This design comes from an exercise in tuning for small area on the open sky130 flow, not from production work. At most, simulation tests tie the RTL to the original design; equivalence was not proved. Some runs may be left out. An edit can pass the tests and still lose a function that they never use. No functional check of the RTL was part of runs 4 to 7.

==> run_1/by_instance.png <==
Drawn at 2 px/um. Other sequential cells in the stronger gray, the rest of the logic in the fainter gray.
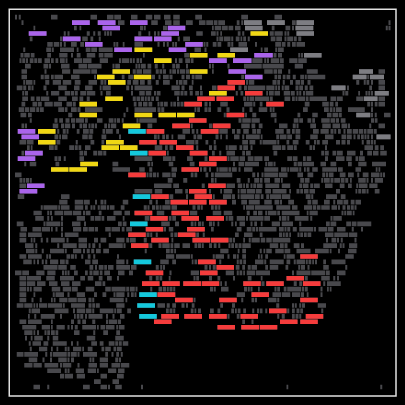
==> run_1/metal_density.png <==
Drawn at 2 px/um. 39 x 39 tiles, from dark purple (low) to yellow (high), scaled to the fullest tile. Values are wire area over tile area, all layers added.
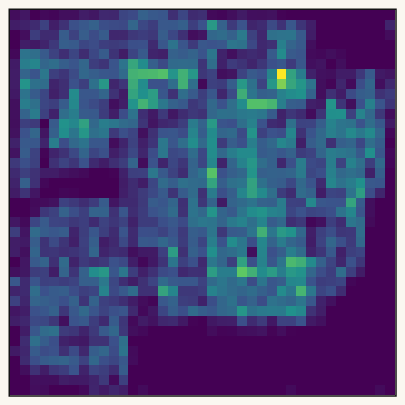
==> run_1/clk_routes.png <==
Drawn at 3 px/um.
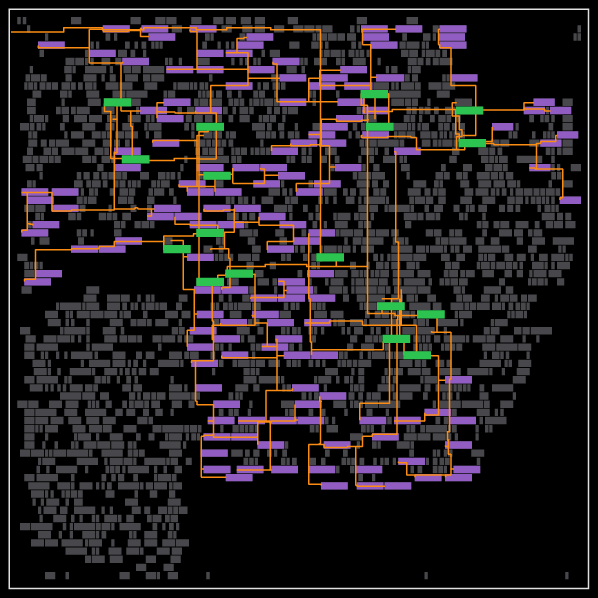
`config.mk`:
```
export PLATFORM = sky130hd
export DESIGN_NAME = edgeDetection2
export DESIGN_NICKNAME = edgeDetection2
export VERILOG_FILES = /design/flow/design.v
export SDC_FILE = /design/flow/constraint.sdc
export NUM_CORES = 4
export LEC_CHECK = 0
export CAP_MARGIN = 20
export CORE_MARGIN = 2
export CORE_UTILIZATION = 40
export SLEW_MARGIN = 20
```
`constraint.sdc`:
```
create_clock -name core_clock -period 12.0 [get_ports {clk}]
set_input_delay 2.4000 -clock core_clock [delete_from_list [all_inputs] [get_ports {clk}]]
set_output_delay 2.4000 -clock core_clock [all_outputs]
set_load 0.01 [all_outputs]
```
`design.v`:
```
`timescale 1ns / 10ps
module flex_counter
#(
	parameter NUM_CNT_BITS = 4
)
(
	input wire clk,
	input wire n_rst,
	input wire clear,
	input wire count_enable,
	input wire colsFlag,
	input wire [NUM_CNT_BITS-1:0] rollover_val,
	output reg [NUM_CNT_BITS-1:0] count_out,
	output reg rollover_flag
);
reg [NUM_CNT_BITS-1:0] count_out_storage;
reg rollover_flag_storage;
always_comb
begin
	count_out_storage = count_out;
	rollover_flag_storage = rollover_flag;
	if(clear == 1)
	begin
		count_out_storage = 0;
		rollover_flag_storage = 0;
	end
	else
	begin	
		if(count_enable == 1)
		begin
			count_out_storage = count_out + 1;
			rollover_flag_storage = 0;
			if((rollover_val < count_out_storage)) 
			begin
				count_out_storage = 1;
			end
			if(rollover_val == count_out_storage)
			begin
				rollover_flag_storage = 1;
			end
		end
	end
end
always_ff@(posedge clk, negedge n_rst)
begin
	if(n_rst == 0)
	begin
		count_out <= '0;  
		rollover_flag <= 1'b0;
	end
	else
	begin
		count_out <= count_out_storage;
		rollover_flag <= rollover_flag_storage;
	end
end
endmodule
`timescale 1ns / 10ps
module flex_counter2
#(
	parameter NUM_CNT_BITS = 4
)
(
	input wire clk,
	input wire n_rst,
	input wire clear,
	input wire count_enable,
	input wire [NUM_CNT_BITS-1:0] rollover_val,
	output reg [NUM_CNT_BITS-1:0] count_out,
	output reg rollover_flag
);
reg [NUM_CNT_BITS-1:0] count_out_storage;
reg rollover_flag_storage;
always_comb
begin
	count_out_storage = count_out;
	rollover_flag_storage = rollover_flag;
	if(clear == 1)
	begin
		count_out_storage = 0;
		rollover_flag_storage = 0;
	end
	else
	begin	
		if(count_enable == 1)
		begin
			count_out_storage = count_out + 1;
			rollover_flag_storage = 0;
			if(rollover_val < count_out_storage)
			begin
				count_out_storage = 0;
			end
			if(rollover_val == count_out_storage)
			begin
				rollover_flag_storage = 1;
			end
		end
	end
end
always_ff@(posedge clk, negedge n_rst)
begin
	if(n_rst == 0)
	begin
		count_out <= '0;  
		rollover_flag <= 1'b0;
	end
	else
	begin
		count_out <= count_out_storage;
		rollover_flag <= rollover_flag_storage;
	end
end
endmodule
module controller2
(
	input wire clk,
	input wire n_rst,
	input wire [31:0] startSignal,
	input wire [31:0] readDone,
	input wire [31:0] rwError,
	input wire [3:0] countVal,
	input wire [3:0] countOut,
 	input wire [31:0] signalToAssertWriteEnable,
	input wire [31:0] writeDone,
	output wire executeRead,
	output wire [31:0] readEnable,
	output wire [31:0] outputError,
	output wire grayReady,
	output wire grayReady2,
	output wire writeEnable,
	output wire [31:0] realOutputEnable
);
parameter [2:0] idle=3'b000, generateAddress=3'b001, waitForData=3'b010, storeGray=3'b011, error=3'b100, writing=3'b101;
reg [2:0] state, nxtState;
reg start,assertWrite,assertWriteTemp;
always_comb
begin
    nxtState=state;
	assertWrite=0;
	start=0;
    case(state)
	idle: begin
		if(startSignal[0]==1)
		begin
			nxtState=generateAddress;
		end
		else
		begin
			nxtState=idle;
		end
	end 
	generateAddress: begin
		nxtState=waitForData;
	end
	waitForData: begin
		if(readDone[0]==1 && rwError[0]==0)
		begin
			start=1;
			nxtState=storeGray;
		end
		else if (rwError[0]==1)
		begin
			nxtState=error;
		end
		else
		begin
			nxtState=waitForData;
		end
	end
	storeGray: begin
		if(countVal==9 && countOut==9)
		begin
			assertWrite=1'b1;
			nxtState=writing;
		end
		else if (countVal==3 && countOut==3)
		begin
			assertWrite=1'b1;
			nxtState=writing;
		end
 else
		begin
			nxtState=generateAddress;  
		end
	end
	writing: begin
		if(writeDone[0]==1)
		begin
			nxtState=generateAddress;
		end
		else
		begin
			nxtState=writing;
		end
	end
	error: begin
		nxtState=error;
	end
    endcase   
end
always @(posedge clk, negedge n_rst)
begin
    if(n_rst == 0)
    begin
        state<=idle;
	assertWriteTemp=0;
    end
    else
    begin
        state<=nxtState;
	assertWriteTemp=assertWrite;
    end
end
assign executeRead=(state==generateAddress);
assign readEnable=(state==waitForData);
assign outputError=(state==error);
assign grayReady= start ? 1 : 0;
assign grayReady2=(state==storeGray);
assign writeEnable= assertWriteTemp ? 1 : 0;
assign realOutputEnable= (state==writing);
endmodule 
module readController
(	
 	input logic clk,	
	input logic n_rst, 
	input logic [1:0] rowCount,
	input logic [9:0] colCount,
	input logic [8:0] offsetCount,
	input logic startSobel,
	input logic executeRead,  
	output logic [31:0] readAddress,	 
	output logic [3:0] numPixToLoad	 
);
logic [3:0] temp_numPixToLoad,temp2_numPixToLoad;
logic [31:0] temp_readAddress;
logic [3:0] set_numPixToLoad;
logic [31:0] set_readAddress;
always_comb
begin
	temp_readAddress = set_readAddress;
	temp_numPixToLoad = 4'b1001;
	if(colCount > 2'd2) 
	begin 
	  temp_numPixToLoad = 4'b0011; 
	end
	if(executeRead == 1'b1)
	begin
		temp_readAddress = ((rowCount + offsetCount)*640 + colCount) * 32;
	end 
end
always_ff@(posedge clk, negedge n_rst)
begin
	if(n_rst == 0)
	begin
		set_readAddress <= 32'b0;
		temp2_numPixToLoad <= 4'b1001;  	
	end
	else
	begin
		set_readAddress <= temp_readAddress;
		temp2_numPixToLoad <= temp_numPixToLoad;
	end
end
always_ff@(posedge clk, negedge n_rst)
begin
	if(n_rst == 0)
	begin
		set_numPixToLoad <= 4'b1001;  	
	end
	else
	begin
		set_numPixToLoad <= temp2_numPixToLoad;
	end
end
assign readAddress = set_readAddress;
assign numPixToLoad = set_numPixToLoad;
endmodule
module readCounters
(
	input logic clk,
	input logic n_rst,
	input logic executeRead, 
	output logic [1:0] rowCount,
	output logic [9:0] colCount,
	output logic [8:0] offsetCount,
	output logic cols_rollover_flag
);
logic rows_rollover_flag;
logic cols_rollover_flag_Temp,cols_rollover_flag_Temp2,cols_rollover_flag_Temp3;
logic offset_rollover_flag;
flex_counter2 #(2) ROWS(.clk(clk), .n_rst(n_rst), .count_enable(executeRead), .clear(rows_rollover_flag), .rollover_val(2'd3), .count_out(rowCount), .rollover_flag(rows_rollover_flag));  
flex_counter2 #(10) COLS(.clk(clk), .n_rst(n_rst), .count_enable(rows_rollover_flag), .clear(cols_rollover_flag_Temp), .rollover_val(10'd640), .count_out(colCount), .rollover_flag(cols_rollover_flag_Temp));  
flex_counter2 #(9) OFFSET(.clk(clk), .n_rst(n_rst), .count_enable(cols_rollover_flag_Temp), .clear(offset_rollover_flag), .rollover_val(9'd478), .count_out(offsetCount), .rollover_flag(offset_rollover_flag));  
always_ff@(posedge clk, negedge n_rst)
begin
	if(n_rst == 0)
	begin
		cols_rollover_flag_Temp2<=0;
	end
	else
	begin
		cols_rollover_flag_Temp2<=cols_rollover_flag_Temp;		
	end
end
always_ff@(posedge clk, negedge n_rst)
begin
	if(n_rst == 0)
	begin
		cols_rollover_flag_Temp3<=0;
	end
	else
	begin
		cols_rollover_flag_Temp3<=cols_rollover_flag_Temp2;		
	end
end
assign cols_rollover_flag=cols_rollover_flag_Temp3;
endmodule
module rgbToGray2
(
	input clk,
	input n_rst,
	input logic [31:0] inputData,
	output logic [7:0] grayPixel
);
logic [15:0] r;
logic [15:0] g;
logic [15:0] b;
logic [15:0] total;
reg [7:0] grayTemp;
always_comb
begin
	r = 54*inputData[23:16];
	g = 184*inputData[15:8];
	b = 18*inputData[7:0];
end
assign total = r + g + b;
always_ff@(posedge clk, negedge n_rst)
begin
	if(n_rst == 0)
	begin
		grayTemp<='0;
	end
	else
	begin
		grayTemp <= total[15:8]; 
	end
end
assign grayPixel=grayTemp;
endmodule 
module concat2(
input logic clk,
input logic n_rst,
input logic [7:0] pixel,
input logic [3:0] numPixToLoad,
input logic [3:0] count,
input logic grayReady,
input logic grayReady2,
output logic [71:0] matrix,
output logic [7:0] s1,s2,s3,s4,s5,s6,s7,s8,s9
);
reg [7:0] t1,t2,t3,t4,t5,t6,t7,t8,t9,m1,m2,m3,m4,m5,m6,m7,m8,m9;
always_comb
begin
	t1=m1;
	t2=m2;
	t3=m3;
	t4=m4;
	t5=m5;
	t6=m6;
	t7=m7;
	t8=m8;
	t9=m9;
	if(numPixToLoad==4'd9)
	begin
		t1=m1;
		t2=m2;
		t3=m3;
		t4=m4;
		t5=m5;
		t6=m6;
		t7=m7;
		t8=m8;
		t9=m9;
		if(count==4'd1) 
		begin
			t1=pixel;
		end
		else if(count==4'd2) 
		begin
			t4=pixel;		
		end
		else if(count==4'd3) 
		begin
			t7=pixel;
		end
		else if(count==4'd4) 
		begin
			t2=pixel;
		end
		else if(count==4'd5) 
		begin
			t5=pixel;
		end
		else if(count==4'd6) 
		begin
			t8=pixel;
		end
		else if(count==4'd7) 
		begin
			t3=pixel;
		end
		else if(count==4'd8) 
		begin
			t6=pixel;
		end
		else  
		begin
				t9=pixel;
		end
	end
	if(numPixToLoad==4'd3)
	begin
		t1=m1;
		t2=m2;
		t3=m3;
		t4=m4;
		t5=m5;
		t6=m6;
		t7=m7;
		t8=m8;
		t9=m9;
		if(count==4'd1 && grayReady2==1)
		begin
			t1=m2;
			t2=m3;
			t4=m5;
			t5=m6;
			t7=m8;
			t8=m9;
			t3=pixel;
		end
		if(count==4'd2 && grayReady2==1)
		begin
			t6=pixel;
		end
		if(count==4'd3 && grayReady2==1)
		begin
			t9=pixel;
		end
	end
end
always_ff@(posedge clk, negedge n_rst)
begin
	if(n_rst == 0)
	begin
		m1<='0;
		m2<='0;
		m3<='0;
		m4<='0;
		m5<='0;
		m6<='0;
		m7<='0;
		m8<='0;
		m9<='0;    
	end
	else
	begin
		m1<=t1;
		m2<=t2;
		m3<=t3;
		m4<=t4;
		m5<=t5;
		m6<=t6;
		m7<=t7;
		m8<=t8;
		m9<=t9;
	end
end
assign s1=m1;
assign s2=m2;
assign s3=m3;
assign s4=m4;
assign s5=m5;
assign s6=m6;
assign s7=m7;
assign s8=m8;
assign s9=m9;
assign matrix={m1,m2,m3,m4,m5,m6,m7,m8,m9};
endmodule 
module sobel( 
input wire clk,
input wire n_rst,
input wire [71:0] data,
output wire [7:0] out
);
reg [7:0] p1,p2,p3,p4,p5,p6,p7,p8,p9,outTemp;
assign p1=data[71:64];
assign p2=data[63:56];
assign p3=data[55:48];
assign p4=data[47:40];
assign p5=data[39:32];  
assign p6=data[31:24];
assign p7=data[23:16];
assign p8=data[15:8];
assign p9=data[7:0];
wire signed [10:0] gX,gY;   
wire signed [10:0] absGX,absGY;	
wire [10:0] sum;			
assign gX=((p3-p1)+((p6-p4)*2)+(p9-p7));   
assign gY=((p1-p7)+((p2-p8)*2)+(p3-p9));
assign absGX = (gX[10]? ~gX+1 : gX);	  
assign absGY = (gY[10]? ~gY+1 : gY);	
assign sum = (absGX+absGY);		 
assign outTemp = (sum[10]|sum[9]|sum[8])?8'd255 : sum[7:0];   
assign out=outTemp; 
endmodule
module captureOutput2(
	input wire clk,
	input wire n_rst,
	input wire holdIt,
	input wire [7:0] sobelValue,
	output wire [31:0] out,
	output wire useIt,
	output wire [31:0] read,
	output wire [31:0] write
);
reg [7:0] temp,temp2,temp3;
reg useItTemp,useItTemp2;
reg [31:0] readTemp,writeTemp;
reg rstTemp;
always_comb
begin
	if (holdIt==1)
	begin
		temp=sobelValue;
		useItTemp=1;
	end
	else
	begin
		temp='0;
		useItTemp=0;
	end
end
always_ff@(posedge clk, negedge n_rst)
begin
	if(n_rst == 0)
	begin
		temp2 <= '0;
		useItTemp2<=0;
	end
	else
	begin
		temp2 <= temp;
		useItTemp2<=useItTemp;
	end
end
always_ff@(posedge clk)
begin
	temp3<=out;
end
assign out= {24'd0, holdIt ? temp : temp3};
assign useIt=holdIt;
assign read=!useIt;
assign write=useIt;
endmodule 
module edgeDetection2(
	input logic clk,
    	input logic n_rst,
    	input logic startSignal,   
    	input logic [23:0] inputData,      
    	input logic rwError,        
    	input logic readDone,      
    	input logic writeDone,      
    	output logic [31:0] readAddress,      
    	output logic [7:0] outputData,      
    	output logic readEnable,   
    	output logic writeEnable,  
    	output logic outputError   
);
reg [1:0] rowCount;
reg [9:0] colCount;
reg [8:0] offsetCount;
reg [3:0] numPixToLoad;
reg executeRead;
reg grayReady,grayReady2;
reg [3:0] countOut;
reg startSobel;
reg [71:0] matrix;
reg [7:0] s1,s2,s3,s4,s5,s6,s7,s8,s9;
reg [7:0] grayPixel;
reg cols_rollover_flag;
reg assertWrite;
reg [7:0] sobelData;
reg [31:0] readTempSignal;
reg [31:0] writeEnableTempSignal;
logic [31:0] startSignal32, inputData32, rwError32, readDone32, writeDone32;
logic [31:0] outputData32, readEnable32, writeEnable32, outputError32;
assign startSignal32 = {31'd0, startSignal};
assign inputData32 = {8'd0, inputData};
assign rwError32 = {31'd0, rwError};
assign readDone32 = {31'd0, readDone};
assign writeDone32 = {31'd0, writeDone};
assign outputData = outputData32[7:0];
assign readEnable = readEnable32[0];
assign writeEnable = writeEnable32[0];
assign outputError = outputError32[0];
controller2 controller(
.clk(clk),
.n_rst(n_rst),
.startSignal(startSignal32),
.readDone(readDone32),
.rwError(rwError32),
.countVal(numPixToLoad),
.countOut(countOut),
.executeRead(executeRead),
.readEnable(readEnable32),
.outputError(outputError32),
.grayReady(grayReady),
.grayReady2(grayReady2),
.writeEnable(assertWrite),
.signalToAssertWriteEnable(writeEnableTempSignal),
.writeDone(writeDone32),
.realOutputEnable(writeEnable32)
);
readController readController(
.clk(clk),	
.n_rst(n_rst), 
.rowCount(rowCount),
.colCount(colCount),
.offsetCount(offsetCount),
.executeRead(executeRead),
.startSobel(startSobel),
.readAddress(readAddress),	
.numPixToLoad(numPixToLoad)	
);
readCounters readCounter(
.clk(clk),
.n_rst(n_rst),
.executeRead(executeRead), 
.rowCount(rowCount),
.colCount(colCount),
.offsetCount(offsetCount),
.cols_rollover_flag(cols_rollover_flag)
);
rgbToGray2 rgbToGray(
.clk(clk),
.n_rst(n_rst),
.inputData(inputData32),
.grayPixel(grayPixel)
);
flex_counter flexCounterStore(
.clk(clk),
.n_rst(n_rst),
.clear(cols_rollover_flag | rwError), 
.count_enable(grayReady),
.rollover_val(numPixToLoad),
.colsFlag(cols_rollover_flag),
.count_out(countOut),
.rollover_flag(startSobel)
);
concat2 concat(
.clk(clk),
.n_rst(n_rst),
.pixel(grayPixel),
.grayReady(grayReady),
.grayReady2(grayReady2),
.numPixToLoad(numPixToLoad),
.count(countOut),
.matrix(matrix),
.s1(s1),
.s2(s2),
.s3(s3),
.s4(s4),
.s5(s5),
.s6(s6),
.s7(s7),
.s8(s8),
.s9(s9)
);
sobel sobel(
.clk(clk),
.n_rst(n_rst),
.data(matrix),
.out(sobelData)
);
captureOutput2 captureOutput(
.clk(clk),
.n_rst(n_rst),
.holdIt(assertWrite),
.sobelValue(sobelData),
.out(outputData32),
.write(writeEnableTempSignal),
.read(readTempSignal)
);
endmodule 
```
`run.sh`:
```
#!/bin/bash
# synth_recipe.tcl (not shown) runs the flow's synth.tcl, then flattens the netlist and writes it again
# the make line also repeats each setting of config.mk as NAME=value (left out here)
make -C /OpenROAD-flow-scripts/flow DESIGN_CONFIG=/design/flow/config.mk WORK_HOME=/design/flow/orfs CLKGATE_MAP_FILE= SYNTH_SCRIPT=/design/flow/synth_recipe.tcl finish
```
==> PnR_summary.wiki, run 1 <==
{| class="wikitable"
! Metric !! Value
|-
| Count of non-filler cells in the finished layout || 2206
|-
| Post-synth design cell area || 14200 um^2
|-
| CP max stage cell || sky130_fd_sc_hd__o311ai_2
|-
| GR met3 Demand/Resource || 0.0231
|-
| Routing usage on met2 || 0.302
|-
| Worst setup SP type || flop
|-
| Routed WL || 32000 um
|-
| DR vias/cell || 5.11
|-
| Yosys top cell by area || sky130_fd_sc_hd__dfrtp_1
|-
| Mapped Avg Cell Area || 8.46 um^2
|-
| Number of levels the H-tree was split into || 4
|-
| Worst endpoint required time || 9.60 ns
|-
| Most congested layer reported by global routing || met2
|-
| Actual transition at the worst max-transition pin || 1.00 ns
|-
| Grt total ovfl || 0
|-
| Setup repair after global routing missed its margin || false
|-
| Signed area change from the synthesized netlist to the final layout || 12.1%
|-
| Effective utilization at floorplan || 0.403
|-
| Number of buffers inserted by hold repair at cts || 0
|-
| Clock root cell || sky130_fd_sc_hd__clkbuf_16
|-
| Cell mode on critical path || sky130_fd_sc_hd__a21oi_1
|-
| Number of fill cells || 3483
|-
| Number of violations reported at the end of detailed-routing iteration 0 || 531
|-
| Peak per-stage delay on the critical path || 0.63 ns
|-
| RePlAce Congestion || 0.841
|-
| Synth Instances || 1682
|-
| Share of the yosys chip area belonging to registers || 0.256
|-
| Hold Crit Class || reg -> reg
|-
| Clock tree skew after final layout || 0.0181 ns
|-
| Cell with the most instances after synthesis || sky130_fd_sc_hd__inv_1
|-
| HPWL after detailed placement || 25200 um
|-
| Crit path buf inv count || 4
|-
| Highest fanout seen on the critical path || 10
|-
| Number of slew-limit violations in the final report || 0
|-
| Max-cap check violation count || 0
|-
| Overall die area || 37100 um^2
|-
| Clock network latency to the later pin of the worst-skew pair || 0.44 ns
|-
| Result of the run || timing/DRC/antenna clean
|-
| Sinks on the clock net || 147
|-
| Flops & latches, synth || 147
|-
| Crit path DAT || 7.71 ns
|-
| Instance count after placement with tap cells included || 2173
|-
| Ranking of synthesized cells by area || sky130_fd_sc_hd__dfrtp_1 (24%), sky130_fd_sc_hd__ha_1 (17%), sky130_fd_sc_hd__fa_1 (8.4%), sky130_fd_sc_hd__inv_1 (6.6%), sky130_fd_sc_hd__a21oi_1 (6.4%)
|-
| First-pass GRT wire length || 54000 um
|-
| Number of warnings reported in the yosys synthesis log || 20
|-
| Post-layout min period || 10.11 ns
|-
| Post-route setup TNS || 0 ns
|-
| Fraction of layout cells with a size suffix above 1 || 0.0476
|-
| Total routing resource utilization after global routing || 0.179
|-
| Cell family with most CP delay || compound AO/OA/AOI/OAI gates
|-
| Register containing the most flip-flops in the final layout || readController.set_readAddress
|-
| IO buf count || 61
|-
| Antenna cells || 0
|-
| IO Pins || 73
|-
| Flip-flop count of the largest register after layout || 21
|-
| GR Layer Usage met1 || 0.246
|-
| Count of endpoints failing hold in the final timing report || 0
|-
| Number of buffers between clock root and the deepest sink || 2
|-
| CTS Buf Count || 17
|-
| Number of antenna-violating nets in the routed design || 0
|-
| Most common flop cell mapped by yosys || sky130_fd_sc_hd__dfrtp_1
|-
| Number of standard-cell rows in the floorplan || 69
|-
| Synth cell count leaders || sky130_fd_sc_hd__inv_1 (249), sky130_fd_sc_hd__ha_1 (191), sky130_fd_sc_hd__a21oi_1 (183), sky130_fd_sc_hd__dfrtp_1 (137), sky130_fd_sc_hd__nor2_1 (133)
|-
| Wire length per cell after detailed routing || 14.5 um
|-
| Residual DRC count || 0
|-
| Net total in the final layout || 2013
|-
| Period Utilization, post-route || 0.843
|-
| Y dimension of the die || 193 um
|-
| Placeable Area || 35300 um^2
|-
| Max-Slew Margin vs Limit || 0.329
|-
| Post-CTS Setup Bufs || 0
|-
| Vias in the first global route || 11040
|-
| Kind of end point of the critical path || output port
|-
| TritonCTS clock tree || yes
|-
| Share of the synthesized area in the top cell type || 0.241
|-
| Path type of the worst setup path || reg -> out
|-
| CTS-repair resized insts || 0
|-
| Maximum clock rate || 98.9 MHz
|-
| Clock input transition at the sequential cells of the worst setup and hold paths || 0.07 ns
|-
| Initial antenna violation count || 0
|-
| Biggest registers after layout || readController.set_readAddress x21, readCounter.COLS.count_out x10, readCounter.OFFSET.count_out x9
|-
| Count of cell types in the netlist || 84
|-
| Maximum number of pins on one net before global-route repair || 86
|-
| Via count || 11279
|-
| Die X-Extent || 193 um
|-
| Share of synthesized registers carrying an async set or reset || 0.946
|-
| EDFF count, synth || 0
|-
| Final setup violation count || 0
|-
| Detailed-routing iteration count for the pre-antenna-repair pass || 5
|}
About by_instance.png:
- yellow: readCounter (placed flops 26)
- cyan: rgbToGray (placed flops 8)
- red: concat (placed flops 72)
- purple: readController (placed flops 25)
- not colored: 16

About metal_density.png:
- mean over tiles: 0.13
- fullest tile: 0.67
- nearly empty tiles: 21%
- densest ninth of the die: middle

About clk_routes.png:
- green: clock drivers (count 17)
- orange: clock wires (length 2500 um)
- purple: flip-flops (count 147)
- routed clock nets: 18

## run 1: cell usage in the layout, fill, tap and decap left out, types with 27 or more instances in the layout
cell / instances
sky130_fd_sc_hd__a21o_1: 27
sky130_fd_sc_hd__xnor2_1: 63
sky130_fd_sc_hd__a21oi_1: 182
sky130_fd_sc_hd__fa_1: 60
sky130_fd_sc_hd__clkdlybuf4s50_1: 60
sky130_fd_sc_hd__inv_1: 249
sky130_fd_sc_hd__nand2_1: 95
sky130_fd_sc_hd__nor2_1: 132
sky130_fd_sc_hd__o21ai_0: 95
sky130_fd_sc_hd__nand3_1: 41
sky130_fd_sc_hd__xor2_1: 48
sky130_fd_sc_hd__nor2b_1: 37
sky130_fd_sc_hd__nand2b_1: 34
sky130_fd_sc_hd__nor3_1: 27
sky130_fd_sc_hd__dfrtp_1: 137
sky130_fd_sc_hd__ha_1: 190
## run 1: final cells by class
cell class / instances / area (um^2) / share of cell area
multi-input cells: 1247 / 9480 / 0.594
flip-flops and latches: 147 / 3640 / 0.228
inverters: 249 / 935 / 0.0586
repair buffers: 70 / 679 / 0.0426
well taps: 461 / 577 / 0.0362
clock buffers: 17 / 425 / 0.0267
clock inverters: 15 / 210 / 0.0132
## run 1: worst paths after layout
kind / from / end / slack (ns) / cells past startpoint
min: readController.temp2_numPixToLoad[1] / readController.set_numPixToLoad[1] / 0.35 / 0
max reg2reg: concat.m7[1] / captureOutput.temp3[0] / 5.19 / 29
max in group asynchronous: n_rst / concat.m1[1] / 8.74 / 2
min in group asynchronous: n_rst / flexCounterStore.count_out[3] / 2.02 / 1
max: concat.m7[1] / outputData[0] / 1.89 / 30
min reg2reg: readController.temp2_numPixToLoad[1] / readController.set_numPixToLoad[1] / 0.35 / 0
## run 1: kinds of logic after synthesis
family	share of synthesized area
adders and majority gates	0.252
buffers and inverters	0.0817
xor gates and xnor gates	0.0711
AOI/OAI and AO/OA	0.171
and+or+nand+nor	0.155
DFF	0.256
muxes	0.0125
other	0.000264
## run 1: worst reg2reg max path, delay by kind of cell, from the launching register on
family | cells | cell delay (ns)
AND/OR/NAND/NOR | 4 | 0.69
multiplexers | 1 | 0.43
flip-flops | 1 | 0.42
AO/OA/AOI/OAI | 15 | 3.11
XOR/XNOR | 2 | 0.56
buffers and inverters | 3 | 0.27
adder cells (fa/ha/maj) | 4 | 1.25
## run 1: through the flow
stage	area [um^2]	setup slack [ns]	util	hold WS [ns]
finish	15900	1.89	0.452	0.354
global route	15900	1.21	0.452	0.361
CTS	15900	1.90	0.451	0.354
detailed placement	15300	2.39	0.433	0.337
global placement	15300	2.53	0.433	0.334
floorplan	14300	3.46	-	0.331
## run 1: routing by layer
layer	vias up	part of all wire	wire [um]
met5	-	0	0
met4	0	0.011	364
met3	32	0.028	883
met2	161	0.46	14800
met1	5321	0.50	16000
li1	5765	-	-
==> run_1/routing.png <==
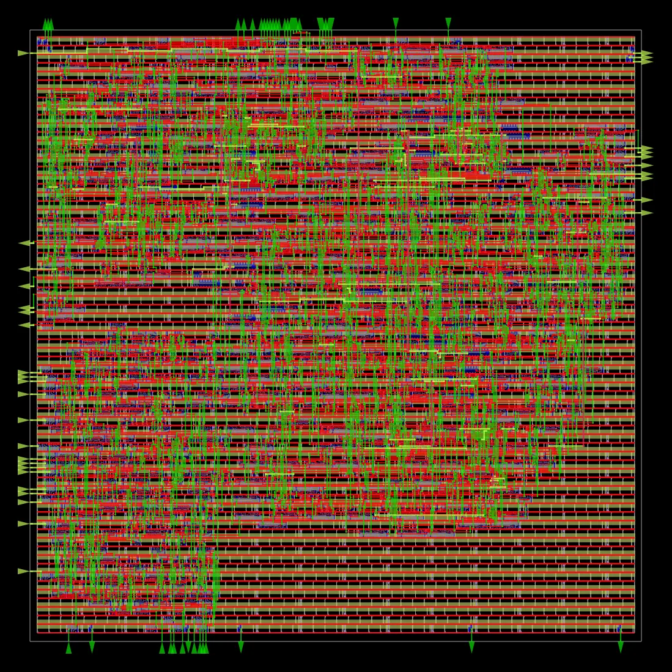

--- run 2 (changed files replaced; the others as in run 1) ---
==> design.v <==
module fa_u(input a, input b, input c, output s, output co);
assign {co, s} = a + b + c;
endmodule
module ha_u(input a, input b, output s, output co);
assign {co, s} = a + b;
endmodule
module maj_u(input a, input b, input c, output co);
assign co = (a & b) | (a & c) | (b & c);
endmodule
module addr_calc(input [1:0] row, input [8:0] off, input [9:7] col, output [11:0] hi);
wire ad1, ad2; fa_u uad1 (.a(off[0]), .b(row[0]), .c(col[7]), .s(ad1), .co(ad2));
wire ad3, ad4; fa_u uad3 (.a(off[1]), .b(row[1]), .c(col[8]), .s(ad3), .co(ad4));
wire ad5, ad6; ha_u uad5 (.a(ad2), .b(ad3), .s(ad5), .co(ad6));
wire ad7, ad8; fa_u uad7 (.a(off[2]), .b(off[0]), .c(row[0]), .s(ad7), .co(ad8));
wire ad9, ad10; fa_u uad9 (.a(col[9]), .b(ad4), .c(ad7), .s(ad9), .co(ad10));
wire ad11, ad12; ha_u uad11 (.a(ad6), .b(ad9), .s(ad11), .co(ad12));
wire ad13, ad14; fa_u uad13 (.a(off[3]), .b(off[1]), .c(row[1]), .s(ad13), .co(ad14));
wire ad15, ad16; fa_u uad15 (.a(ad8), .b(ad13), .c(ad10), .s(ad15), .co(ad16));
wire ad17, ad18; ha_u uad17 (.a(ad12), .b(ad15), .s(ad17), .co(ad18));
wire ad19, ad20; fa_u uad19 (.a(off[4]), .b(off[2]), .c(ad14), .s(ad19), .co(ad20));
wire ad21, ad22; fa_u uad21 (.a(ad19), .b(ad16), .c(ad18), .s(ad21), .co(ad22));
wire ad23, ad24; fa_u uad23 (.a(off[5]), .b(off[3]), .c(ad20), .s(ad23), .co(ad24));
wire ad25, ad26; ha_u uad25 (.a(ad23), .b(ad22), .s(ad25), .co(ad26));
wire ad27, ad28; fa_u uad27 (.a(off[6]), .b(off[4]), .c(ad24), .s(ad27), .co(ad28));
wire ad29, ad30; ha_u uad29 (.a(ad27), .b(ad26), .s(ad29), .co(ad30));
wire ad31, ad32; fa_u uad31 (.a(off[7]), .b(off[5]), .c(ad28), .s(ad31), .co(ad32));
wire ad33, ad34; ha_u uad33 (.a(ad31), .b(ad30), .s(ad33), .co(ad34));
wire ad35, ad36; fa_u uad35 (.a(off[8]), .b(off[6]), .c(ad32), .s(ad35), .co(ad36));
wire ad37, ad38; ha_u uad37 (.a(ad35), .b(ad34), .s(ad37), .co(ad38));
wire ad39, ad40; fa_u uad39 (.a(off[7]), .b(ad36), .c(ad38), .s(ad39), .co(ad40));
wire ad41, ad42; ha_u uad41 (.a(off[8]), .b(ad40), .s(ad41), .co(ad42));
assign hi = {ad42, ad41, ad39, ad37, ad33, ad29, ad25, ad21, ad17, ad11, ad5, ad1};
endmodule
module grey_conv(input [23:0] inputData, output [7:0] g);
wire [7:0] R = inputData[23:16], G = inputData[15:8], B = inputData[7:0];
wire gc1, gc2; ha_u ugc1 (.a(R[0]), .b(B[0]), .s(gc1), .co(gc2));
wire gc3, gc4; fa_u ugc3 (.a(R[1]), .b(R[0]), .c(B[1]), .s(gc3), .co(gc4));
wire gc5, gc6; fa_u ugc5 (.a(G[0]), .b(gc2), .c(gc3), .s(gc5), .co(gc6));
wire gc7, gc8; fa_u ugc7 (.a(R[2]), .b(R[1]), .c(B[2]), .s(gc7), .co(gc8));
wire gc9, gc10; fa_u ugc9 (.a(G[1]), .b(gc4), .c(gc7), .s(gc9), .co(gc10));
wire gc11, gc12; ha_u ugc11 (.a(gc6), .b(gc9), .s(gc11), .co(gc12));
wire gc13, gc14; fa_u ugc13 (.a(R[3]), .b(R[2]), .c(B[3]), .s(gc13), .co(gc14));
wire gc15, gc16; fa_u ugc15 (.a(G[2]), .b(G[0]), .c(gc8), .s(gc15), .co(gc16));
wire gc17, gc18; fa_u ugc17 (.a(gc13), .b(gc10), .c(gc15), .s(gc17), .co(gc18));
wire gc19, gc20; ha_u ugc19 (.a(gc12), .b(gc17), .s(gc19), .co(gc20));
wire gc21, gc22; fa_u ugc21 (.a(R[4]), .b(R[3]), .c(B[4]), .s(gc21), .co(gc22));
wire gc23, gc24; fa_u ugc23 (.a(G[3]), .b(G[1]), .c(gc14), .s(gc23), .co(gc24));
wire gc25, gc26; fa_u ugc25 (.a(gc21), .b(gc16), .c(gc23), .s(gc25), .co(gc26));
wire gc27, gc28; fa_u ugc27 (.a(gc18), .b(gc25), .c(gc20), .s(gc27), .co(gc28));
wire gc29, gc30; fa_u ugc29 (.a(R[5]), .b(R[4]), .c(B[5]), .s(gc29), .co(gc30));
wire gc31, gc32; fa_u ugc31 (.a(G[4]), .b(G[2]), .c(gc22), .s(gc31), .co(gc32));
wire gc33, gc34; fa_u ugc33 (.a(gc29), .b(gc24), .c(gc31), .s(gc33), .co(gc34));
wire gc35, gc36; fa_u ugc35 (.a(gc26), .b(gc33), .c(gc28), .s(gc35), .co(gc36));
wire gc37, gc38; fa_u ugc37 (.a(R[6]), .b(R[5]), .c(B[6]), .s(gc37), .co(gc38));
wire gc39, gc40; fa_u ugc39 (.a(G[5]), .b(G[3]), .c(gc30), .s(gc39), .co(gc40));
wire gc41, gc42; fa_u ugc41 (.a(gc37), .b(gc32), .c(gc39), .s(gc41), .co(gc42));
wire gc43, gc44; fa_u ugc43 (.a(gc34), .b(gc41), .c(gc36), .s(gc43), .co(gc44));
wire gc45, gc46; fa_u ugc45 (.a(R[7]), .b(R[6]), .c(B[7]), .s(gc45), .co(gc46));
wire gc47, gc48; fa_u ugc47 (.a(G[6]), .b(G[4]), .c(gc38), .s(gc47), .co(gc48));
wire gc49, gc50; fa_u ugc49 (.a(gc45), .b(gc40), .c(gc47), .s(gc49), .co(gc50));
wire gc51, gc52; fa_u ugc51 (.a(gc42), .b(gc49), .c(gc44), .s(gc51), .co(gc52));
wire gc53, gc54; fa_u ugc53 (.a(R[7]), .b(G[7]), .c(G[5]), .s(gc53), .co(gc54));
wire gc55, gc56; fa_u ugc55 (.a(gc46), .b(gc53), .c(gc48), .s(gc55), .co(gc56));
wire gc57, gc58; fa_u ugc57 (.a(gc50), .b(gc55), .c(gc52), .s(gc57), .co(gc58));
wire gc59, gc60; fa_u ugc59 (.a(G[6]), .b(gc54), .c(gc56), .s(gc59), .co(gc60));
wire gc61, gc62; ha_u ugc61 (.a(gc59), .b(gc58), .s(gc61), .co(gc62));
wire gc63, gc64; fa_u ugc63 (.a(G[7]), .b(gc60), .c(gc62), .s(gc63), .co(gc64));
wire gc66 = G[0] & gc5;
wire gc68; maj_u ugc68 (.a(G[1]), .b(gc66), .c(gc11), .co(gc68));
wire gc69, gc70; fa_u ugc69 (.a(G[2]), .b(gc1), .c(gc19), .s(gc69), .co(gc70));
wire gc72 = gc68 & gc69;
wire gc73, gc74; fa_u ugc73 (.a(G[3]), .b(gc5), .c(gc70), .s(gc73), .co(gc74));
wire gc76; maj_u ugc76 (.a(gc27), .b(gc72), .c(gc73), .co(gc76));
wire gc77, gc78; fa_u ugc77 (.a(G[4]), .b(gc11), .c(gc74), .s(gc77), .co(gc78));
wire gc80; maj_u ugc80 (.a(gc35), .b(gc76), .c(gc77), .co(gc80));
wire gc81, gc82; fa_u ugc81 (.a(G[5]), .b(gc19), .c(gc78), .s(gc81), .co(gc82));
wire gc84; maj_u ugc84 (.a(gc43), .b(gc80), .c(gc81), .co(gc84));
wire gc85, gc86; fa_u ugc85 (.a(G[6]), .b(gc27), .c(gc82), .s(gc85), .co(gc86));
wire gc87, gc88; fa_u ugc87 (.a(gc51), .b(gc84), .c(gc85), .s(gc87), .co(gc88));
wire gc89, gc90; fa_u ugc89 (.a(G[7]), .b(gc35), .c(gc86), .s(gc89), .co(gc90));
wire gc91, gc92; fa_u ugc91 (.a(gc57), .b(gc88), .c(gc89), .s(gc91), .co(gc92));
wire gc93, gc94; fa_u ugc93 (.a(gc43), .b(gc61), .c(gc90), .s(gc93), .co(gc94));
wire gc95, gc96; ha_u ugc95 (.a(gc92), .b(gc93), .s(gc95), .co(gc96));
wire gc97, gc98; fa_u ugc97 (.a(gc51), .b(gc63), .c(gc94), .s(gc97), .co(gc98));
wire gc99, gc100; ha_u ugc99 (.a(gc96), .b(gc97), .s(gc99), .co(gc100));
wire gc101, gc102; fa_u ugc101 (.a(gc57), .b(gc64), .c(gc98), .s(gc101), .co(gc102));
wire gc103, gc104; ha_u ugc103 (.a(gc100), .b(gc101), .s(gc103), .co(gc104));
wire gc105, gc106; fa_u ugc105 (.a(gc61), .b(gc102), .c(gc104), .s(gc105), .co(gc106));
wire gc107, gc108; ha_u ugc107 (.a(gc63), .b(gc106), .s(gc107), .co(gc108));
wire gc109 = gc64 ^ gc108;
assign g = {gc109, gc107, gc105, gc103, gc99, gc95, gc91, gc87};
endmodule
module sobel_mag(input [7:0] m1,m2,m3,m4,m6,m7,m8,m9, output [7:0] outputData);
wire sa1 = ~(m3[0] ^ ~m7[0]);
wire sa2 = m3[0] | ~m7[0];
wire sa3, sa4; fa_u usa3 (.a(m3[1]), .b(~m7[1]), .c(sa2), .s(sa3), .co(sa4));
wire sa5, sa6; fa_u usa5 (.a(m3[2]), .b(~m7[2]), .c(sa4), .s(sa5), .co(sa6));
wire sa7, sa8; fa_u usa7 (.a(m3[3]), .b(~m7[3]), .c(sa6), .s(sa7), .co(sa8));
wire sa9, sa10; fa_u usa9 (.a(m3[4]), .b(~m7[4]), .c(sa8), .s(sa9), .co(sa10));
wire sa11, sa12; fa_u usa11 (.a(m3[5]), .b(~m7[5]), .c(sa10), .s(sa11), .co(sa12));
wire sa13, sa14; fa_u usa13 (.a(m3[6]), .b(~m7[6]), .c(sa12), .s(sa13), .co(sa14));
wire sa15, sa16; fa_u usa15 (.a(m3[7]), .b(~m7[7]), .c(sa14), .s(sa15), .co(sa16));
wire sa17 = ~sa16;
wire sa19 = ~(m9[0] ^ ~m1[0]);
wire sa20 = m9[0] | ~m1[0];
wire sa21, sa22; fa_u usa21 (.a(m9[1]), .b(~m1[1]), .c(sa20), .s(sa21), .co(sa22));
wire sa23, sa24; fa_u usa23 (.a(m9[2]), .b(~m1[2]), .c(sa22), .s(sa23), .co(sa24));
wire sa25, sa26; fa_u usa25 (.a(m9[3]), .b(~m1[3]), .c(sa24), .s(sa25), .co(sa26));
wire sa27, sa28; fa_u usa27 (.a(m9[4]), .b(~m1[4]), .c(sa26), .s(sa27), .co(sa28));
wire sa29, sa30; fa_u usa29 (.a(m9[5]), .b(~m1[5]), .c(sa28), .s(sa29), .co(sa30));
wire sa31, sa32; fa_u usa31 (.a(m9[6]), .b(~m1[6]), .c(sa30), .s(sa31), .co(sa32));
wire sa33, sa34; fa_u usa33 (.a(m9[7]), .b(~m1[7]), .c(sa32), .s(sa33), .co(sa34));
wire sa35 = ~sa34;
wire sa37 = ~(m6[0] ^ ~m4[0]);
wire sa38 = m6[0] | ~m4[0];
wire sa39, sa40; fa_u usa39 (.a(m6[1]), .b(~m4[1]), .c(sa38), .s(sa39), .co(sa40));
wire sa41, sa42; fa_u usa41 (.a(m6[2]), .b(~m4[2]), .c(sa40), .s(sa41), .co(sa42));
wire sa43, sa44; fa_u usa43 (.a(m6[3]), .b(~m4[3]), .c(sa42), .s(sa43), .co(sa44));
wire sa45, sa46; fa_u usa45 (.a(m6[4]), .b(~m4[4]), .c(sa44), .s(sa45), .co(sa46));
wire sa47, sa48; fa_u usa47 (.a(m6[5]), .b(~m4[5]), .c(sa46), .s(sa47), .co(sa48));
wire sa49, sa50; fa_u usa49 (.a(m6[6]), .b(~m4[6]), .c(sa48), .s(sa49), .co(sa50));
wire sa51, sa52; fa_u usa51 (.a(m6[7]), .b(~m4[7]), .c(sa50), .s(sa51), .co(sa52));
wire sa53 = ~sa52;
wire sa55 = ~(m2[0] ^ ~m8[0]);
wire sa56 = m2[0] | ~m8[0];
wire sa57, sa58; fa_u usa57 (.a(m2[1]), .b(~m8[1]), .c(sa56), .s(sa57), .co(sa58));
wire sa59, sa60; fa_u usa59 (.a(m2[2]), .b(~m8[2]), .c(sa58), .s(sa59), .co(sa60));
wire sa61, sa62; fa_u usa61 (.a(m2[3]), .b(~m8[3]), .c(sa60), .s(sa61), .co(sa62));
wire sa63, sa64; fa_u usa63 (.a(m2[4]), .b(~m8[4]), .c(sa62), .s(sa63), .co(sa64));
wire sa65, sa66; fa_u usa65 (.a(m2[5]), .b(~m8[5]), .c(sa64), .s(sa65), .co(sa66));
wire sa67, sa68; fa_u usa67 (.a(m2[6]), .b(~m8[6]), .c(sa66), .s(sa67), .co(sa68));
wire sa69, sa70; fa_u usa69 (.a(m2[7]), .b(~m8[7]), .c(sa68), .s(sa69), .co(sa70));
wire sa71 = ~sa70;
wire sa73, sa74; ha_u usa73 (.a(sa1), .b(sa19), .s(sa73), .co(sa74));
wire sa75, sa76; fa_u usa75 (.a(sa37), .b(sa74), .c(sa3), .s(sa75), .co(sa76));
wire sa77, sa78; ha_u usa77 (.a(sa21), .b(sa75), .s(sa77), .co(sa78));
wire sa79, sa80; fa_u usa79 (.a(sa39), .b(sa5), .c(sa23), .s(sa79), .co(sa80));
wire sa81, sa82; fa_u usa81 (.a(sa76), .b(sa78), .c(sa79), .s(sa81), .co(sa82));
wire sa83, sa84; fa_u usa83 (.a(sa41), .b(sa7), .c(sa25), .s(sa83), .co(sa84));
wire sa85, sa86; fa_u usa85 (.a(sa80), .b(sa82), .c(sa83), .s(sa85), .co(sa86));
wire sa87, sa88; fa_u usa87 (.a(sa43), .b(sa9), .c(sa27), .s(sa87), .co(sa88));
wire sa89, sa90; fa_u usa89 (.a(sa84), .b(sa86), .c(sa87), .s(sa89), .co(sa90));
wire sa91, sa92; fa_u usa91 (.a(sa45), .b(sa11), .c(sa29), .s(sa91), .co(sa92));
wire sa93, sa94; fa_u usa93 (.a(sa88), .b(sa90), .c(sa91), .s(sa93), .co(sa94));
wire sa95, sa96; fa_u usa95 (.a(sa47), .b(sa13), .c(sa31), .s(sa95), .co(sa96));
wire sa97, sa98; fa_u usa97 (.a(sa92), .b(sa94), .c(sa95), .s(sa97), .co(sa98));
wire sa99, sa100; fa_u usa99 (.a(sa49), .b(sa15), .c(sa33), .s(sa99), .co(sa100));
wire sa101, sa102; fa_u usa101 (.a(sa96), .b(sa98), .c(sa99), .s(sa101), .co(sa102));
wire sa103, sa104; fa_u usa103 (.a(sa51), .b(~sa17), .c(~sa35), .s(sa103), .co(sa104));
wire sa105, sa106; fa_u usa105 (.a(sa100), .b(sa103), .c(sa102), .s(sa105), .co(sa106));
wire sa107, sa108; fa_u usa107 (.a(~sa53), .b(sa104), .c(sa106), .s(sa107), .co(sa108));
wire sa109 = ~sa108;
wire sa111 = ~(sa1 ^ ~sa19);
wire sa112 = sa1 | ~sa19;
wire sa113, sa114; fa_u usa113 (.a(sa55), .b(sa3), .c(~sa21), .s(sa113), .co(sa114));
wire sa115, sa116; ha_u usa115 (.a(sa112), .b(sa113), .s(sa115), .co(sa116));
wire sa117, sa118; fa_u usa117 (.a(sa57), .b(sa5), .c(~sa23), .s(sa117), .co(sa118));
wire sa119, sa120; fa_u usa119 (.a(sa114), .b(sa116), .c(sa117), .s(sa119), .co(sa120));
wire sa121, sa122; fa_u usa121 (.a(sa59), .b(sa7), .c(~sa25), .s(sa121), .co(sa122));
wire sa123, sa124; fa_u usa123 (.a(sa118), .b(sa120), .c(sa121), .s(sa123), .co(sa124));
wire sa125, sa126; fa_u usa125 (.a(sa61), .b(sa9), .c(~sa27), .s(sa125), .co(sa126));
wire sa127, sa128; fa_u usa127 (.a(sa122), .b(sa124), .c(sa125), .s(sa127), .co(sa128));
wire sa129, sa130; fa_u usa129 (.a(sa63), .b(sa11), .c(~sa29), .s(sa129), .co(sa130));
wire sa131, sa132; fa_u usa131 (.a(sa126), .b(sa128), .c(sa129), .s(sa131), .co(sa132));
wire sa133, sa134; fa_u usa133 (.a(sa65), .b(sa13), .c(~sa31), .s(sa133), .co(sa134));
wire sa135, sa136; fa_u usa135 (.a(sa130), .b(sa132), .c(sa133), .s(sa135), .co(sa136));
wire sa137, sa138; fa_u usa137 (.a(sa67), .b(sa15), .c(~sa33), .s(sa137), .co(sa138));
wire sa139, sa140; fa_u usa139 (.a(sa134), .b(sa136), .c(sa137), .s(sa139), .co(sa140));
wire sa141, sa142; fa_u usa141 (.a(sa69), .b(~sa17), .c(sa35), .s(sa141), .co(sa142));
wire sa143, sa144; fa_u usa143 (.a(sa138), .b(sa141), .c(sa140), .s(sa143), .co(sa144));
wire sa145, sa146; fa_u usa145 (.a(~sa71), .b(sa142), .c(sa144), .s(sa145), .co(sa146));
wire sa147 = ~sa146;
wire sa149, sa150; fa_u usa149 (.a(ax0), .b(ay0), .c(sa109), .s(sa149), .co(sa150));
wire sa151, sa152; ha_u usa151 (.a(sa147), .b(sa149), .s(sa151), .co(sa152));
wire sa153, sa154; fa_u usa153 (.a(ax1), .b(ay1), .c(sa150), .s(sa153), .co(sa154));
wire sa155, sa156; ha_u usa155 (.a(sa152), .b(sa153), .s(sa155), .co(sa156));
wire sa157, sa158; fa_u usa157 (.a(ax2), .b(ay2), .c(sa154), .s(sa157), .co(sa158));
wire sa159, sa160; ha_u usa159 (.a(sa156), .b(sa157), .s(sa159), .co(sa160));
wire sa161, sa162; fa_u usa161 (.a(ax3), .b(ay3), .c(sa158), .s(sa161), .co(sa162));
wire sa163, sa164; ha_u usa163 (.a(sa160), .b(sa161), .s(sa163), .co(sa164));
wire sa165, sa166; fa_u usa165 (.a(ax4), .b(ay4), .c(sa162), .s(sa165), .co(sa166));
wire sa167, sa168; ha_u usa167 (.a(sa164), .b(sa165), .s(sa167), .co(sa168));
wire sa169, sa170; fa_u usa169 (.a(ax5), .b(ay5), .c(sa166), .s(sa169), .co(sa170));
wire sa171, sa172; ha_u usa171 (.a(sa168), .b(sa169), .s(sa171), .co(sa172));
wire sa173, sa174; fa_u usa173 (.a(ax6), .b(ay6), .c(sa170), .s(sa173), .co(sa174));
wire sa175, sa176; ha_u usa175 (.a(sa172), .b(sa173), .s(sa175), .co(sa176));
wire sa177, sa178; fa_u usa177 (.a(ax7), .b(ay7), .c(sa174), .s(sa177), .co(sa178));
wire sa179, sa180; ha_u usa179 (.a(sa176), .b(sa177), .s(sa179), .co(sa180));
wire sa181, sa182; fa_u usa181 (.a(ax8), .b(ay8), .c(sa178), .s(sa181), .co(sa182));
wire sa183, sa184; ha_u usa183 (.a(sa180), .b(sa181), .s(sa183), .co(sa184));
wire sa185, sa186; fa_u usa185 (.a(ax9), .b(ay9), .c(sa182), .s(sa185), .co(sa186));
wire sa187, sa188; ha_u usa187 (.a(sa184), .b(sa185), .s(sa187), .co(sa188));
wire sa189 = sa186 ^ sa188;
wire ax0 = sa73 ^ sa109;
wire ay0 = sa111 ^ sa147;
wire ax1 = sa77 ^ sa109;
wire ay1 = sa115 ^ sa147;
wire ax2 = sa81 ^ sa109;
wire ay2 = sa119 ^ sa147;
wire ax3 = sa85 ^ sa109;
wire ay3 = sa123 ^ sa147;
wire ax4 = sa89 ^ sa109;
wire ay4 = sa127 ^ sa147;
wire ax5 = sa93 ^ sa109;
wire ay5 = sa131 ^ sa147;
wire ax6 = sa97 ^ sa109;
wire ay6 = sa135 ^ sa147;
wire ax7 = sa101 ^ sa109;
wire ay7 = sa139 ^ sa147;
wire ax8 = sa105 ^ sa109;
wire ay8 = sa143 ^ sa147;
wire ax9 = sa107 ^ sa109;
wire ay9 = sa145 ^ sa147;
wire sat = sa189 | sa187 | sa183;
assign outputData = {sa179, sa175, sa171, sa167, sa163, sa159, sa155, sa151} | {8{sat}};
endmodule
module edgeDetection2(
    input  logic        clk,
    input  logic        n_rst,
    input  logic        startSignal,
    input  logic [23:0] inputData,
    input  logic        rwError,
    input  logic        readDone,
    input  logic        writeDone,
    output logic [31:0] readAddress,
    output logic [7:0]  outputData,
    output logic        readEnable,
    output logic        writeEnable,
    output logic        outputError
);
localparam [2:0] IDLE = 3'd0, GEN = 3'd1, WAITD = 3'd2, STORE = 3'd3,
                 ERR = 3'd4, WRITE = 3'd5;
reg [2:0] state;
wire exec  = (state == GEN);
wire store = (state == STORE);
wire grab  = (state == WAITD) & readDone & ~rwError;
reg  [3:0] cnt;      
reg        np3;      
wire       cntTop = np3 ? (cnt == 4'd3) : (cnt == 4'd9);
always_ff @(posedge clk, negedge n_rst)
    if (!n_rst) state <= IDLE;
    else case (state)
        IDLE:    if (startSignal) state <= GEN;
        GEN:     state <= WAITD;
        WAITD:   if (rwError) state <= ERR; else if (readDone) state <= STORE;
        STORE:   state <= cntTop ? WRITE : GEN;
        WRITE:   if (writeDone) state <= GEN;
        default: state <= state;
    endcase
assign readEnable  = (state == WAITD);
assign writeEnable = (state == WRITE);
assign outputError = (state == ERR);
reg [1:0] row;       
reg [9:0] col;       
reg [8:0] off;       
wire rowWrap = row[1] & row[0];
wire colWrap = col[9] & col[7];
wire offWrap = &{off[8:6], off[4:1]};
reg  colWrapD1, colWrapD2;
reg  np3Pre;
wire [9:0] colInc; wire [10:0] colC;
wire [8:0] offInc; wire [9:0] offC;
assign colC[0] = 1'b1;
assign offC[0] = 1'b1;
genvar gi;
generate
    for (gi = 0; gi < 10; gi = gi + 1) begin : colIncBit
        ha_u u (.a(col[gi]), .b(colC[gi]), .s(colInc[gi]), .co(colC[gi+1]));
    end
    for (gi = 0; gi < 9; gi = gi + 1) begin : offIncBit
        ha_u u (.a(off[gi]), .b(offC[gi]), .s(offInc[gi]), .co(offC[gi+1]));
    end
endgenerate
always_ff @(posedge clk, negedge n_rst)
    if (!n_rst) begin
        row <= '0; col <= '0; off <= '0;
        colWrapD1 <= 1'b0; colWrapD2 <= 1'b0;
        np3Pre <= 1'b0; np3 <= 1'b0;
    end else begin
        if (rowWrap) row <= '0; else if (exec) row <= {row[1] ^ row[0], ~row[0]};
        if (colWrap) col <= '0; else if (rowWrap) col <= colInc;
        if (offWrap) off <= '0; else if (colWrap) off <= offInc;
        colWrapD1 <= colWrap;
        colWrapD2 <= colWrapD1;
        np3Pre <= (|col[9:2]) | (col[1] & col[0]);
        np3 <= np3Pre;
    end
wire [11:0] addrHi;
addr_calc addrCalc (.row(row), .off(off), .col(col[9:7]), .hi(addrHi));
reg [18:0] addr;
always_ff @(posedge clk)
    if (exec) addr <= {addrHi, col[6:0]};
assign readAddress = {8'd0, addr, 5'd0};
always_ff @(posedge clk, negedge n_rst)
    if (!n_rst) cnt <= '0;
    else if (colWrapD2) cnt <= '0;
    else if (grab) begin
        if (np3 ? (cnt >= 4'd3) : (cnt >= 4'd9)) cnt <= 4'd1;
        else cnt <= cnt + 4'd1;
    end
wire [7:0] grey;
grey_conv greyConv (.inputData(inputData), .g(grey));
reg [7:0] pixel;
always_ff @(posedge clk) pixel <= grey;
reg [7:0] m1, m2, m3, m4, m5, m6, m7, m8, m9;
always_ff @(posedge clk) begin
    if (!np3) begin
        case (cnt)
            4'd1: m1 <= pixel;
            4'd2: m4 <= pixel;
            4'd3: m7 <= pixel;
            4'd4: m2 <= pixel;
            4'd5: m5 <= pixel;
            4'd6: m8 <= pixel;
            4'd7: m3 <= pixel;
            4'd8: m6 <= pixel;
            default: m9 <= pixel;
        endcase
    end else if (store) begin
        if (cnt == 4'd1) begin
            m1 <= m2; m2 <= m3; m3 <= pixel;
            m4 <= m5; m5 <= m6;
            m7 <= m8; m8 <= m9;
        end
        if (cnt == 4'd2) m6 <= pixel;
        if (cnt == 4'd3) m9 <= pixel;
    end
end
sobel_mag sobelMag (.m1(m1), .m2(m2), .m3(m3), .m4(m4), .m6(m6), .m7(m7),
                    .m8(m8), .m9(m9), .outputData(outputData));
endmodule
==> config.mk <==
export PLATFORM = sky130hd
export DESIGN_NAME = edgeDetection2
export DESIGN_NICKNAME = edgeDetection2
export VERILOG_FILES = /design/flow/design.v
export SDC_FILE = /design/flow/constraint.sdc
export NUM_CORES = 4
export LEC_CHECK = 0
export CAP_MARGIN = 20
export CORE_MARGIN = 2
export CORE_UTILIZATION = 40
export SLEW_MARGIN = 20
export SYNTH_HIERARCHICAL = 1
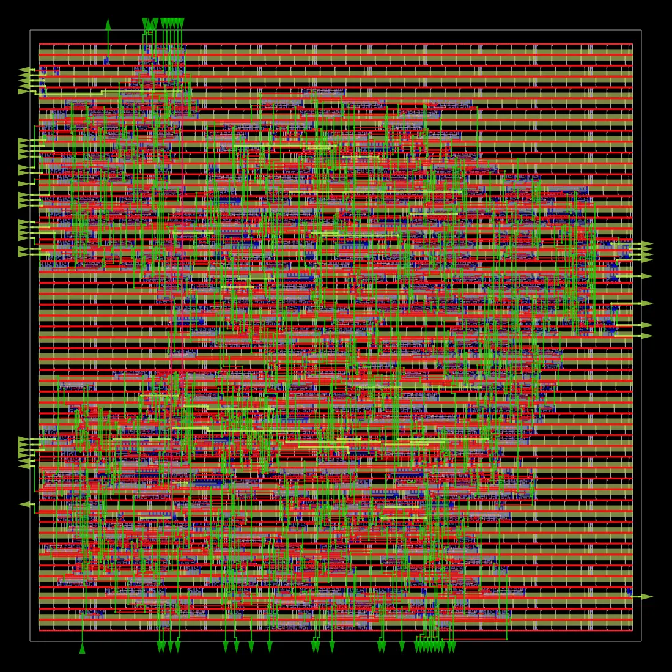
(run_2/routing.png)
Routed WL: 15800 um
sum of routed wire segments on met1: 7290 um
via count: 4948

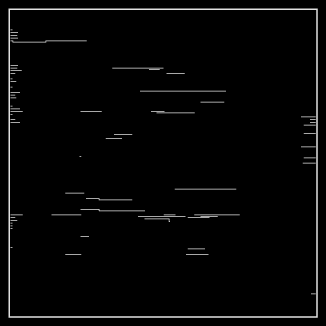
(run_2/layer_met3.png)
Drawn at 2 px/um.
- nets with wire on the layer: 53
- main direction: horizontal
- share of all routed wire: 3.3%

==> PnR_summary.wiki, run 2 <==
{| class="wikitable"
! Metric !! Value
|-
| Most frequent cells in the layout || sky130_fd_sc_hd__nand2_1 (125), sky130_fd_sc_hd__edfxtp_1 (91), sky130_fd_sc_hd__fa_1 (85), sky130_fd_sc_hd__ha_1 (58), sky130_fd_sc_hd__inv_1 (55)
|-
| Most common cell after layout, fill and taps aside || sky130_fd_sc_hd__nand2_1
|-
| RePlAce Congestion || 0.792
|-
| Yosys top cell by area || sky130_fd_sc_hd__edfxtp_1
|-
| Hold Crit Class || reg -> reg
|-
| GR met3 Demand/Resource || 0.0255
|-
| Post-place instance area || 9840 um^2
|-
| Number of violations reported at the end of detailed-routing iteration 0 || 233
|-
| Number of standard-cell rows in the floorplan || 54
|-
| Initial antenna violation count || 0
|-
| Residual DRC count || 0
|-
| Mapped Avg Cell Area || 12.9 um^2
|-
| IO Pins || 73
|-
| Flops & latches, synth || 131
|-
| Sinks on the clock net || 131
|-
| Number of buffers between clock root and the deepest sink || 2
|-
| Wire length per cell after detailed routing || 15.2 um
|-
| Clock root cell || sky130_fd_sc_hd__clkbuf_16
|-
| Cell mode on critical path || sky130_fd_sc_hd__fa_2
|-
| Highest fanout seen on the critical path || 8
|-
| Number of antenna-violating nets in the routed design || 0
|-
| Signed area change from the synthesized netlist to the final layout || 17.8%
|-
| Post-layout min period || 12.55 ns
|-
| Maximum clock rate || 79.7 MHz
|-
| CP max stage cell || sky130_fd_sc_hd__fa_2
|-
| Overall die area || 23400 um^2
|-
| Post-synth design cell area || 8890 um^2
|-
| First-pass GRT wire length || 27100 um
|-
| Antenna cells || 0
|-
| Path type of the worst setup path || reg -> out
|-
| Net total in the final layout || 959
|-
| Number of fill cells || 1891
|-
| Detailed-routing iteration count for the pre-antenna-repair pass || 4
|-
| Post-route cell area || 10500 um^2
|-
| Post-layout worst setup margin || -0.546 ns
|-
| Synth Instances || 688
|-
| Grt total ovfl || 0
|-
| Register containing the most flip-flops in the final layout || addr
|-
| Count of endpoints failing hold in the final timing report || 0
|-
| GR Layer Usage met1 || 0.196
|-
| Kind of end point of the critical path || output port
|-
| Layout Utilization || 0.480
|-
| Clock input transition at the sequential cells of the worst setup and hold paths || 0.06 ns
|-
| Synth cell count leaders || sky130_fd_sc_hd__nand2_1 (125), sky130_fd_sc_hd__fa_1 (123), sky130_fd_sc_hd__edfxtp_1 (91), sky130_fd_sc_hd__ha_1 (59), sky130_fd_sc_hd__inv_1 (56)
|-
| Final setup violation count || 8
|-
| Peak per-stage delay on the critical path || 0.55 ns
|-
| HPWL after detailed placement || 12700 um
|-
| Flip-flop count of the largest register after layout || 19
|-
| Max-Slew Margin vs Limit || 0.302
|-
| Most common flop cell mapped by yosys || sky130_fd_sc_hd__edfxtp_1
|-
| Share of the synthesized area in the top cell type || 0.307
|-
| Die X-Extent || 153 um
|-
| Worst setup slack before clock tree synthesis || -0.753 ns
|-
| DR vias/cell || 4.76
|-
| Count of cell types in the netlist || 46
|-
| Cell with the most instances after synthesis || sky130_fd_sc_hd__nand2_1
|-
| Worst endpoint required time || 9.60 ns
|-
| Routing usage on met2 || 0.239
|-
| Number of slew-limit violations in the final report || 0
|-
| Worst setup SP type || flop
|-
| Ranking of synthesized cells by area || sky130_fd_sc_hd__edfxtp_1 (31%), sky130_fd_sc_hd__fa_1 (28%), sky130_fd_sc_hd__dfrtp_1 (9.0%), sky130_fd_sc_hd__ha_1 (8.3%), sky130_fd_sc_hd__nand2_1 (5.3%)
|-
| CTS Buf Count || 17
|-
| Vias in the first global route || 5488
|-
| IO buf count || 59
|-
| Maximum number of pins on one net before global-route repair || 68
|-
| Setup repair after global routing missed its margin || true
|-
| Total routing resource utilization after global routing || 0.144
|-
| Crit path DAT || 10.15 ns
|-
| Placeable Area || 21800 um^2
|-
| Number of buffers inserted by hold repair at cts || 0
|-
| Biggest registers after layout || addr x19, col x10, off x9
|-
| Share of the yosys chip area belonging to registers || 0.415
|-
| Actual transition at the worst max-transition pin || 1.05 ns
|-
| Effective utilization at floorplan || 0.408
|-
| Result of the run || finished with violations
|-
| Layout Check Fails || negative setup slack
|-
| Number of levels the H-tree was split into || 4
|-
| EDFF count, synth || 91
|-
| Share of synthesized registers carrying an async set or reset || 0.244
|-
| Most congested layer reported by global routing || met2
|-
| Number of warnings reported in the yosys synthesis log || 7
|-
| Y dimension of the die || 153 um
|-
| Hold Slack || 0.356 ns
|-
| Period Utilization, post-route || 1.05
|-
| Max-cap check violation count || 0
|-
| Fraction of layout cells with a size suffix above 1 || 0.161
|-
| TritonCTS clock tree || yes
|}
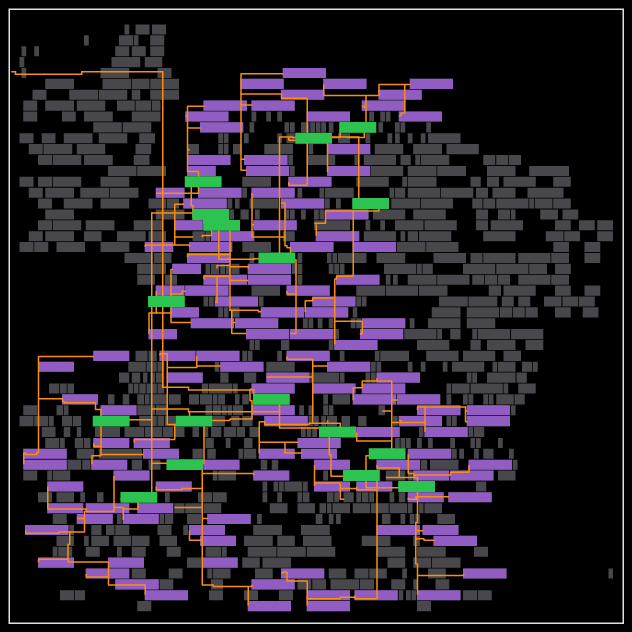
(run_2/clk_routes.png)
Drawn at 4 px/um.
clock network latency to the later pin of the worst-skew pair: 0.42 ns
clock tree skew after final layout: 0.0125 ns

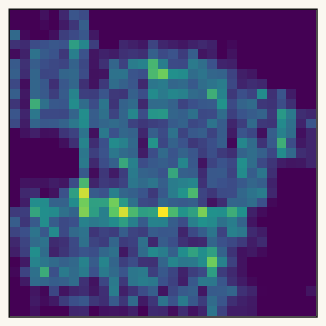
(run_2/metal_density.png)
Drawn at 2 px/um. 31 x 31 tiles, from dark purple (low) to yellow (high), scaled to the fullest tile. Values are wire area over tile area, all layers added.
- emptiest ninth of the die: top right
- mean over tiles: 0.10
- nearly empty tiles: 26%
- tiles over half the peak: 4.7%
- fullest tile: 0.51
- densest ninth of the die: middle

run 2: cell types whose count changed after synthesis, moves of 35 or more:
cell | before | now
sky130_fd_sc_hd__inv_1 | 249 | 56
sky130_fd_sc_hd__a21oi_1 | 183 | 19
sky130_fd_sc_hd__edfxtp_1 | 0 | 91
sky130_fd_sc_hd__fa_1 | 60 | 123
sky130_fd_sc_hd__dfrtp_1 | 137 | 32
sky130_fd_sc_hd__nand3_1 | 41 | 6
sky130_fd_sc_hd__xnor2_1 | 63 | 20
sky130_fd_sc_hd__xor2_1 | 48 | 3
sky130_fd_sc_hd__o21ai_0 | 95 | 3
sky130_fd_sc_hd__ha_1 | 191 | 59
sky130_fd_sc_hd__nor2_1 | 133 | 17
run 2: per-stage QoR:
stage	cells	TNS (ns)
CTS	1039	-4.77
global route	1040	-6.93
floorplan	701	0
global placement	1007	-5.05
finish	1040	-4.35
detailed placement	1007	-5.98
run 2: per-layer routing:
| layer | part of all wire | vias up | routed length, um |
|---|---|---|---|
| li1 | - | 2332 | - |
| met1 | 0.46 | 2524 | 7290 |
| met2 | 0.50 | 84 | 7830 |
| met3 | 0.033 | 8 | 523 |
| met4 | 0.0095 | 0 | 150 |
| met5 | 0 | - | 0 |
run 2: critical path: cells and delay by family, from the launching register on:
family	cells	cell delay (ns)
adder cells (fa/ha/maj)	23	8.21
XOR/XNOR	2	0.36
AND/OR/NAND/NOR	1	0.43
flip-flops	1	0.38
buffers and inverters	4	0.35
run 2: timing repair:
action                                  CTS  global route
endpoints found under the setup margin    8             8
gates resized for setup                  47             0
setup buffers                             0             1
pin swaps                                33             0
run 2: per-module statistics from Yosys, one instance, submodules excluded:
| module | copies in the design | area [um^2] | cells inside |
|---|---|---|---|
| fa_u | 123 | 20.0 | 1 |
| addr_calc | 1 | 90.1 | 12 |
| edgeDetection2 | 1 | 5110 | 403 |
| ha_u | 48 | 12.5 | 1 |
| grey_conv | 1 | 81.3 | 11 |
| maj_u | 4 | 11.3 | 1 |
| sobel_mag | 1 | 508 | 87 |
run 2: worst paths after layout:
| check | from | to | slack [ns] | depth (start not counted) |
|---|---|---|---|---|
| worst max-delay path | m9[0] | outputData[1] | -0.55 | 30 |
| max in group asynchronous | n_rst | off[5] | 9.31 | 2 |
| min in group asynchronous | n_rst | col[2] | 2.38 | 2 |
| worst min register to register | np3Pre | np3 | 0.36 | 0 |
| worst max register to register | off[3] | addr[17] | 7.89 | 9 |
| worst min-delay path | np3Pre | np3 | 0.36 | 0 |
run 2: logic make-up (layout without fill, tap and decap cells):
family          after synthesis  count (layout)  synth area share
mux                          11              11            0.0125
xor+xnor                     23              23            0.0227
fa+ha+maj                   186             186             0.365
buf+inv                     106             165            0.0599
compound gates               32              32            0.0207
simple gates                197             197             0.103
other cells                   2              15          0.000844
flops                       131             131             0.415
run 2: layout make-up:
type | count | area (um^2) | area share
inverters | 56 | 210 | 0.0201
repair buffers | 77 | 736 | 0.0702
well taps | 280 | 350 | 0.0334
clock inverters | 13 | 121 | 0.0116
flip-flops and latches | 131 | 3690 | 0.352
multi-input cells | 464 | 4900 | 0.468
clock buffers | 19 | 464 | 0.0443
==> run_2/flops_by_reg.png <==
Drawn at 2 px/um. Other sequential cells in the stronger gray, the rest of the logic in the fainter gray.
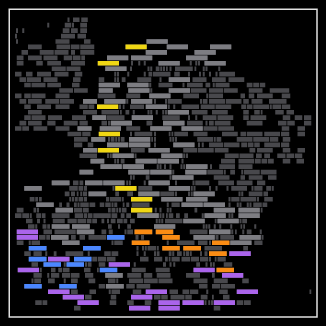

==> run 2 -> run 3 <==
--- a/design.v
+++ b/design.v
@@ -326,6 +326,10 @@
         if (cnt == 4'd3) m9 <= pixel;
     end
 end
+wire [7:0] mag;
 sobel_mag sobelMag (.m1(m1), .m2(m2), .m3(m3), .m4(m4), .m6(m6), .m7(m7),
-                    .m8(m8), .m9(m9), .outputData(outputData));
+                    .m8(m8), .m9(pixel), .outputData(mag));
+reg [7:0] outR;
+always_ff @(posedge clk) outR <= mag;
+assign outputData = outR;
 endmodule
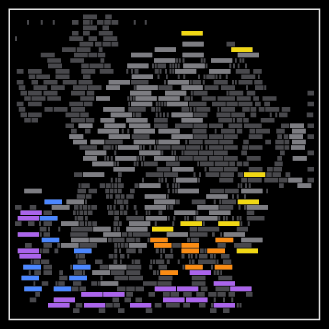
(run_3/flops_by_reg.png)
Drawn at 2 px/um. Other sequential cells in the stronger gray, the rest of the logic in the fainter gray.
- purple: addr (placed flops 19)
- orange: off (placed flops 9; where bottom middle)
- blue: col (placed flops 10; where bottom left)
- yellow: m5 (placed flops 8)
- not colored: 93

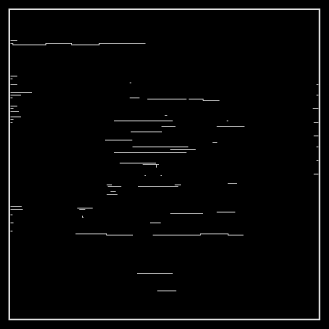
(run_3/layer_met3.png)
Drawn at 2 px/um.
- wire length on this layer: 546 um
- share of all routed wire: 3.3%
- longest straight run: 35.9 um

==> PnR_summary.wiki, run 3 <==
{| class="wikitable"
! Metric !! Value
|-
| Routed WL || 16600 um
|-
| CTS Buf Count || 17
|-
| Cell with the most instances after synthesis || sky130_fd_sc_hd__nand2_1
|-
| Number of standard-cell rows in the floorplan || 55
|-
| GR Layer Usage met1 || 0.202
|-
| Fraction of layout cells with a size suffix above 1 || 0.0623
|-
| Period Utilization, post-route || 0.914
|-
| Yosys top cell by area || sky130_fd_sc_hd__edfxtp_1
|-
| Count of cell types in the netlist || 45
|-
| Most congested layer reported by global routing || met2
|-
| Placeable Area || 22400 um^2
|-
| Register containing the most flip-flops in the final layout || addr
|-
| Grt total ovfl || 0
|-
| Detailed-routing iteration count for the pre-antenna-repair pass || 4
|-
| Worst setup slack before clock tree synthesis || 0.992 ns
|-
| Result of the run || timing/DRC/antenna clean
|-
| IO Pins || 73
|-
| Mapped Avg Cell Area || 13.0 um^2
|-
| Synth cell count leaders || sky130_fd_sc_hd__nand2_1 (125), sky130_fd_sc_hd__fa_1 (123), sky130_fd_sc_hd__edfxtp_1 (91), sky130_fd_sc_hd__ha_1 (59), sky130_fd_sc_hd__inv_1 (56)
|-
| Share of synthesized registers carrying an async set or reset || 0.230
|-
| Worst endpoint required time || 12.30 ns
|-
| Clock input transition at the sequential cells of the worst setup and hold paths || 0.07 ns
|-
| CTS-repair resized insts || 0
|-
| DR vias/cell || 4.79
|-
| Post-CTS Setup Bufs || 0
|-
| Most common flop cell mapped by yosys || sky130_fd_sc_hd__edfxtp_1
|-
| Maximum clock rate || 91.2 MHz
|-
| Post-route setup TNS || 0 ns
|-
| Share of the synthesized area in the top cell type || 0.302
|-
| Number of levels the H-tree was split into || 4
|-
| Flops & latches, synth || 139
|-
| Count of endpoints failing hold in the final timing report || 0
|-
| Flip-flop count of the largest register after layout || 19
|-
| Clock root cell || sky130_fd_sc_hd__clkbuf_16
|-
| GR met3 Demand/Resource || 0.0356
|-
| Number of violations reported at the end of detailed-routing iteration 0 || 238
|-
| Initial antenna violation count || 0
|-
| Signed area change from the synthesized netlist to the final layout || 15.1%
|-
| Overall die area || 23800 um^2
|-
| Worst setup SP type || flop
|-
| Path type of the worst setup path || reg -> reg
|-
| EDFF count, synth || 91
|-
| Die X-Extent || 154 um
|-
| Net total in the final layout || 954
|-
| Post-layout min period || 10.97 ns
|-
| Post-synth design cell area || 9050 um^2
|-
| Most common cell after layout, fill and taps aside || sky130_fd_sc_hd__nand2_1
|-
| HPWL after detailed placement || 12900 um
|-
| Effective utilization at floorplan || 0.403
|-
| RePlAce Congestion || 0.873
|-
| Synth Instances || 696
|-
| Hold Crit Class || reg -> reg
|-
| Y dimension of the die || 154 um
|-
| Max-Slew Margin vs Limit || 0.345
|-
| Post-layout worst setup margin || 1.03 ns
|-
| Antenna cells || 0
|-
| IO buf count || 59
|-
| Biggest registers after layout || addr x19, col x10, off x9
|-
| Sinks on the clock net || 139
|-
| Highest fanout seen on the critical path || 11
|-
| Crit path DAT || 11.26 ns
|-
| Number of antenna-violating nets in the routed design || 0
|-
| Residual DRC count || 0
|-
| Maximum number of pins on one net before global-route repair || 68
|-
| Vias in the first global route || 5525
|-
| First-pass GRT wire length || 27800 um
|}
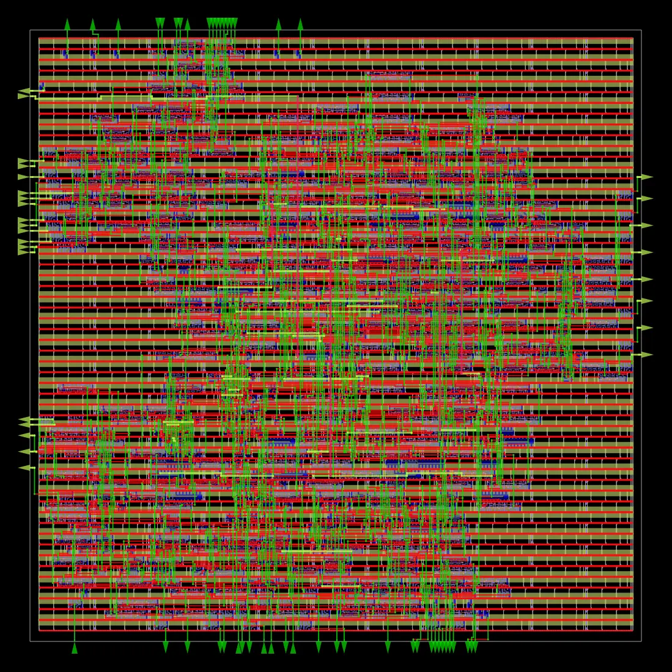
(run_3/routing.png)
total routing resource utilization after global routing: 0.150
via count: 4978
wire length per cell after detailed routing: 16.0 um
Met3 Routed Length: 546 um

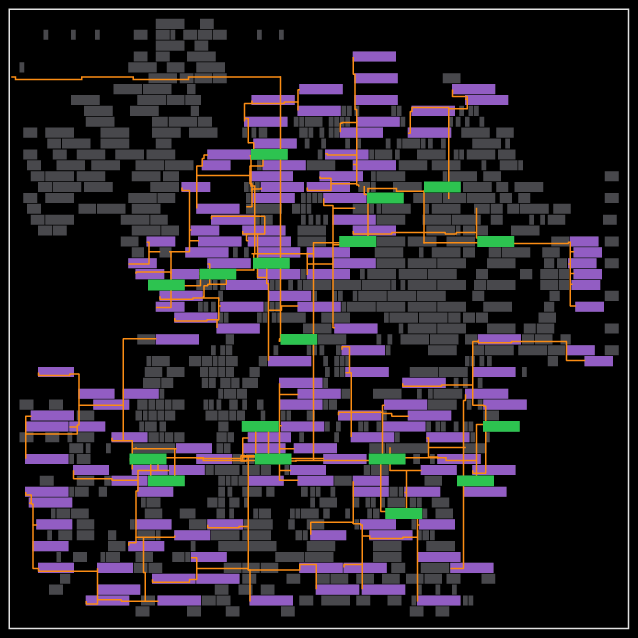
(run_3/clk_routes.png)
Drawn at 4 px/um.
clock network latency to the later pin of the worst-skew pair: 0.43 ns
clock tree skew after final layout: 0.00939 ns

[run 3: cell types whose count changed after synthesis]
cell	change
sky130_fd_sc_hd__and2_1	+1
sky130_fd_sc_hd__buf_2	+1
sky130_fd_sc_hd__clkbuf_1	-1
sky130_fd_sc_hd__dfxtp_1	+8
sky130_fd_sc_hd__nor2_1	+1
sky130_fd_sc_hd__nor2_2	-1
sky130_fd_sc_hd__nor3b_1	-1
sky130_fd_sc_hd__or2_1	+1
sky130_fd_sc_hd__or2_2	-1
[run 3: worst paths after layout]
| check | start | end | slack (ns) | cells after the start |
|---|---|---|---|---|
| setup / recovery | m3[0] | outR[3] | 1.03 | 27 |
| hold / removal | np3Pre | np3 | 0.36 | 0 |
| setup reg to reg | m3[0] | outR[3] | 1.03 | 27 |
| hold reg to reg | np3Pre | np3 | 0.36 | 0 |
| max in group asynchronous | n_rst | off[1] | 9.32 | 2 |
| min in group asynchronous | n_rst | col[3] | 2.37 | 2 |
[run 3: layout make-up]
class,instances,area (um^2),area share
clock buffers,18,450,0.0433
inverters,56,210,0.0202
well taps,285,357,0.0342
repair buffers,64,628,0.0603
multi-input cells,464,4720,0.454
flip-flops and latches,139,3850,0.370
clock inverters,14,190,0.0183
[run 3: layer usage]
metal,part of all wire,vias up
met3,0.033,14
li1,-,2332
met1,0.46,2538
met5,0,-
met2,0.49,94
met4,0.013,0
[run 3: per-module statistics from Yosys, one instance, submodules excluded, a selection]
module,cells inside,copies in the design,area [um^2],flops+latches
addr_calc,12,1,90.1,0
edgeDetection2,411,1,5260,139
fa_u,1,123,20.0,0
grey_conv,11,1,81.3,0
ha_u,1,48,12.5,0
maj_u,1,4,11.3,0
[run 3: kinds of logic (layout without fill, tap and decap cells)]
family,count (synthesis),after routing,synth area share
AND/OR/NAND/NOR,197,197,0.101
adder cells (fa/ha/maj),186,186,0.359
flip-flops,139,139,0.426
buffers and inverters,106,152,0.0590
AO/OA/AOI/OAI,32,32,0.0203
XOR/XNOR,23,23,0.0223
multiplexers,11,11,0.0123
other,2,15,0.000830
[run 3: critical path, stage by stage (launching register included)]
cell                       delay, ns
sky130_fd_sc_hd__edfxtp_1       0.38
sky130_fd_sc_hd__inv_1          0.07
sky130_fd_sc_hd__ha_1           0.13
sky130_fd_sc_hd__inv_1          0.04
sky130_fd_sc_hd__fa_1           0.38
sky130_fd_sc_hd__fa_1           0.57
sky130_fd_sc_hd__fa_1           0.46
sky130_fd_sc_hd__fa_1           0.40
sky130_fd_sc_hd__fa_1           0.43
sky130_fd_sc_hd__fa_1           0.43
sky130_fd_sc_hd__fa_1           0.43
sky130_fd_sc_hd__fa_1           0.43
sky130_fd_sc_hd__fa_1           0.43
sky130_fd_sc_hd__fa_1           0.40
sky130_fd_sc_hd__fa_1           0.65
sky130_fd_sc_hd__xor2_1         0.27
sky130_fd_sc_hd__fa_1           0.43
sky130_fd_sc_hd__fa_1           0.40
sky130_fd_sc_hd__fa_1           0.39
sky130_fd_sc_hd__fa_1           0.40
sky130_fd_sc_hd__fa_1           0.40
sky130_fd_sc_hd__fa_1           0.40
sky130_fd_sc_hd__fa_1           0.41
sky130_fd_sc_hd__fa_1           0.40
sky130_fd_sc_hd__fa_1           0.41
sky130_fd_sc_hd__fa_1           0.44
sky130_fd_sc_hd__ha_1           0.36
sky130_fd_sc_hd__or4_1          0.49
[run 3: per-stage QoR]
stage / cell area, um^2 / utilization / hold WS, ns / cells
final: 10400 / 0.464 / 0.355 / 1040
after global routing: 10400 / 0.464 / 0.364 / 1040
after CTS: 10400 / 0.464 / 0.360 / 1040
after global placement: 9770 / 0.435 / 0.332 / 1008
after detailed placement: 9770 / 0.435 / 0.343 / 1008
after floorplan: 9100 / - / 0.331 / 709
==> run_3/metal_density.png <==
Drawn at 2 px/um. 31 x 31 tiles, from dark purple (low) to yellow (high), scaled to the fullest tile. Values are wire area over tile area, all layers added.
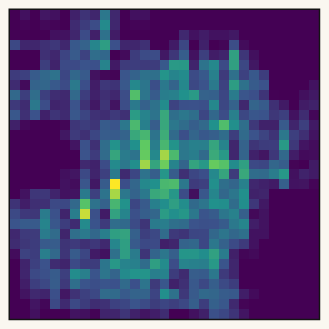

==> run 3 -> run 4 <==
--- a/design.v
+++ b/design.v
@@ -285,12 +285,24 @@
         np3Pre <= (|col[9:2]) | (col[1] & col[0]);
         np3 <= np3Pre;
     end
+wire rowZ  = ~(row[1] | row[0]);
+wire colZ  = ~(|col);
+wire offZ  = ~(|off);
+wire back  = rowZ & colZ;             
+wire [6:0] colLoDec; wire [7:0] colBw;
+assign colBw[0] = rowZ;
+generate
+    for (gi = 0; gi < 7; gi = gi + 1) begin : colDecBit
+        assign colLoDec[gi] = col[gi] ^ colBw[gi];
+        assign colBw[gi+1]  = ~col[gi] & colBw[gi];
+    end
+endgenerate
+wire [2:0] colHi = back ? 3'd4 : (col[9:7] - {2'd0, colBw[7]});
+wire [1:0] k = rowZ ? (back ? 2'd1 : 2'd2) : (row - 2'd1);
+wire [8:0] offR = off | ({9{back & offZ}} & 9'd478);
 wire [11:0] addrHi;
-addr_calc addrCalc (.row(row), .off(off), .col(col[9:7]), .hi(addrHi));
-reg [18:0] addr;
-always_ff @(posedge clk)
-    if (exec) addr <= {addrHi, col[6:0]};
-assign readAddress = {8'd0, addr, 5'd0};
+addr_calc addrCalc (.row(k), .off(offR), .col(colHi), .hi(addrHi));
+assign readAddress = {8'd0, addrHi, colLoDec, 5'd0};
 always_ff @(posedge clk, negedge n_rst)
     if (!n_rst) cnt <= '0;
     else if (colWrapD2) cnt <= '0;
--- a/config.mk
+++ b/config.mk
@@ -8,5 +8,8 @@
 export CAP_MARGIN = 20
 export CORE_MARGIN = 2
 export CORE_UTILIZATION = 40
+export CTS_BUF_LIST = sky130_fd_sc_hd__clkbuf_8
+export CTS_CLUSTER_DIAMETER = 80
+export CTS_CLUSTER_SIZE = 30
 export SLEW_MARGIN = 20
 export SYNTH_HIERARCHICAL = 1
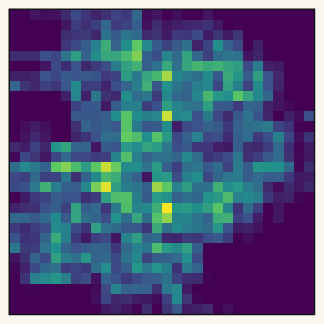
(run_4/metal_density.png)
Drawn at 2 px/um. 30 x 30 tiles, from dark purple (low) to yellow (high), scaled to the fullest tile. Values are wire area over tile area, all layers added.
- emptiest ninth of the die: bottom right
- nearly empty tiles: 26%
- fullest tile: 0.43
- tiles over half the peak: 12%
- mean over tiles: 0.10

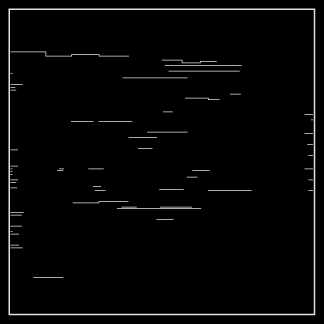
(run_4/layer_met3.png)
Drawn at 2 px/um.
GR met3 Demand/Resource: 0.0351
Routed WL: 15400 um
via count: 4977

==> PnR_summary.wiki, run 4 <==
{| class="wikitable"
! Metric !! Value
|-
| CP max stage cell || sky130_fd_sc_hd__fa_1
|-
| Hold Path Cell Cnt || 0
|-
| CTS Buf Count || 17
|-
| Max-cap check violation count || 0
|-
| Flip-flop count of the largest register after layout || 10
|-
| Number of slew-limit violations in the final report || 0
|-
| Mapped Avg Cell Area || 12.1 um^2
|-
| Mux cell area share after synthesis || 0.0114
|-
| Number of buffers between clock root and the deepest sink || 2
|-
| Largest family of logic cells by synthesized area || adder cells
|-
| Initial antenna violation count || 0
|-
| Worst setup SP type || flop
|-
| EDFF count, synth || 72
|-
| Worst setup slack before clock tree synthesis || 1.10 ns
|-
| Signed area change from the synthesized netlist to the final layout || 12.7%
|-
| Maximum clock rate || 91.7 MHz
|-
| Area of combinational cells with multiple inputs || 4930 um^2
|-
| Area share of and/or/nand/nor cells after synthesis || 0.111
|-
| Maximum number of pins on one net before global-route repair || 67
|-
| Synth cell count leaders || sky130_fd_sc_hd__nand2_1 (127), sky130_fd_sc_hd__fa_1 (123), sky130_fd_sc_hd__inv_1 (74), sky130_fd_sc_hd__edfxtp_1 (72), sky130_fd_sc_hd__ha_1 (69)
|-
| Number of antenna-violating nets in the routed design || 0
|-
| Y dimension of the die || 152 um
|-
| Net total in the final layout || 992
|-
| Worst endpoint required time || 12.30 ns
|-
| Highest fanout seen on the critical path || 11
|-
| Most common cell after layout, fill and taps aside || sky130_fd_sc_hd__nand2_1
|-
| Crit path DAT || 11.20 ns
|-
| Overall die area || 23100 um^2
|-
| Grt total ovfl || 0
|-
| Clock input transition at the sequential cells of the worst setup and hold paths || 0.08 ns
|-
| End point of the most critical hold path || colWrapD2
|-
| Total routing resource utilization after global routing || 0.141
|-
| Register containing the most flip-flops in the final layout || col
|-
| Post-place instance area || 9470 um^2
|-
| Count of endpoints failing hold in the final timing report || 0
|-
| Post-route cell area || 9860 um^2
|-
| Flip-flop and latch area || 3280 um^2
|-
| Path type of the worst setup path || reg -> reg
|-
| Hold Slack || 0.354 ns
|-
| Number of levels the H-tree was split into || 4
|-
| Ranking of synthesized cells by area || sky130_fd_sc_hd__fa_1 (28%), sky130_fd_sc_hd__edfxtp_1 (25%), sky130_fd_sc_hd__ha_1 (9.9%), sky130_fd_sc_hd__dfrtp_1 (9.2%), sky130_fd_sc_hd__nand2_1 (5.4%)
|-
| CTS-repair resized insts || 0
|-
| Cell with the most instances after synthesis || sky130_fd_sc_hd__nand2_1
|-
| Result of the run || timing/DRC/antenna clean
|-
| Worst R2R Path Depth || 27
|-
| Cell family with most CP delay || adder cells
|-
| DR vias/cell || 4.68
|-
| Number of violations reported at the end of detailed-routing iteration 0 || 345
|-
| Most frequent cells in the layout || sky130_fd_sc_hd__nand2_1 (127), sky130_fd_sc_hd__fa_1 (123), sky130_fd_sc_hd__inv_1 (76), sky130_fd_sc_hd__edfxtp_1 (72), sky130_fd_sc_hd__ha_1 (69)
|-
| Period Utilization, post-route || 0.908
|-
| Number of warnings reported in the yosys synthesis log || 7
|-
| Path length in cells of the critical path || 27
|-
| Residual DRC count || 0
|-
| Number of fill cells || 1994
|-
| Number of buffers inserted by hold repair at cts || 0
|-
| Share of the synthesized area in the top cell type || 0.281
|-
| Vias in the first global route || 5097
|-
| Crit path buf inv count || 2
|-
| Xor-xnor portion of the synthesized cell area || 0.0240
|-
| TritonCTS clock tree || yes
|-
| Post-synth design cell area || 8750 um^2
|-
| Post-layout worst setup margin || 1.10 ns
|}
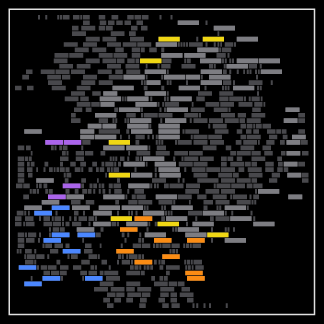
(run_4/flops_by_reg.png)
Drawn at 2 px/um. Other sequential cells in the stronger gray, the rest of the logic in the fainter gray.
- purple: cnt (placed flops 4; where left middle)
- blue: col (placed flops 10; where bottom left)
- orange: off (placed flops 9; where bottom middle)
- yellow: m5 (placed flops 8)

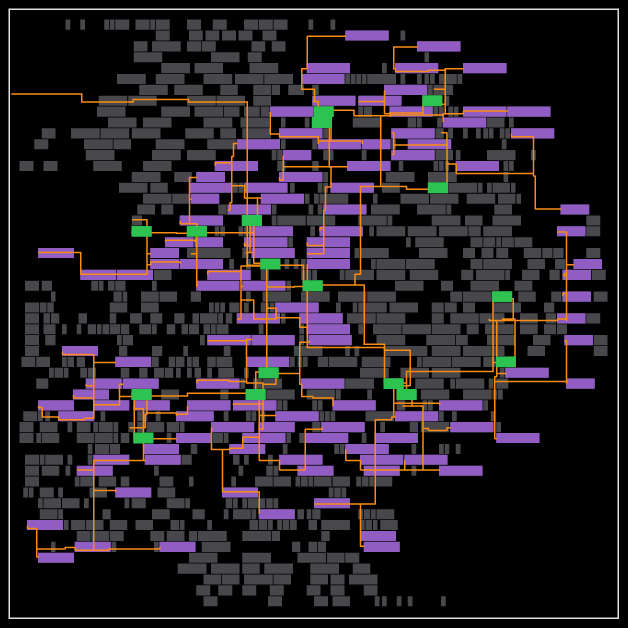
(run_4/clk_routes.png)
Drawn at 4 px/um.
clock network latency to the later pin of the worst-skew pair: 0.44 ns

==> run 4: cell types whose count changed in the layout (fill, tap and decap cells not counted), sizes merged, moves of 3 or more <==
cell,before,now
nor2,18,21
o21ai,3,6
ha,59,69
edfxtp,91,72
inv,66,80
or2,1,7
==> run 4: worst max-delay path by stage <==
stage | startpoint | endpoint | slack (ns)
4_1_cts | m3[0] | outR[6] | 1.06
2_1_floorplan | m3[0] | outR[0] | 1.60
6_report | m3[0] | outR[6] | 1.10
3_5_place_dp | m3[0] | outR[6] | 1.10
3_3_place_gp | m3[0] | outR[0] | 1.22
5_1_grt | m3[0] | outR[6] | 0.64
==> run 4: logic make-up (layout without fill, tap and decap cells) <==
kind of cell,Yosys count,count (layout)
and+or+nand+nor,211,211
adders and majority gates,196,196
buffers and inverters,123,170
DFF,120,120
AOI/OAI and AO/OA,37,37
xor gates and xnor gates,24,24
muxes,10,10
other,2,15
==> run 4: through the flow <==
stage | util | cells
after floorplan | - | 736
after global placement | 0.437 | 1029
after detailed placement | 0.438 | 1031
after CTS | 0.456 | 1063
after global routing | 0.456 | 1063
final | 0.456 | 1063
==> run 4: per-module statistics from Yosys (local to each module, per instance) <==
module          times used  cells
grey_conv                1     11
fa_u                   123      1
maj_u                    4      1
edgeDetection2           1    438
addr_calc                1     12
sobel_mag                1     87
ha_u                    48      1
==> run 4: area by class of cell <==
| cell class | instances | area share |
|---|---|---|
| multi-input cells | 493 | 0.500 |
| flip-flops and latches | 120 | 0.333 |
| repair buffers | 64 | 0.0637 |
| well taps | 280 | 0.0355 |
| inverters | 74 | 0.0282 |
| clock buffers | 19 | 0.0265 |
| clock inverters | 13 | 0.0128 |
==> run 4: metal layers <==
layer	global-route usage	vias up	routed length [um]
li1	-	2388	-
met1	0.211	2500	7590
met2	0.211	87	7170
met3	0.0351	2	558
met4	0.0280	0	40
met5	0	-	0
==> run_4/routing.png <==
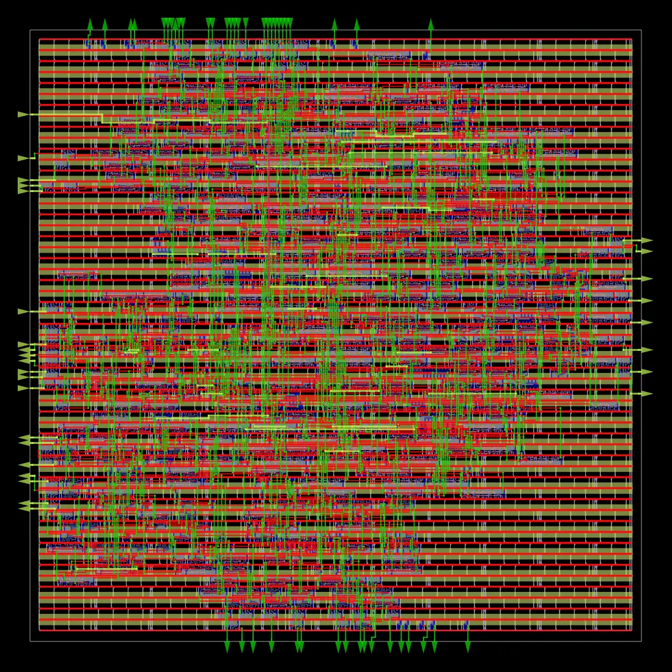

==> run 4 -> run 5 <==
--- a/config.mk
+++ b/config.mk
@@ -8,8 +8,5 @@
 export CAP_MARGIN = 20
 export CORE_MARGIN = 2
 export CORE_UTILIZATION = 40
-export CTS_BUF_LIST = sky130_fd_sc_hd__clkbuf_8
-export CTS_CLUSTER_DIAMETER = 80
-export CTS_CLUSTER_SIZE = 30
 export SLEW_MARGIN = 20
 export SYNTH_HIERARCHICAL = 1
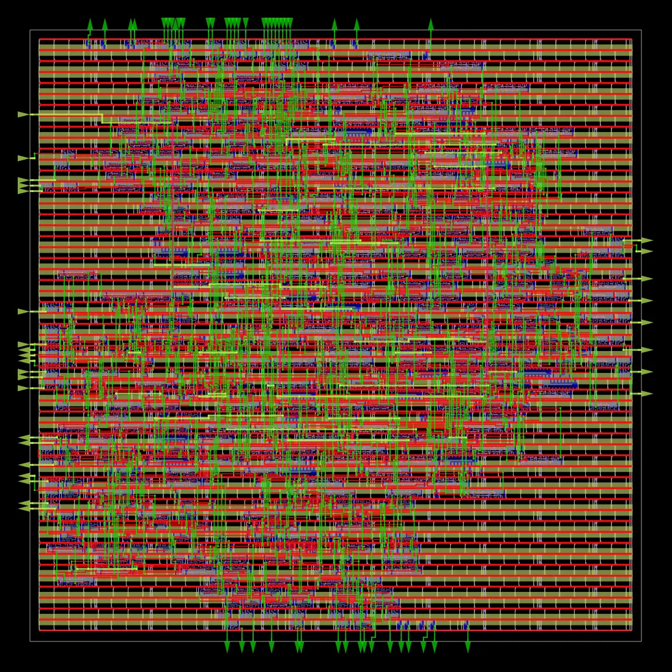
(run_5/routing.png)
wire length per cell after detailed routing: 14.6 um
wire length on met2: 7250 um
total routing resource utilization after global routing: 0.142
via count: 4938
uppermost layer routed: met4

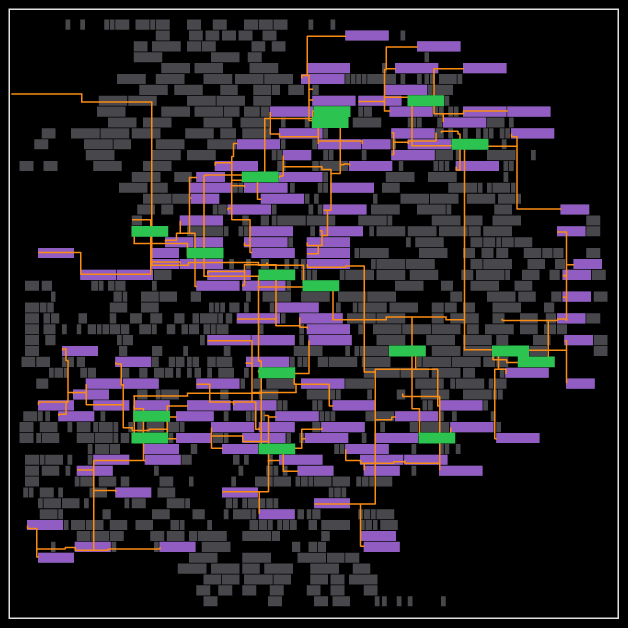
(run_5/clk_routes.png)
Drawn at 4 px/um.
clock tree skew after final layout: 0.0108 ns
clock network latency to the later pin of the worst-skew pair: 0.42 ns

==> PnR_summary.wiki, run 5 <==
{| class="wikitable"
! Metric !! Value
|-
| Crit path DAT || 11.19 ns
|-
| Count of non-filler cells in the finished layout || 1063
|-
| Most common flop cell mapped by yosys || sky130_fd_sc_hd__edfxtp_1
|-
| Cell mode on critical path || sky130_fd_sc_hd__fa_1
|-
| Worst setup SP type || flop
|-
| Result of the run || timing/DRC/antenna clean
|-
| Count of endpoints failing hold in the final timing report || 0
|-
| Detailed-routing iteration count for the pre-antenna-repair pass || 4
|-
| IO buf count || 59
|-
| Path type of the worst setup path || reg -> reg
|-
| Die X-Extent || 152 um
|-
| Net total in the final layout || 992
|-
| Max-Slew Margin vs Limit || 0.318
|-
| CTS-repair resized insts || 0
|-
| Grt total ovfl || 0
|-
| Period Utilization, post-route || 0.909
|-
| Area share of and/or/nand/nor cells after synthesis || 0.111
|-
| Final setup violation count || 0
|-
| HPWL after detailed placement || 12000 um
|-
| Most frequent cells in the layout || sky130_fd_sc_hd__nand2_1 (127), sky130_fd_sc_hd__fa_1 (123), sky130_fd_sc_hd__inv_1 (74), sky130_fd_sc_hd__edfxtp_1 (72), sky130_fd_sc_hd__ha_1 (69)
|-
| Actual transition at the worst max-transition pin || 1.02 ns
|-
| Share of the yosys chip area belonging to registers || 0.375
|-
| Synth cell count leaders || sky130_fd_sc_hd__nand2_1 (127), sky130_fd_sc_hd__fa_1 (123), sky130_fd_sc_hd__inv_1 (74), sky130_fd_sc_hd__edfxtp_1 (72), sky130_fd_sc_hd__ha_1 (69)
|-
| Synth Area in Compound Gates || 0.0243
|-
| Number of buffers inserted by hold repair at cts || 0
|-
| Fraction of layout cells with a size suffix above 1 || 0.0664
|-
| Post-CTS Setup Bufs || 0
|-
| Flops & latches, synth || 120
|-
| Kind of end point of the critical path || flop
|-
| Effective utilization at floorplan || 0.405
|-
| Instance count after placement with tap cells included || 1031
|-
| Antenna cells || 0
|-
| Signed area change from the synthesized netlist to the final layout || 14.8%
|-
| Register containing the most flip-flops in the final layout || col
|-
| Y dimension of the die || 152 um
|-
| Worst endpoint required time || 12.28 ns
|-
| Vias in the first global route || 5124
|-
| EDFF count, synth || 72
|-
| Number of buffers between clock root and the deepest sink || 2
|-
| Number of slew-limit violations in the final report || 0
|-
| First-pass GRT wire length || 26200 um
|-
| Post-route setup TNS || 0 ns
|-
| Highest fanout seen on the critical path || 11
|-
| Placeable Area || 21600 um^2
|-
| Count of cell types in the netlist || 42
|-
| Post-layout min period || 10.91 ns
|-
| Hold Crit Class || reg -> reg
|-
| Maximum number of pins on one net before global-route repair || 67
|-
| RePlAce Congestion || 0.759
|-
| Largest family of logic cells by synthesized area || adder cells
|-
| Ranking of synthesized cells by area || sky130_fd_sc_hd__fa_1 (28%), sky130_fd_sc_hd__edfxtp_1 (25%), sky130_fd_sc_hd__ha_1 (9.9%), sky130_fd_sc_hd__dfrtp_1 (9.2%), sky130_fd_sc_hd__nand2_1 (5.4%)
|-
| Number of standard-cell rows in the floorplan || 54
|-
| Mapped Avg Cell Area || 12.1 um^2
|-
| Number of antenna-violating nets in the routed design || 0
|-
| Sinks on the clock net || 120
|-
| Share of synthesized registers carrying an async set or reset || 0.267
|-
| Flip-flop count of the largest register after layout || 10
|-
| Max-cap check violation count || 0
|-
| Maximum clock rate || 91.6 MHz
|-
| Overall die area || 23100 um^2
|-
| Crit path buf inv count || 2
|-
| Number of levels the H-tree was split into || 4
|-
| Clock root cell || sky130_fd_sc_hd__clkbuf_16
|-
| IO Pins || 73
|-
| Post-synth design cell area || 8750 um^2
|-
| Xor-xnor portion of the synthesized cell area || 0.0240
|-
| Share of the synthesized area in the top cell type || 0.281
|-
| Cell family with most CP delay || adder cells
|-
| Number of violations reported at the end of detailed-routing iteration 0 || 354
|-
| Mux cell area share after synthesis || 0.0114
|-
| Most common cell after layout, fill and taps aside || sky130_fd_sc_hd__nand2_1
|-
| Biggest registers after layout || col x10, off x9
|-
| TritonCTS clock tree || yes
|-
| Peak per-stage delay on the critical path || 0.64 ns
|-
| Clock input transition at the sequential cells of the worst setup and hold paths || 0.06 ns
|-
| Synth Instances || 723
|-
| CTS Buf Count || 17
|-
| DR vias/cell || 4.65
|}
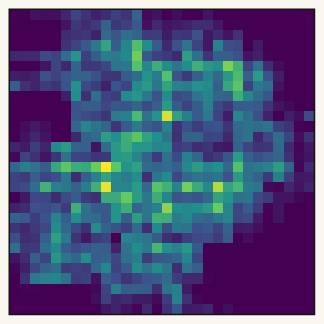
(run_5/metal_density.png)
Drawn at 2 px/um. 30 x 30 tiles, from dark purple (low) to yellow (high), scaled to the fullest tile. Values are wire area over tile area, all layers added.
- nearly empty tiles: 26%
- mean over tiles: 0.10
- densest ninth of the die: middle
- emptiest ninth of the die: bottom right

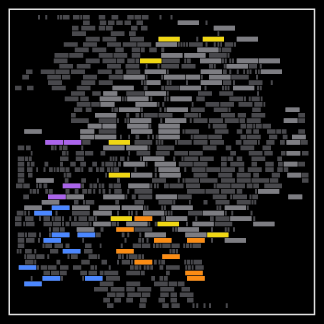
(run_5/flops_by_reg.png)
Drawn at 2 px/um. Other sequential cells in the stronger gray, the rest of the logic in the fainter gray.
sequential cell area share: 0.327

-- run 5: through the flow --
| stage | cell area (um^2) | worst slack (ns) | utilization | hold slack [ns] |
|---|---|---|---|---|
| floorplan | 8800 | 1.60 | - | 0.331 |
| global placement | 9450 | 1.22 | 0.437 | 0.335 |
| detailed placement | 9470 | 1.10 | 0.438 | 0.338 |
| CTS | 10000 | 1.05 | 0.464 | 0.351 |
| global route | 10000 | 0.643 | 0.465 | 0.363 |
| finish | 10000 | 1.09 | 0.465 | 0.348 |
-- run 5: layout make-up --
cell class | count | area [um^2]
Fill cell | 1965 | 11600
Clock buffer | 23 | 510
Tap cell | 280 | 350
Sequential cell | 120 | 3280
Clock inverter | 9 | 58.8
Multi-Input combinational cell | 493 | 4930
Inverter | 74 | 278
Timing Repair Buffer | 64 | 628
-- run 5: Yosys stat by module (local to each module, per instance), a selection --
module / flip-flops and latches / cell area (um^2) / times used
grey_conv: 0 / 81.3 / 1
sobel_mag: 0 / 508 / 1
ha_u: 0 / 12.5 / 48
addr_calc: 0 / 90.1 / 1
edgeDetection2: 120 / 4960 / 1
fa_u: 0 / 20.0 / 123
-- run 5: kinds of logic (layout without fill, tap and decap cells) --
kind of cell,count (synthesis),in the layout
simple gates,211,211
xor+xnor,24,24
mux,10,10
flops,120,120
fa+ha+maj,196,196
buf+inv,123,170
other cells,2,15
compound gates,37,37
-- run 5: routing by layer --
layer,track usage,part of all wire,vias up
met5,0,0,-
met4,0.0307,0.0072,0
met3,0.0342,0.047,8
met2,0.215,0.47,88
met1,0.211,0.48,2453
li1,-,-,2389
-- run 5: worst paths after layout --
kind / startpoint / to / slack (ns) / cells past startpoint
worst max register to register: m3[0] / outR[6] / 1.09 / 27
worst min register to register: colWrapD1 / colWrapD2 / 0.35 / 0
worst min-delay path: colWrapD1 / colWrapD2 / 0.35 / 0
worst max-delay path: m3[0] / outR[6] / 1.09 / 27
min in group asynchronous: n_rst / state[0] / 2.39 / 2
max in group asynchronous: n_rst / np3 / 9.27 / 2
==> run_5/layer_met3.png <==
Drawn at 2 px/um.
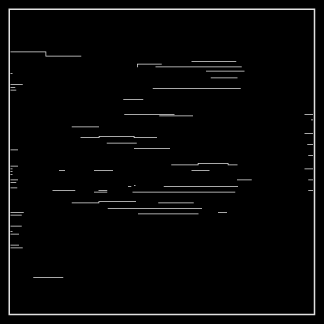

==> run 5 -> run 6 <==
--- a/design.v
+++ b/design.v
@@ -299,7 +299,10 @@
 endgenerate
 wire [2:0] colHi = back ? 3'd4 : (col[9:7] - {2'd0, colBw[7]});
 wire [1:0] k = rowZ ? (back ? 2'd1 : 2'd2) : (row - 2'd1);
-wire [8:0] offR = off | ({9{back & offZ}} & 9'd478);
+reg offWrapRd;
+always_ff @(posedge clk)
+    if (exec) offWrapRd <= offWrap;
+wire [8:0] offR = off | ({9{(back & offZ) | offWrapRd}} & 9'd478);
 wire [11:0] addrHi;
 addr_calc addrCalc (.row(k), .off(offR), .col(colHi), .hi(addrHi));
 assign readAddress = {8'd0, addrHi, colLoDec, 5'd0};
==> flow/run.sh (new file) <==
#!/bin/bash
set -e
export BUFFER_PORTS_ARGS="-buffer_cell sky130_fd_sc_hd__buf_1"
export CTS_ARGS="-sink_clustering_enable -repair_clock_nets -dont_use_dummy_load -buf_list sky130_fd_sc_hd__clkbuf_8"
bash standard.sh > standard.log 2>&1
==> standard.sh (new file) <==
#!/bin/bash
# synth_recipe.tcl (not shown) runs the flow's synth.tcl, then flattens the netlist and writes it again
# the make line also repeats each setting of config.mk as NAME=value (left out here)
make -C /OpenROAD-flow-scripts/flow DESIGN_CONFIG=/design/flow/config.mk WORK_HOME=/design/flow/orfs CLKGATE_MAP_FILE= SYNTH_SCRIPT=/design/flow/synth_recipe.tcl "${@:-finish}"
removed: run.sh
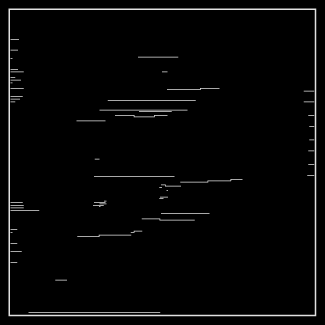
(run_6/layer_met3.png)
Drawn at 2 px/um.
- nets with wire on the layer: 45
- wire length on this layer: 573 um
- main direction: horizontal

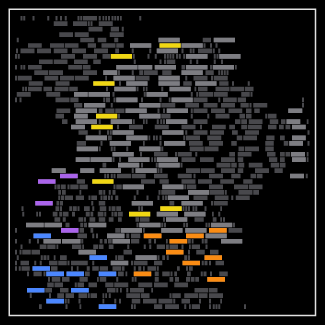
(run_6/flops_by_reg.png)
Drawn at 2 px/um. Other sequential cells in the stronger gray, the rest of the logic in the fainter gray.
sequential cell area share: 0.354

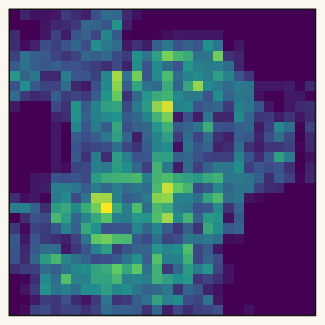
(run_6/metal_density.png)
Drawn at 2 px/um. 30 x 30 tiles, from dark purple (low) to yellow (high), scaled to the fullest tile. Values are wire area over tile area, all layers added.
- tiles over half the peak: 13%
- densest ninth of the die: middle
- nearly empty tiles: 26%
- fullest tile: 0.40
- mean over tiles: 0.099
- emptiest ninth of the die: bottom right

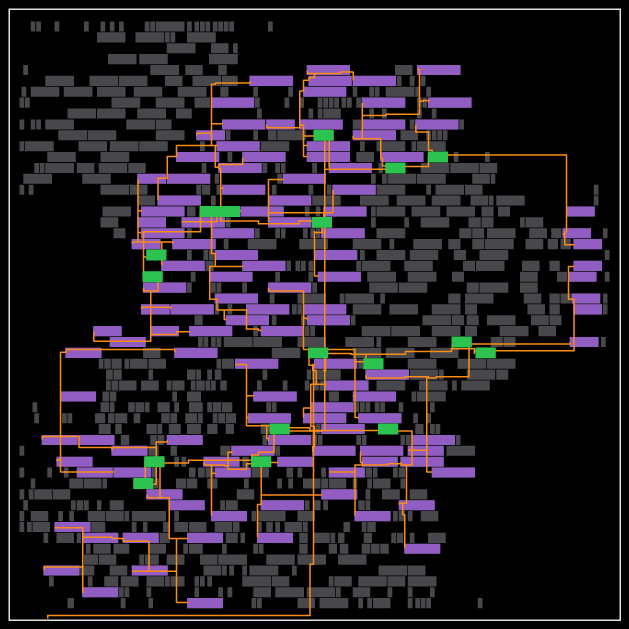
(run_6/clk_routes.png)
Drawn at 4 px/um.
- purple: flip-flops (count 121)
- green: clock drivers (count 17)
- orange: clock wires (length 1600 um)
- routed clock nets: 18

==> PnR_summary.wiki, run 6 <==
{| class="wikitable"
! Metric !! Value
|-
| Result of the run || timing/DRC/antenna clean
|-
| Cell mode on critical path || sky130_fd_sc_hd__fa_1
|-
| Area share of and/or/nand/nor cells after synthesis || 0.110
|-
| Worst R2R Path Depth || 27
|-
| Vias in the first global route || 5169
|-
| Cell family with most CP delay || adder cells
|-
| Most common flop cell mapped by yosys || sky130_fd_sc_hd__edfxtp_1
|-
| Flip-flop and latch area || 3310 um^2
|-
| Actual transition at the worst max-transition pin || 1.07 ns
|-
| Max-Slew Margin vs Limit || 0.286
|-
| Wire length per cell after detailed routing || 14.2 um
|-
| Signed area change from the synthesized netlist to the final layout || 6.31%
|-
| Number of levels the H-tree was split into || 4
|-
| Die X-Extent || 152 um
|-
| Worst setup SP type || flop
|-
| Routed WL || 14800 um
|-
| Ranking of synthesized cells by area || sky130_fd_sc_hd__fa_1 (28%), sky130_fd_sc_hd__edfxtp_1 (25%), sky130_fd_sc_hd__ha_1 (9.8%), sky130_fd_sc_hd__dfrtp_1 (9.1%), sky130_fd_sc_hd__nand2_1 (5.3%)
|-
| Hold Crit Class || reg -> reg
|-
| Peak per-stage delay on the critical path || 0.63 ns
|-
| Xor-xnor portion of the synthesized cell area || 0.0239
|-
| Number of buffers between clock root and the deepest sink || 2
|-
| Yosys top cell by area || sky130_fd_sc_hd__fa_1
|-
| Maximum clock rate || 91.7 MHz
|-
| Post-layout worst setup margin || 1.09 ns
|-
| Sinks on the clock net || 121
|-
| Hold Path Cell Cnt || 0
|-
| Antenna cells || 0
|-
| Layout Utilization || 0.432
|-
| Worst endpoint required time || 12.28 ns
|-
| Worst setup slack before clock tree synthesis || 1.05 ns
|-
| Share of synthesized registers carrying an async set or reset || 0.264
|-
| Synth Area in Compound Gates || 0.0259
|-
| Path length in cells of the critical path || 27
|-
| Net total in the final layout || 991
|-
| Post-synthesis share of cell area spent on full adders, half adders and majority gates || 0.383
|-
| Final setup violation count || 0
|-
| Flops & latches, synth || 121
|-
| Cell with the most instances after synthesis || sky130_fd_sc_hd__nand2_1
|-
| Clock root cell || sky130_fd_sc_hd__clkbuf_8
|-
| Post-route setup TNS || 0 ns
|-
| Period Utilization, post-route || 0.909
|-
| CP max stage cell || sky130_fd_sc_hd__fa_1
|-
| Number of warnings reported in the yosys synthesis log || 7
|-
| Share of the yosys chip area belonging to registers || 0.376
|-
| Register containing the most flip-flops in the final layout || col
|-
| TritonCTS clock tree || yes
|-
| Number of fill cells || 2014
|-
| Share of the synthesized area in the top cell type || 0.280
|-
| Effective utilization at floorplan || 0.406
|-
| Maximum number of pins on one net before global-route repair || 68
|-
| Crit path buf inv count || 2
|-
| Clock tree skew after final layout || 0.0325 ns
|-
| IO buf count || 59
|-
| Largest family of logic cells by synthesized area || adder cells
|-
| Number of slew-limit violations in the final report || 0
|-
| Detailed-routing iteration count for the pre-antenna-repair pass || 5
|-
| Mux cell area share after synthesis || 0.0114
|-
| Number of antenna-violating nets in the routed design || 0
|-
| DR vias/cell || 4.75
|-
| IO Pins || 73
|-
| Crit path DAT || 11.19 ns
|-
| Flip-flop count of the largest register after layout || 10
|-
| Most common cell after layout, fill and taps aside || sky130_fd_sc_hd__nand2_1
|-
| Most frequent cells in the layout || sky130_fd_sc_hd__nand2_1 (125), sky130_fd_sc_hd__fa_1 (123), sky130_fd_sc_hd__inv_1 (76), sky130_fd_sc_hd__edfxtp_1 (73), sky130_fd_sc_hd__ha_1 (69)
|-
| Post-synth design cell area || 8800 um^2
|-
| Count of cell types in the netlist || 46
|-
| Number of buffers inserted by hold repair at cts || 0
|-
| Initial antenna violation count || 0
|-
| Post-CTS Setup Bufs || 0
|-
| Fraction of layout cells with a size suffix above 1 || 0.0469
|-
| Kind of end point of the critical path || flop
|-
| Synth Instances || 727
|-
| First-pass GRT wire length || 25400 um
|-
| Overall die area || 23200 um^2
|-
| Biggest registers after layout || col x10, off x9
|-
| Post-layout min period || 10.91 ns
|-
| Clock input transition at the sequential cells of the worst setup and hold paths || 0.08 ns
|-
| Total routing resource utilization after global routing || 0.136
|-
| Residual DRC count || 0
|-
| CTS Buf Count || 17
|-
| Mapped Avg Cell Area || 12.1 um^2
|-
| Number of standard-cell rows in the floorplan || 54
|-
| Placeable Area || 21700 um^2
|-
| CTS-repair resized insts || 0
|-
| Number of violations reported at the end of detailed-routing iteration 0 || 329
|-
| Grt total ovfl || 0
|-
| Highest fanout seen on the critical path || 11
|-
| Count of endpoints failing hold in the final timing report || 0
|-
| RePlAce Congestion || 0.748
|-
| Max-cap check violation count || 0
|-
| EDFF count, synth || 73
|-
| Via count || 4974
|-
| Area of combinational cells with multiple inputs || 4940 um^2
|-
| Y dimension of the die || 152 um
|-
| Synth cell count leaders || sky130_fd_sc_hd__nand2_1 (125), sky130_fd_sc_hd__fa_1 (123), sky130_fd_sc_hd__inv_1 (76), sky130_fd_sc_hd__edfxtp_1 (73), sky130_fd_sc_hd__ha_1 (69)
|-
| HPWL after detailed placement || 12000 um
|-
| Setup repair after global routing missed its margin || false
|-
| Path type of the worst setup path || reg -> reg
|-
| Clock network latency to the later pin of the worst-skew pair || 0.43 ns
|}
==> run 6: kinds of logic (layout without fill, tap and decap cells) <==
group | after synthesis | after routing
flip-flops | 121 | 121
adder cells (fa/ha/maj) | 196 | 196
buffers and inverters | 127 | 154
multiplexers | 10 | 10
other | 2 | 15
AO/OA/AOI/OAI | 37 | 37
XOR/XNOR | 24 | 24
AND/OR/NAND/NOR | 210 | 210
==> run 6: layer usage <==
layer,vias to the layer above,track usage,routed length (um)
met2,85,0.206,6740
met3,9,0.0296,572
li1,2381,-,-
met1,2499,0.199,7360
met5,-,0,0
met4,0,0.0347,161
==> run 6: modules after synthesis, one instance, submodules excluded <==
module | copies in the design | cell area [um^2]
addr_calc | 1 | 90.1
maj_u | 4 | 11.3
edgeDetection2 | 1 | 5020
sobel_mag | 1 | 508
grey_conv | 1 | 81.3
ha_u | 48 | 12.5
fa_u | 123 | 20.0
==> run 6: stage by stage <==
stage,hold slack (ns),std cells,instance area [um^2]
2_1_floorplan,0.331,740,8850
3_3_place_gp,0.337,1029,9110
3_5_place_dp,0.335,1029,9110
4_1_cts,0.353,1046,9350
5_1_grt,0.354,1047,9360
6_report,0.351,1047,9360
==> run 6: path summary, 6_finish.rpt <==
path / startpoint / to / slack, ns
max: m3[0] / outR[1] / 1.09
min: colWrapD1 / colWrapD2 / 0.35
max reg2reg: m3[0] / outR[1] / 1.09
min reg2reg: colWrapD1 / colWrapD2 / 0.35
max in group asynchronous: n_rst / np3 / 9.34
min in group asynchronous: n_rst / col[5] / 2.07
==> run 6: area by class of cell <==
cell class	instances	share of cell area
clock buffer	17	0.0250
sequential	121	0.354
tap	280	0.0374
multi-input combinational	492	0.528
inverter	76	0.0305
timing repair buffer	61	0.0254
==> run_6/routing.png <==
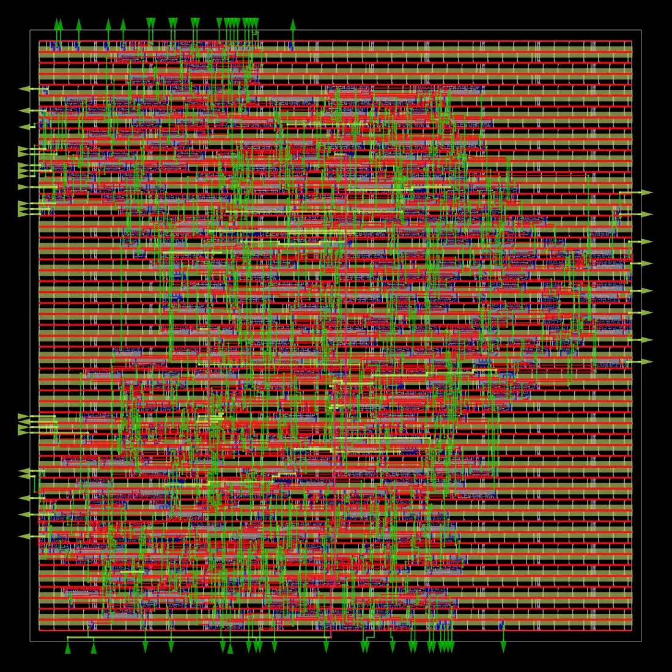

--- run 7: outline of the changes from run 6 ---
design.v: 350 -> 351 lines; modules unchanged: 5
  sobel_mag: edited, 124 -> 124 lines
  edgeDetection2: edited, 134 -> 135 lines
==> flow/run.sh (replaced) <==
#!/bin/bash
set -e
export BUFFER_PORTS_ARGS="-buffer_cell sky130_fd_sc_hd__buf_1"
export CTS_ARGS="-sink_clustering_enable -repair_clock_nets -dont_use_dummy_load -buf_list sky130_fd_sc_hd__clkbuf_8 -sink_clustering_size 30 -sink_clustering_max_diameter 100"
bash standard.sh > standard.log 2>&1
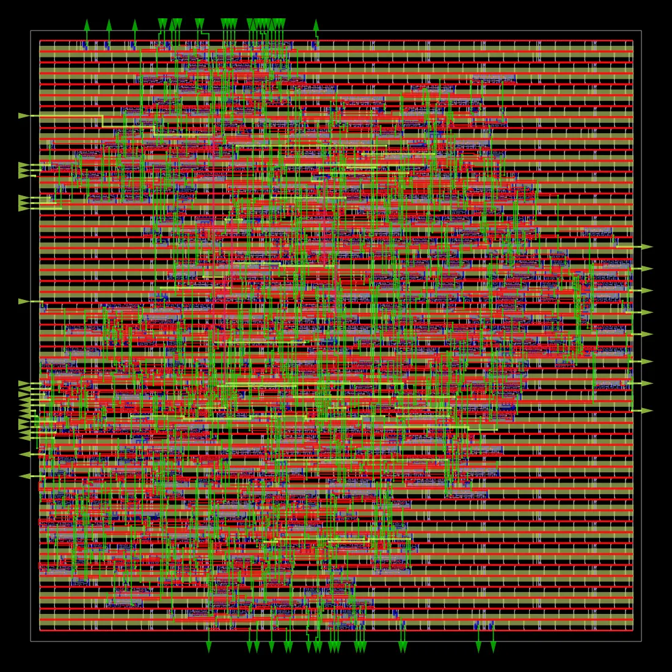
(run_7/routing.png)
wire length per cell after detailed routing: 15.0 um
Met3 Routed Length: 677 um

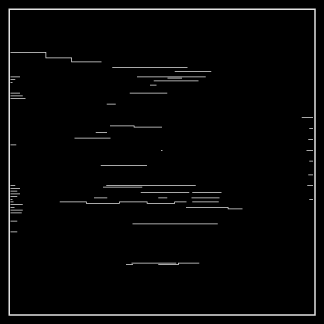
(run_7/layer_met3.png)
Drawn at 2 px/um.
- longest straight run: 44.4 um
- nets with wire on the layer: 44

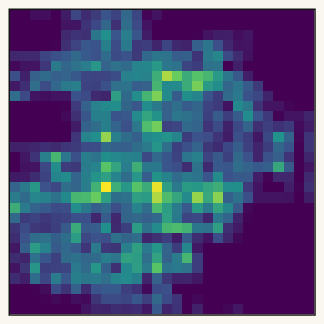
(run_7/metal_density.png)
Drawn at 2 px/um. 30 x 30 tiles, from dark purple (low) to yellow (high), scaled to the fullest tile. Values are wire area over tile area, all layers added.
- emptiest ninth of the die: bottom right
- densest ninth of the die: middle
- nearly empty tiles: 29%

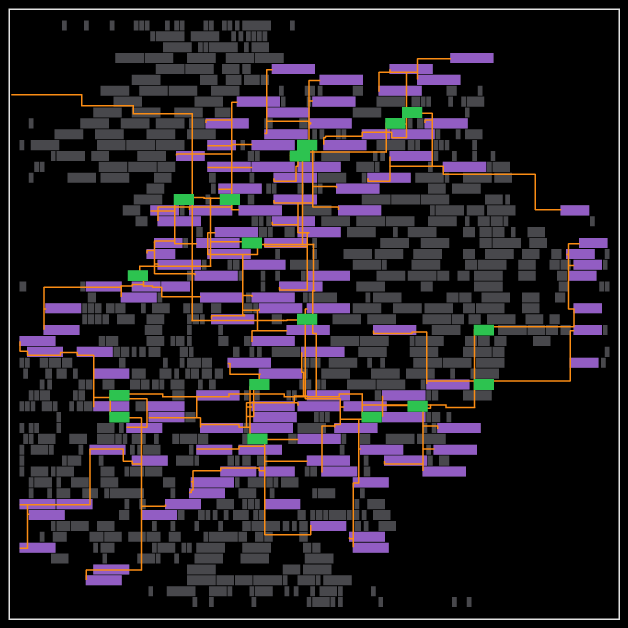
(run_7/clk_routes.png)
Drawn at 4 px/um.
- green: clock drivers (count 17)
- orange: clock wires (length 1710 um)
- purple: flip-flops (count 121)
- routed clock nets: 18

==> PnR_summary.wiki, run 7 <==
{| class="wikitable"
! Metric !! Value
|-
| IO buf count || 59
|-
| Post-layout min period || 11.03 ns
|-
| Placeable Area || 21700 um^2
|-
| Actual transition at the worst max-transition pin || 1.03 ns
|-
| Worst endpoint required time || 12.28 ns
|-
| Synth cell count leaders || sky130_fd_sc_hd__fa_1 (123), sky130_fd_sc_hd__nand2_1 (93), sky130_fd_sc_hd__edfxtp_1 (73), sky130_fd_sc_hd__ha_1 (69), sky130_fd_sc_hd__inv_1 (60)
|-
| Number of violations reported at the end of detailed-routing iteration 0 || 328
|-
| Flip-flop and latch area || 3310 um^2
|-
| Area of combinational cells with multiple inputs || 4960 um^2
|-
| DR vias/cell || 4.80
|-
| Routed WL || 15400 um
|-
| Fraction of layout cells with a size suffix above 1 || 0.0510
|-
| Antenna cells || 0
|-
| Mapped Avg Cell Area || 12.4 um^2
|-
| Count of cell types in the netlist || 46
|-
| Instance count after placement with tap cells included || 1007
|-
| RePlAce Congestion || 0.808
|-
| Number of buffers between clock root and the deepest sink || 2
|-
| Share of the yosys chip area belonging to registers || 0.378
|-
| Clock network latency to the later pin of the worst-skew pair || 0.44 ns
|-
| Result of the run || timing/DRC/antenna clean
|-
| Yosys top cell by area || sky130_fd_sc_hd__fa_1
|-
| CTS-repair resized insts || 0
|-
| Biggest registers after layout || col x10, off x9
|-
| TritonCTS clock tree || yes
|-
| Clock root cell || sky130_fd_sc_hd__clkbuf_8
|-
| Hold Crit Class || reg -> reg
|-
| CTS Buf Count || 17
|-
| Max-Slew Margin vs Limit || 0.309
|-
| Detailed-routing iteration count for the pre-antenna-repair pass || 4
|-
| Number of warnings reported in the yosys synthesis log || 7
|-
| Synth Instances || 705
|-
| Count of endpoints failing hold in the final timing report || 0
|-
| IO Pins || 73
|-
| Clock input transition at the sequential cells of the worst setup and hold paths || 0.06 ns
|-
| Worst setup SP type || flop
|-
| Peak per-stage delay on the critical path || 0.63 ns
|-
| Post-route setup TNS || 0 ns
|-
| Post-CTS Setup Bufs || 0
|-
| Initial antenna violation count || 0
|-
| CP max stage cell || sky130_fd_sc_hd__fa_1
|-
| Flops & latches, synth || 121
|-
| Most frequent cells in the layout || sky130_fd_sc_hd__fa_1 (123), sky130_fd_sc_hd__nand2_1 (93), sky130_fd_sc_hd__edfxtp_1 (73), sky130_fd_sc_hd__ha_1 (69), sky130_fd_sc_hd__inv_1 (60)
|-
| Most common cell after layout, fill and taps aside || sky130_fd_sc_hd__fa_1
|-
| Count of non-filler cells in the finished layout || 1025
|-
| Share of the synthesized area in the top cell type || 0.281
|-
| Max-cap check violation count || 0
|-
| Number of buffers inserted by hold repair at cts || 0
|-
| Residual DRC count || 0
|-
| Sinks on the clock net || 121
|-
| Vias in the first global route || 5109
|-
| Share of synthesized registers carrying an async set or reset || 0.264
|-
| Via count || 4918
|-
| Most common flop cell mapped by yosys || sky130_fd_sc_hd__edfxtp_1
|-
| Clock tree skew after final layout || 0.0224 ns
|-
| Y dimension of the die || 152 um
|-
| Final setup violation count || 0
|-
| Register containing the most flip-flops in the final layout || col
|}
[run 7: cell types whose count changed after synthesis]
cell	before	now
sky130_fd_sc_hd__o21ai_0	5	21
sky130_fd_sc_hd__inv_1	76	60
sky130_fd_sc_hd__clkbuf_1	14	15
sky130_fd_sc_hd__nand2_1	125	93
sky130_fd_sc_hd__a21boi_0	2	10
sky130_fd_sc_hd__buf_2	4	5
[run 7: worst paths after layout]
check,startpoint,endpoint,slack [ns],cells after the start
setup reg to reg,pixel[0],outR[4],0.97,29
max in group asynchronous,n_rst,np3,9.37,1
setup / recovery,pixel[0],outR[4],0.97,29
hold reg to reg,colWrapD1,colWrapD2,0.35,0
hold / removal,colWrapD1,colWrapD2,0.35,0
min in group asynchronous,n_rst,np3Pre,2.05,1
[run 7: stage by stage]
step | instance area, um^2 | util | worst slack [ns] | hold WS, ns
floorplan | 8820 | - | 1.63 | 0.331
global placement | 9070 | 0.418 | 1.15 | 0.334
detailed placement | 9090 | 0.419 | 0.966 | 0.337
CTS | 9320 | 0.430 | 0.954 | 0.351
global route | 9340 | 0.430 | 0.540 | 0.367
finish | 9340 | 0.430 | 0.973 | 0.351
[run 7: metal layers]
metal	up-vias	wire length [um]	track usage
met5	-	0	0
met4	0	127	0.0392
met3	11	677	0.0351
met2	83	6980	0.213
met1	2469	7620	0.208
li1	2355	-	-
[run 7: layout make-up]
| cell class | instances | share of cell area |
|---|---|---|
| Multi-Input combinational cell | 484 | 0.531 |
| Sequential cell | 121 | 0.355 |
| Tap cell | 280 | 0.0375 |
| Timing Repair Buffer | 63 | 0.0271 |
| Clock buffer | 17 | 0.0251 |
| Inverter | 60 | 0.0241 |
[run 7: logic make-up after synthesis]
logic type               Yosys count  synth area share
adder cells (fa/ha/maj)          196             0.384
AND/OR/NAND/NOR                  178            0.0968
flip-flops                       121             0.378
buffers and inverters            113            0.0632
AO/OA/AOI/OAI                     61            0.0419
XOR/XNOR                          24            0.0240
multiplexers                      10            0.0114
other                              2          0.000856
[run 7: worst max-delay path: cells and delay by family (launching register included)]
family,cells,cell delay [ns]
xor gates and xnor gates,1,0.27
adders and majority gates,23,9.49
buffers and inverters,4,0.25
DFF,1,0.41
and+or+nand+nor,1,0.50

## re-timing with driven ports
The flow's constraints put no driver on any port. The routed layouts listed below were extracted and timed again, unchanged, in two steps.
Step 1 (the two cells are an assumption about what drives the block):
set clk [get_ports {clk}]
set_driving_cell -lib_cell sky130_fd_sc_hd__clkbuf_16 $clk
set_driving_cell -lib_cell sky130_fd_sc_hd__buf_2 [delete_from_list [all_inputs] $clk]
Step 2 moves the port delays by t, midway between the first and last clock arrival at a register: inputs arrive t later, outputs are due t later. That takes back most of the time a late clock gives input paths.
Three values: no drivers, after step 1, after step 2; two values: the first two.
run | t (ns) | setup WS [ns] | hold slack, ns | clock arrival spread, ns
run 1 | 0.485 | 1.887 / 1.833 / 2.318 | 0.354 / 0.354 / 0.354 | 0.018 / 0.018
run 2 | 0.453 | -0.546 / -0.590 / -0.137 | 0.356 / 0.356 / 0.356 | 0.012 / 0.012
run 3 | 0.466 | 1.035 / 1.035 / 1.035 | 0.355 / 0.355 / 0.355 | 0.012 / 0.012
run 4 | 0.467 | 1.098 / 1.098 / 1.098 | 0.354 / 0.354 / 0.354 | 0.019 / 0.019
run 5 | 0.459 | 1.086 / 1.086 / 1.086 | 0.348 / 0.348 / 0.348 | 0.011 / 0.012
run 6 | 0.452 | 1.090 / 1.090 / 1.090 | 0.351 / 0.351 / 0.351 | 0.033 / 0.034
run 7 | 0.463 | 0.973 / 0.973 / 0.973 | 0.351 / 0.351 / 0.351 | 0.023 / 0.023
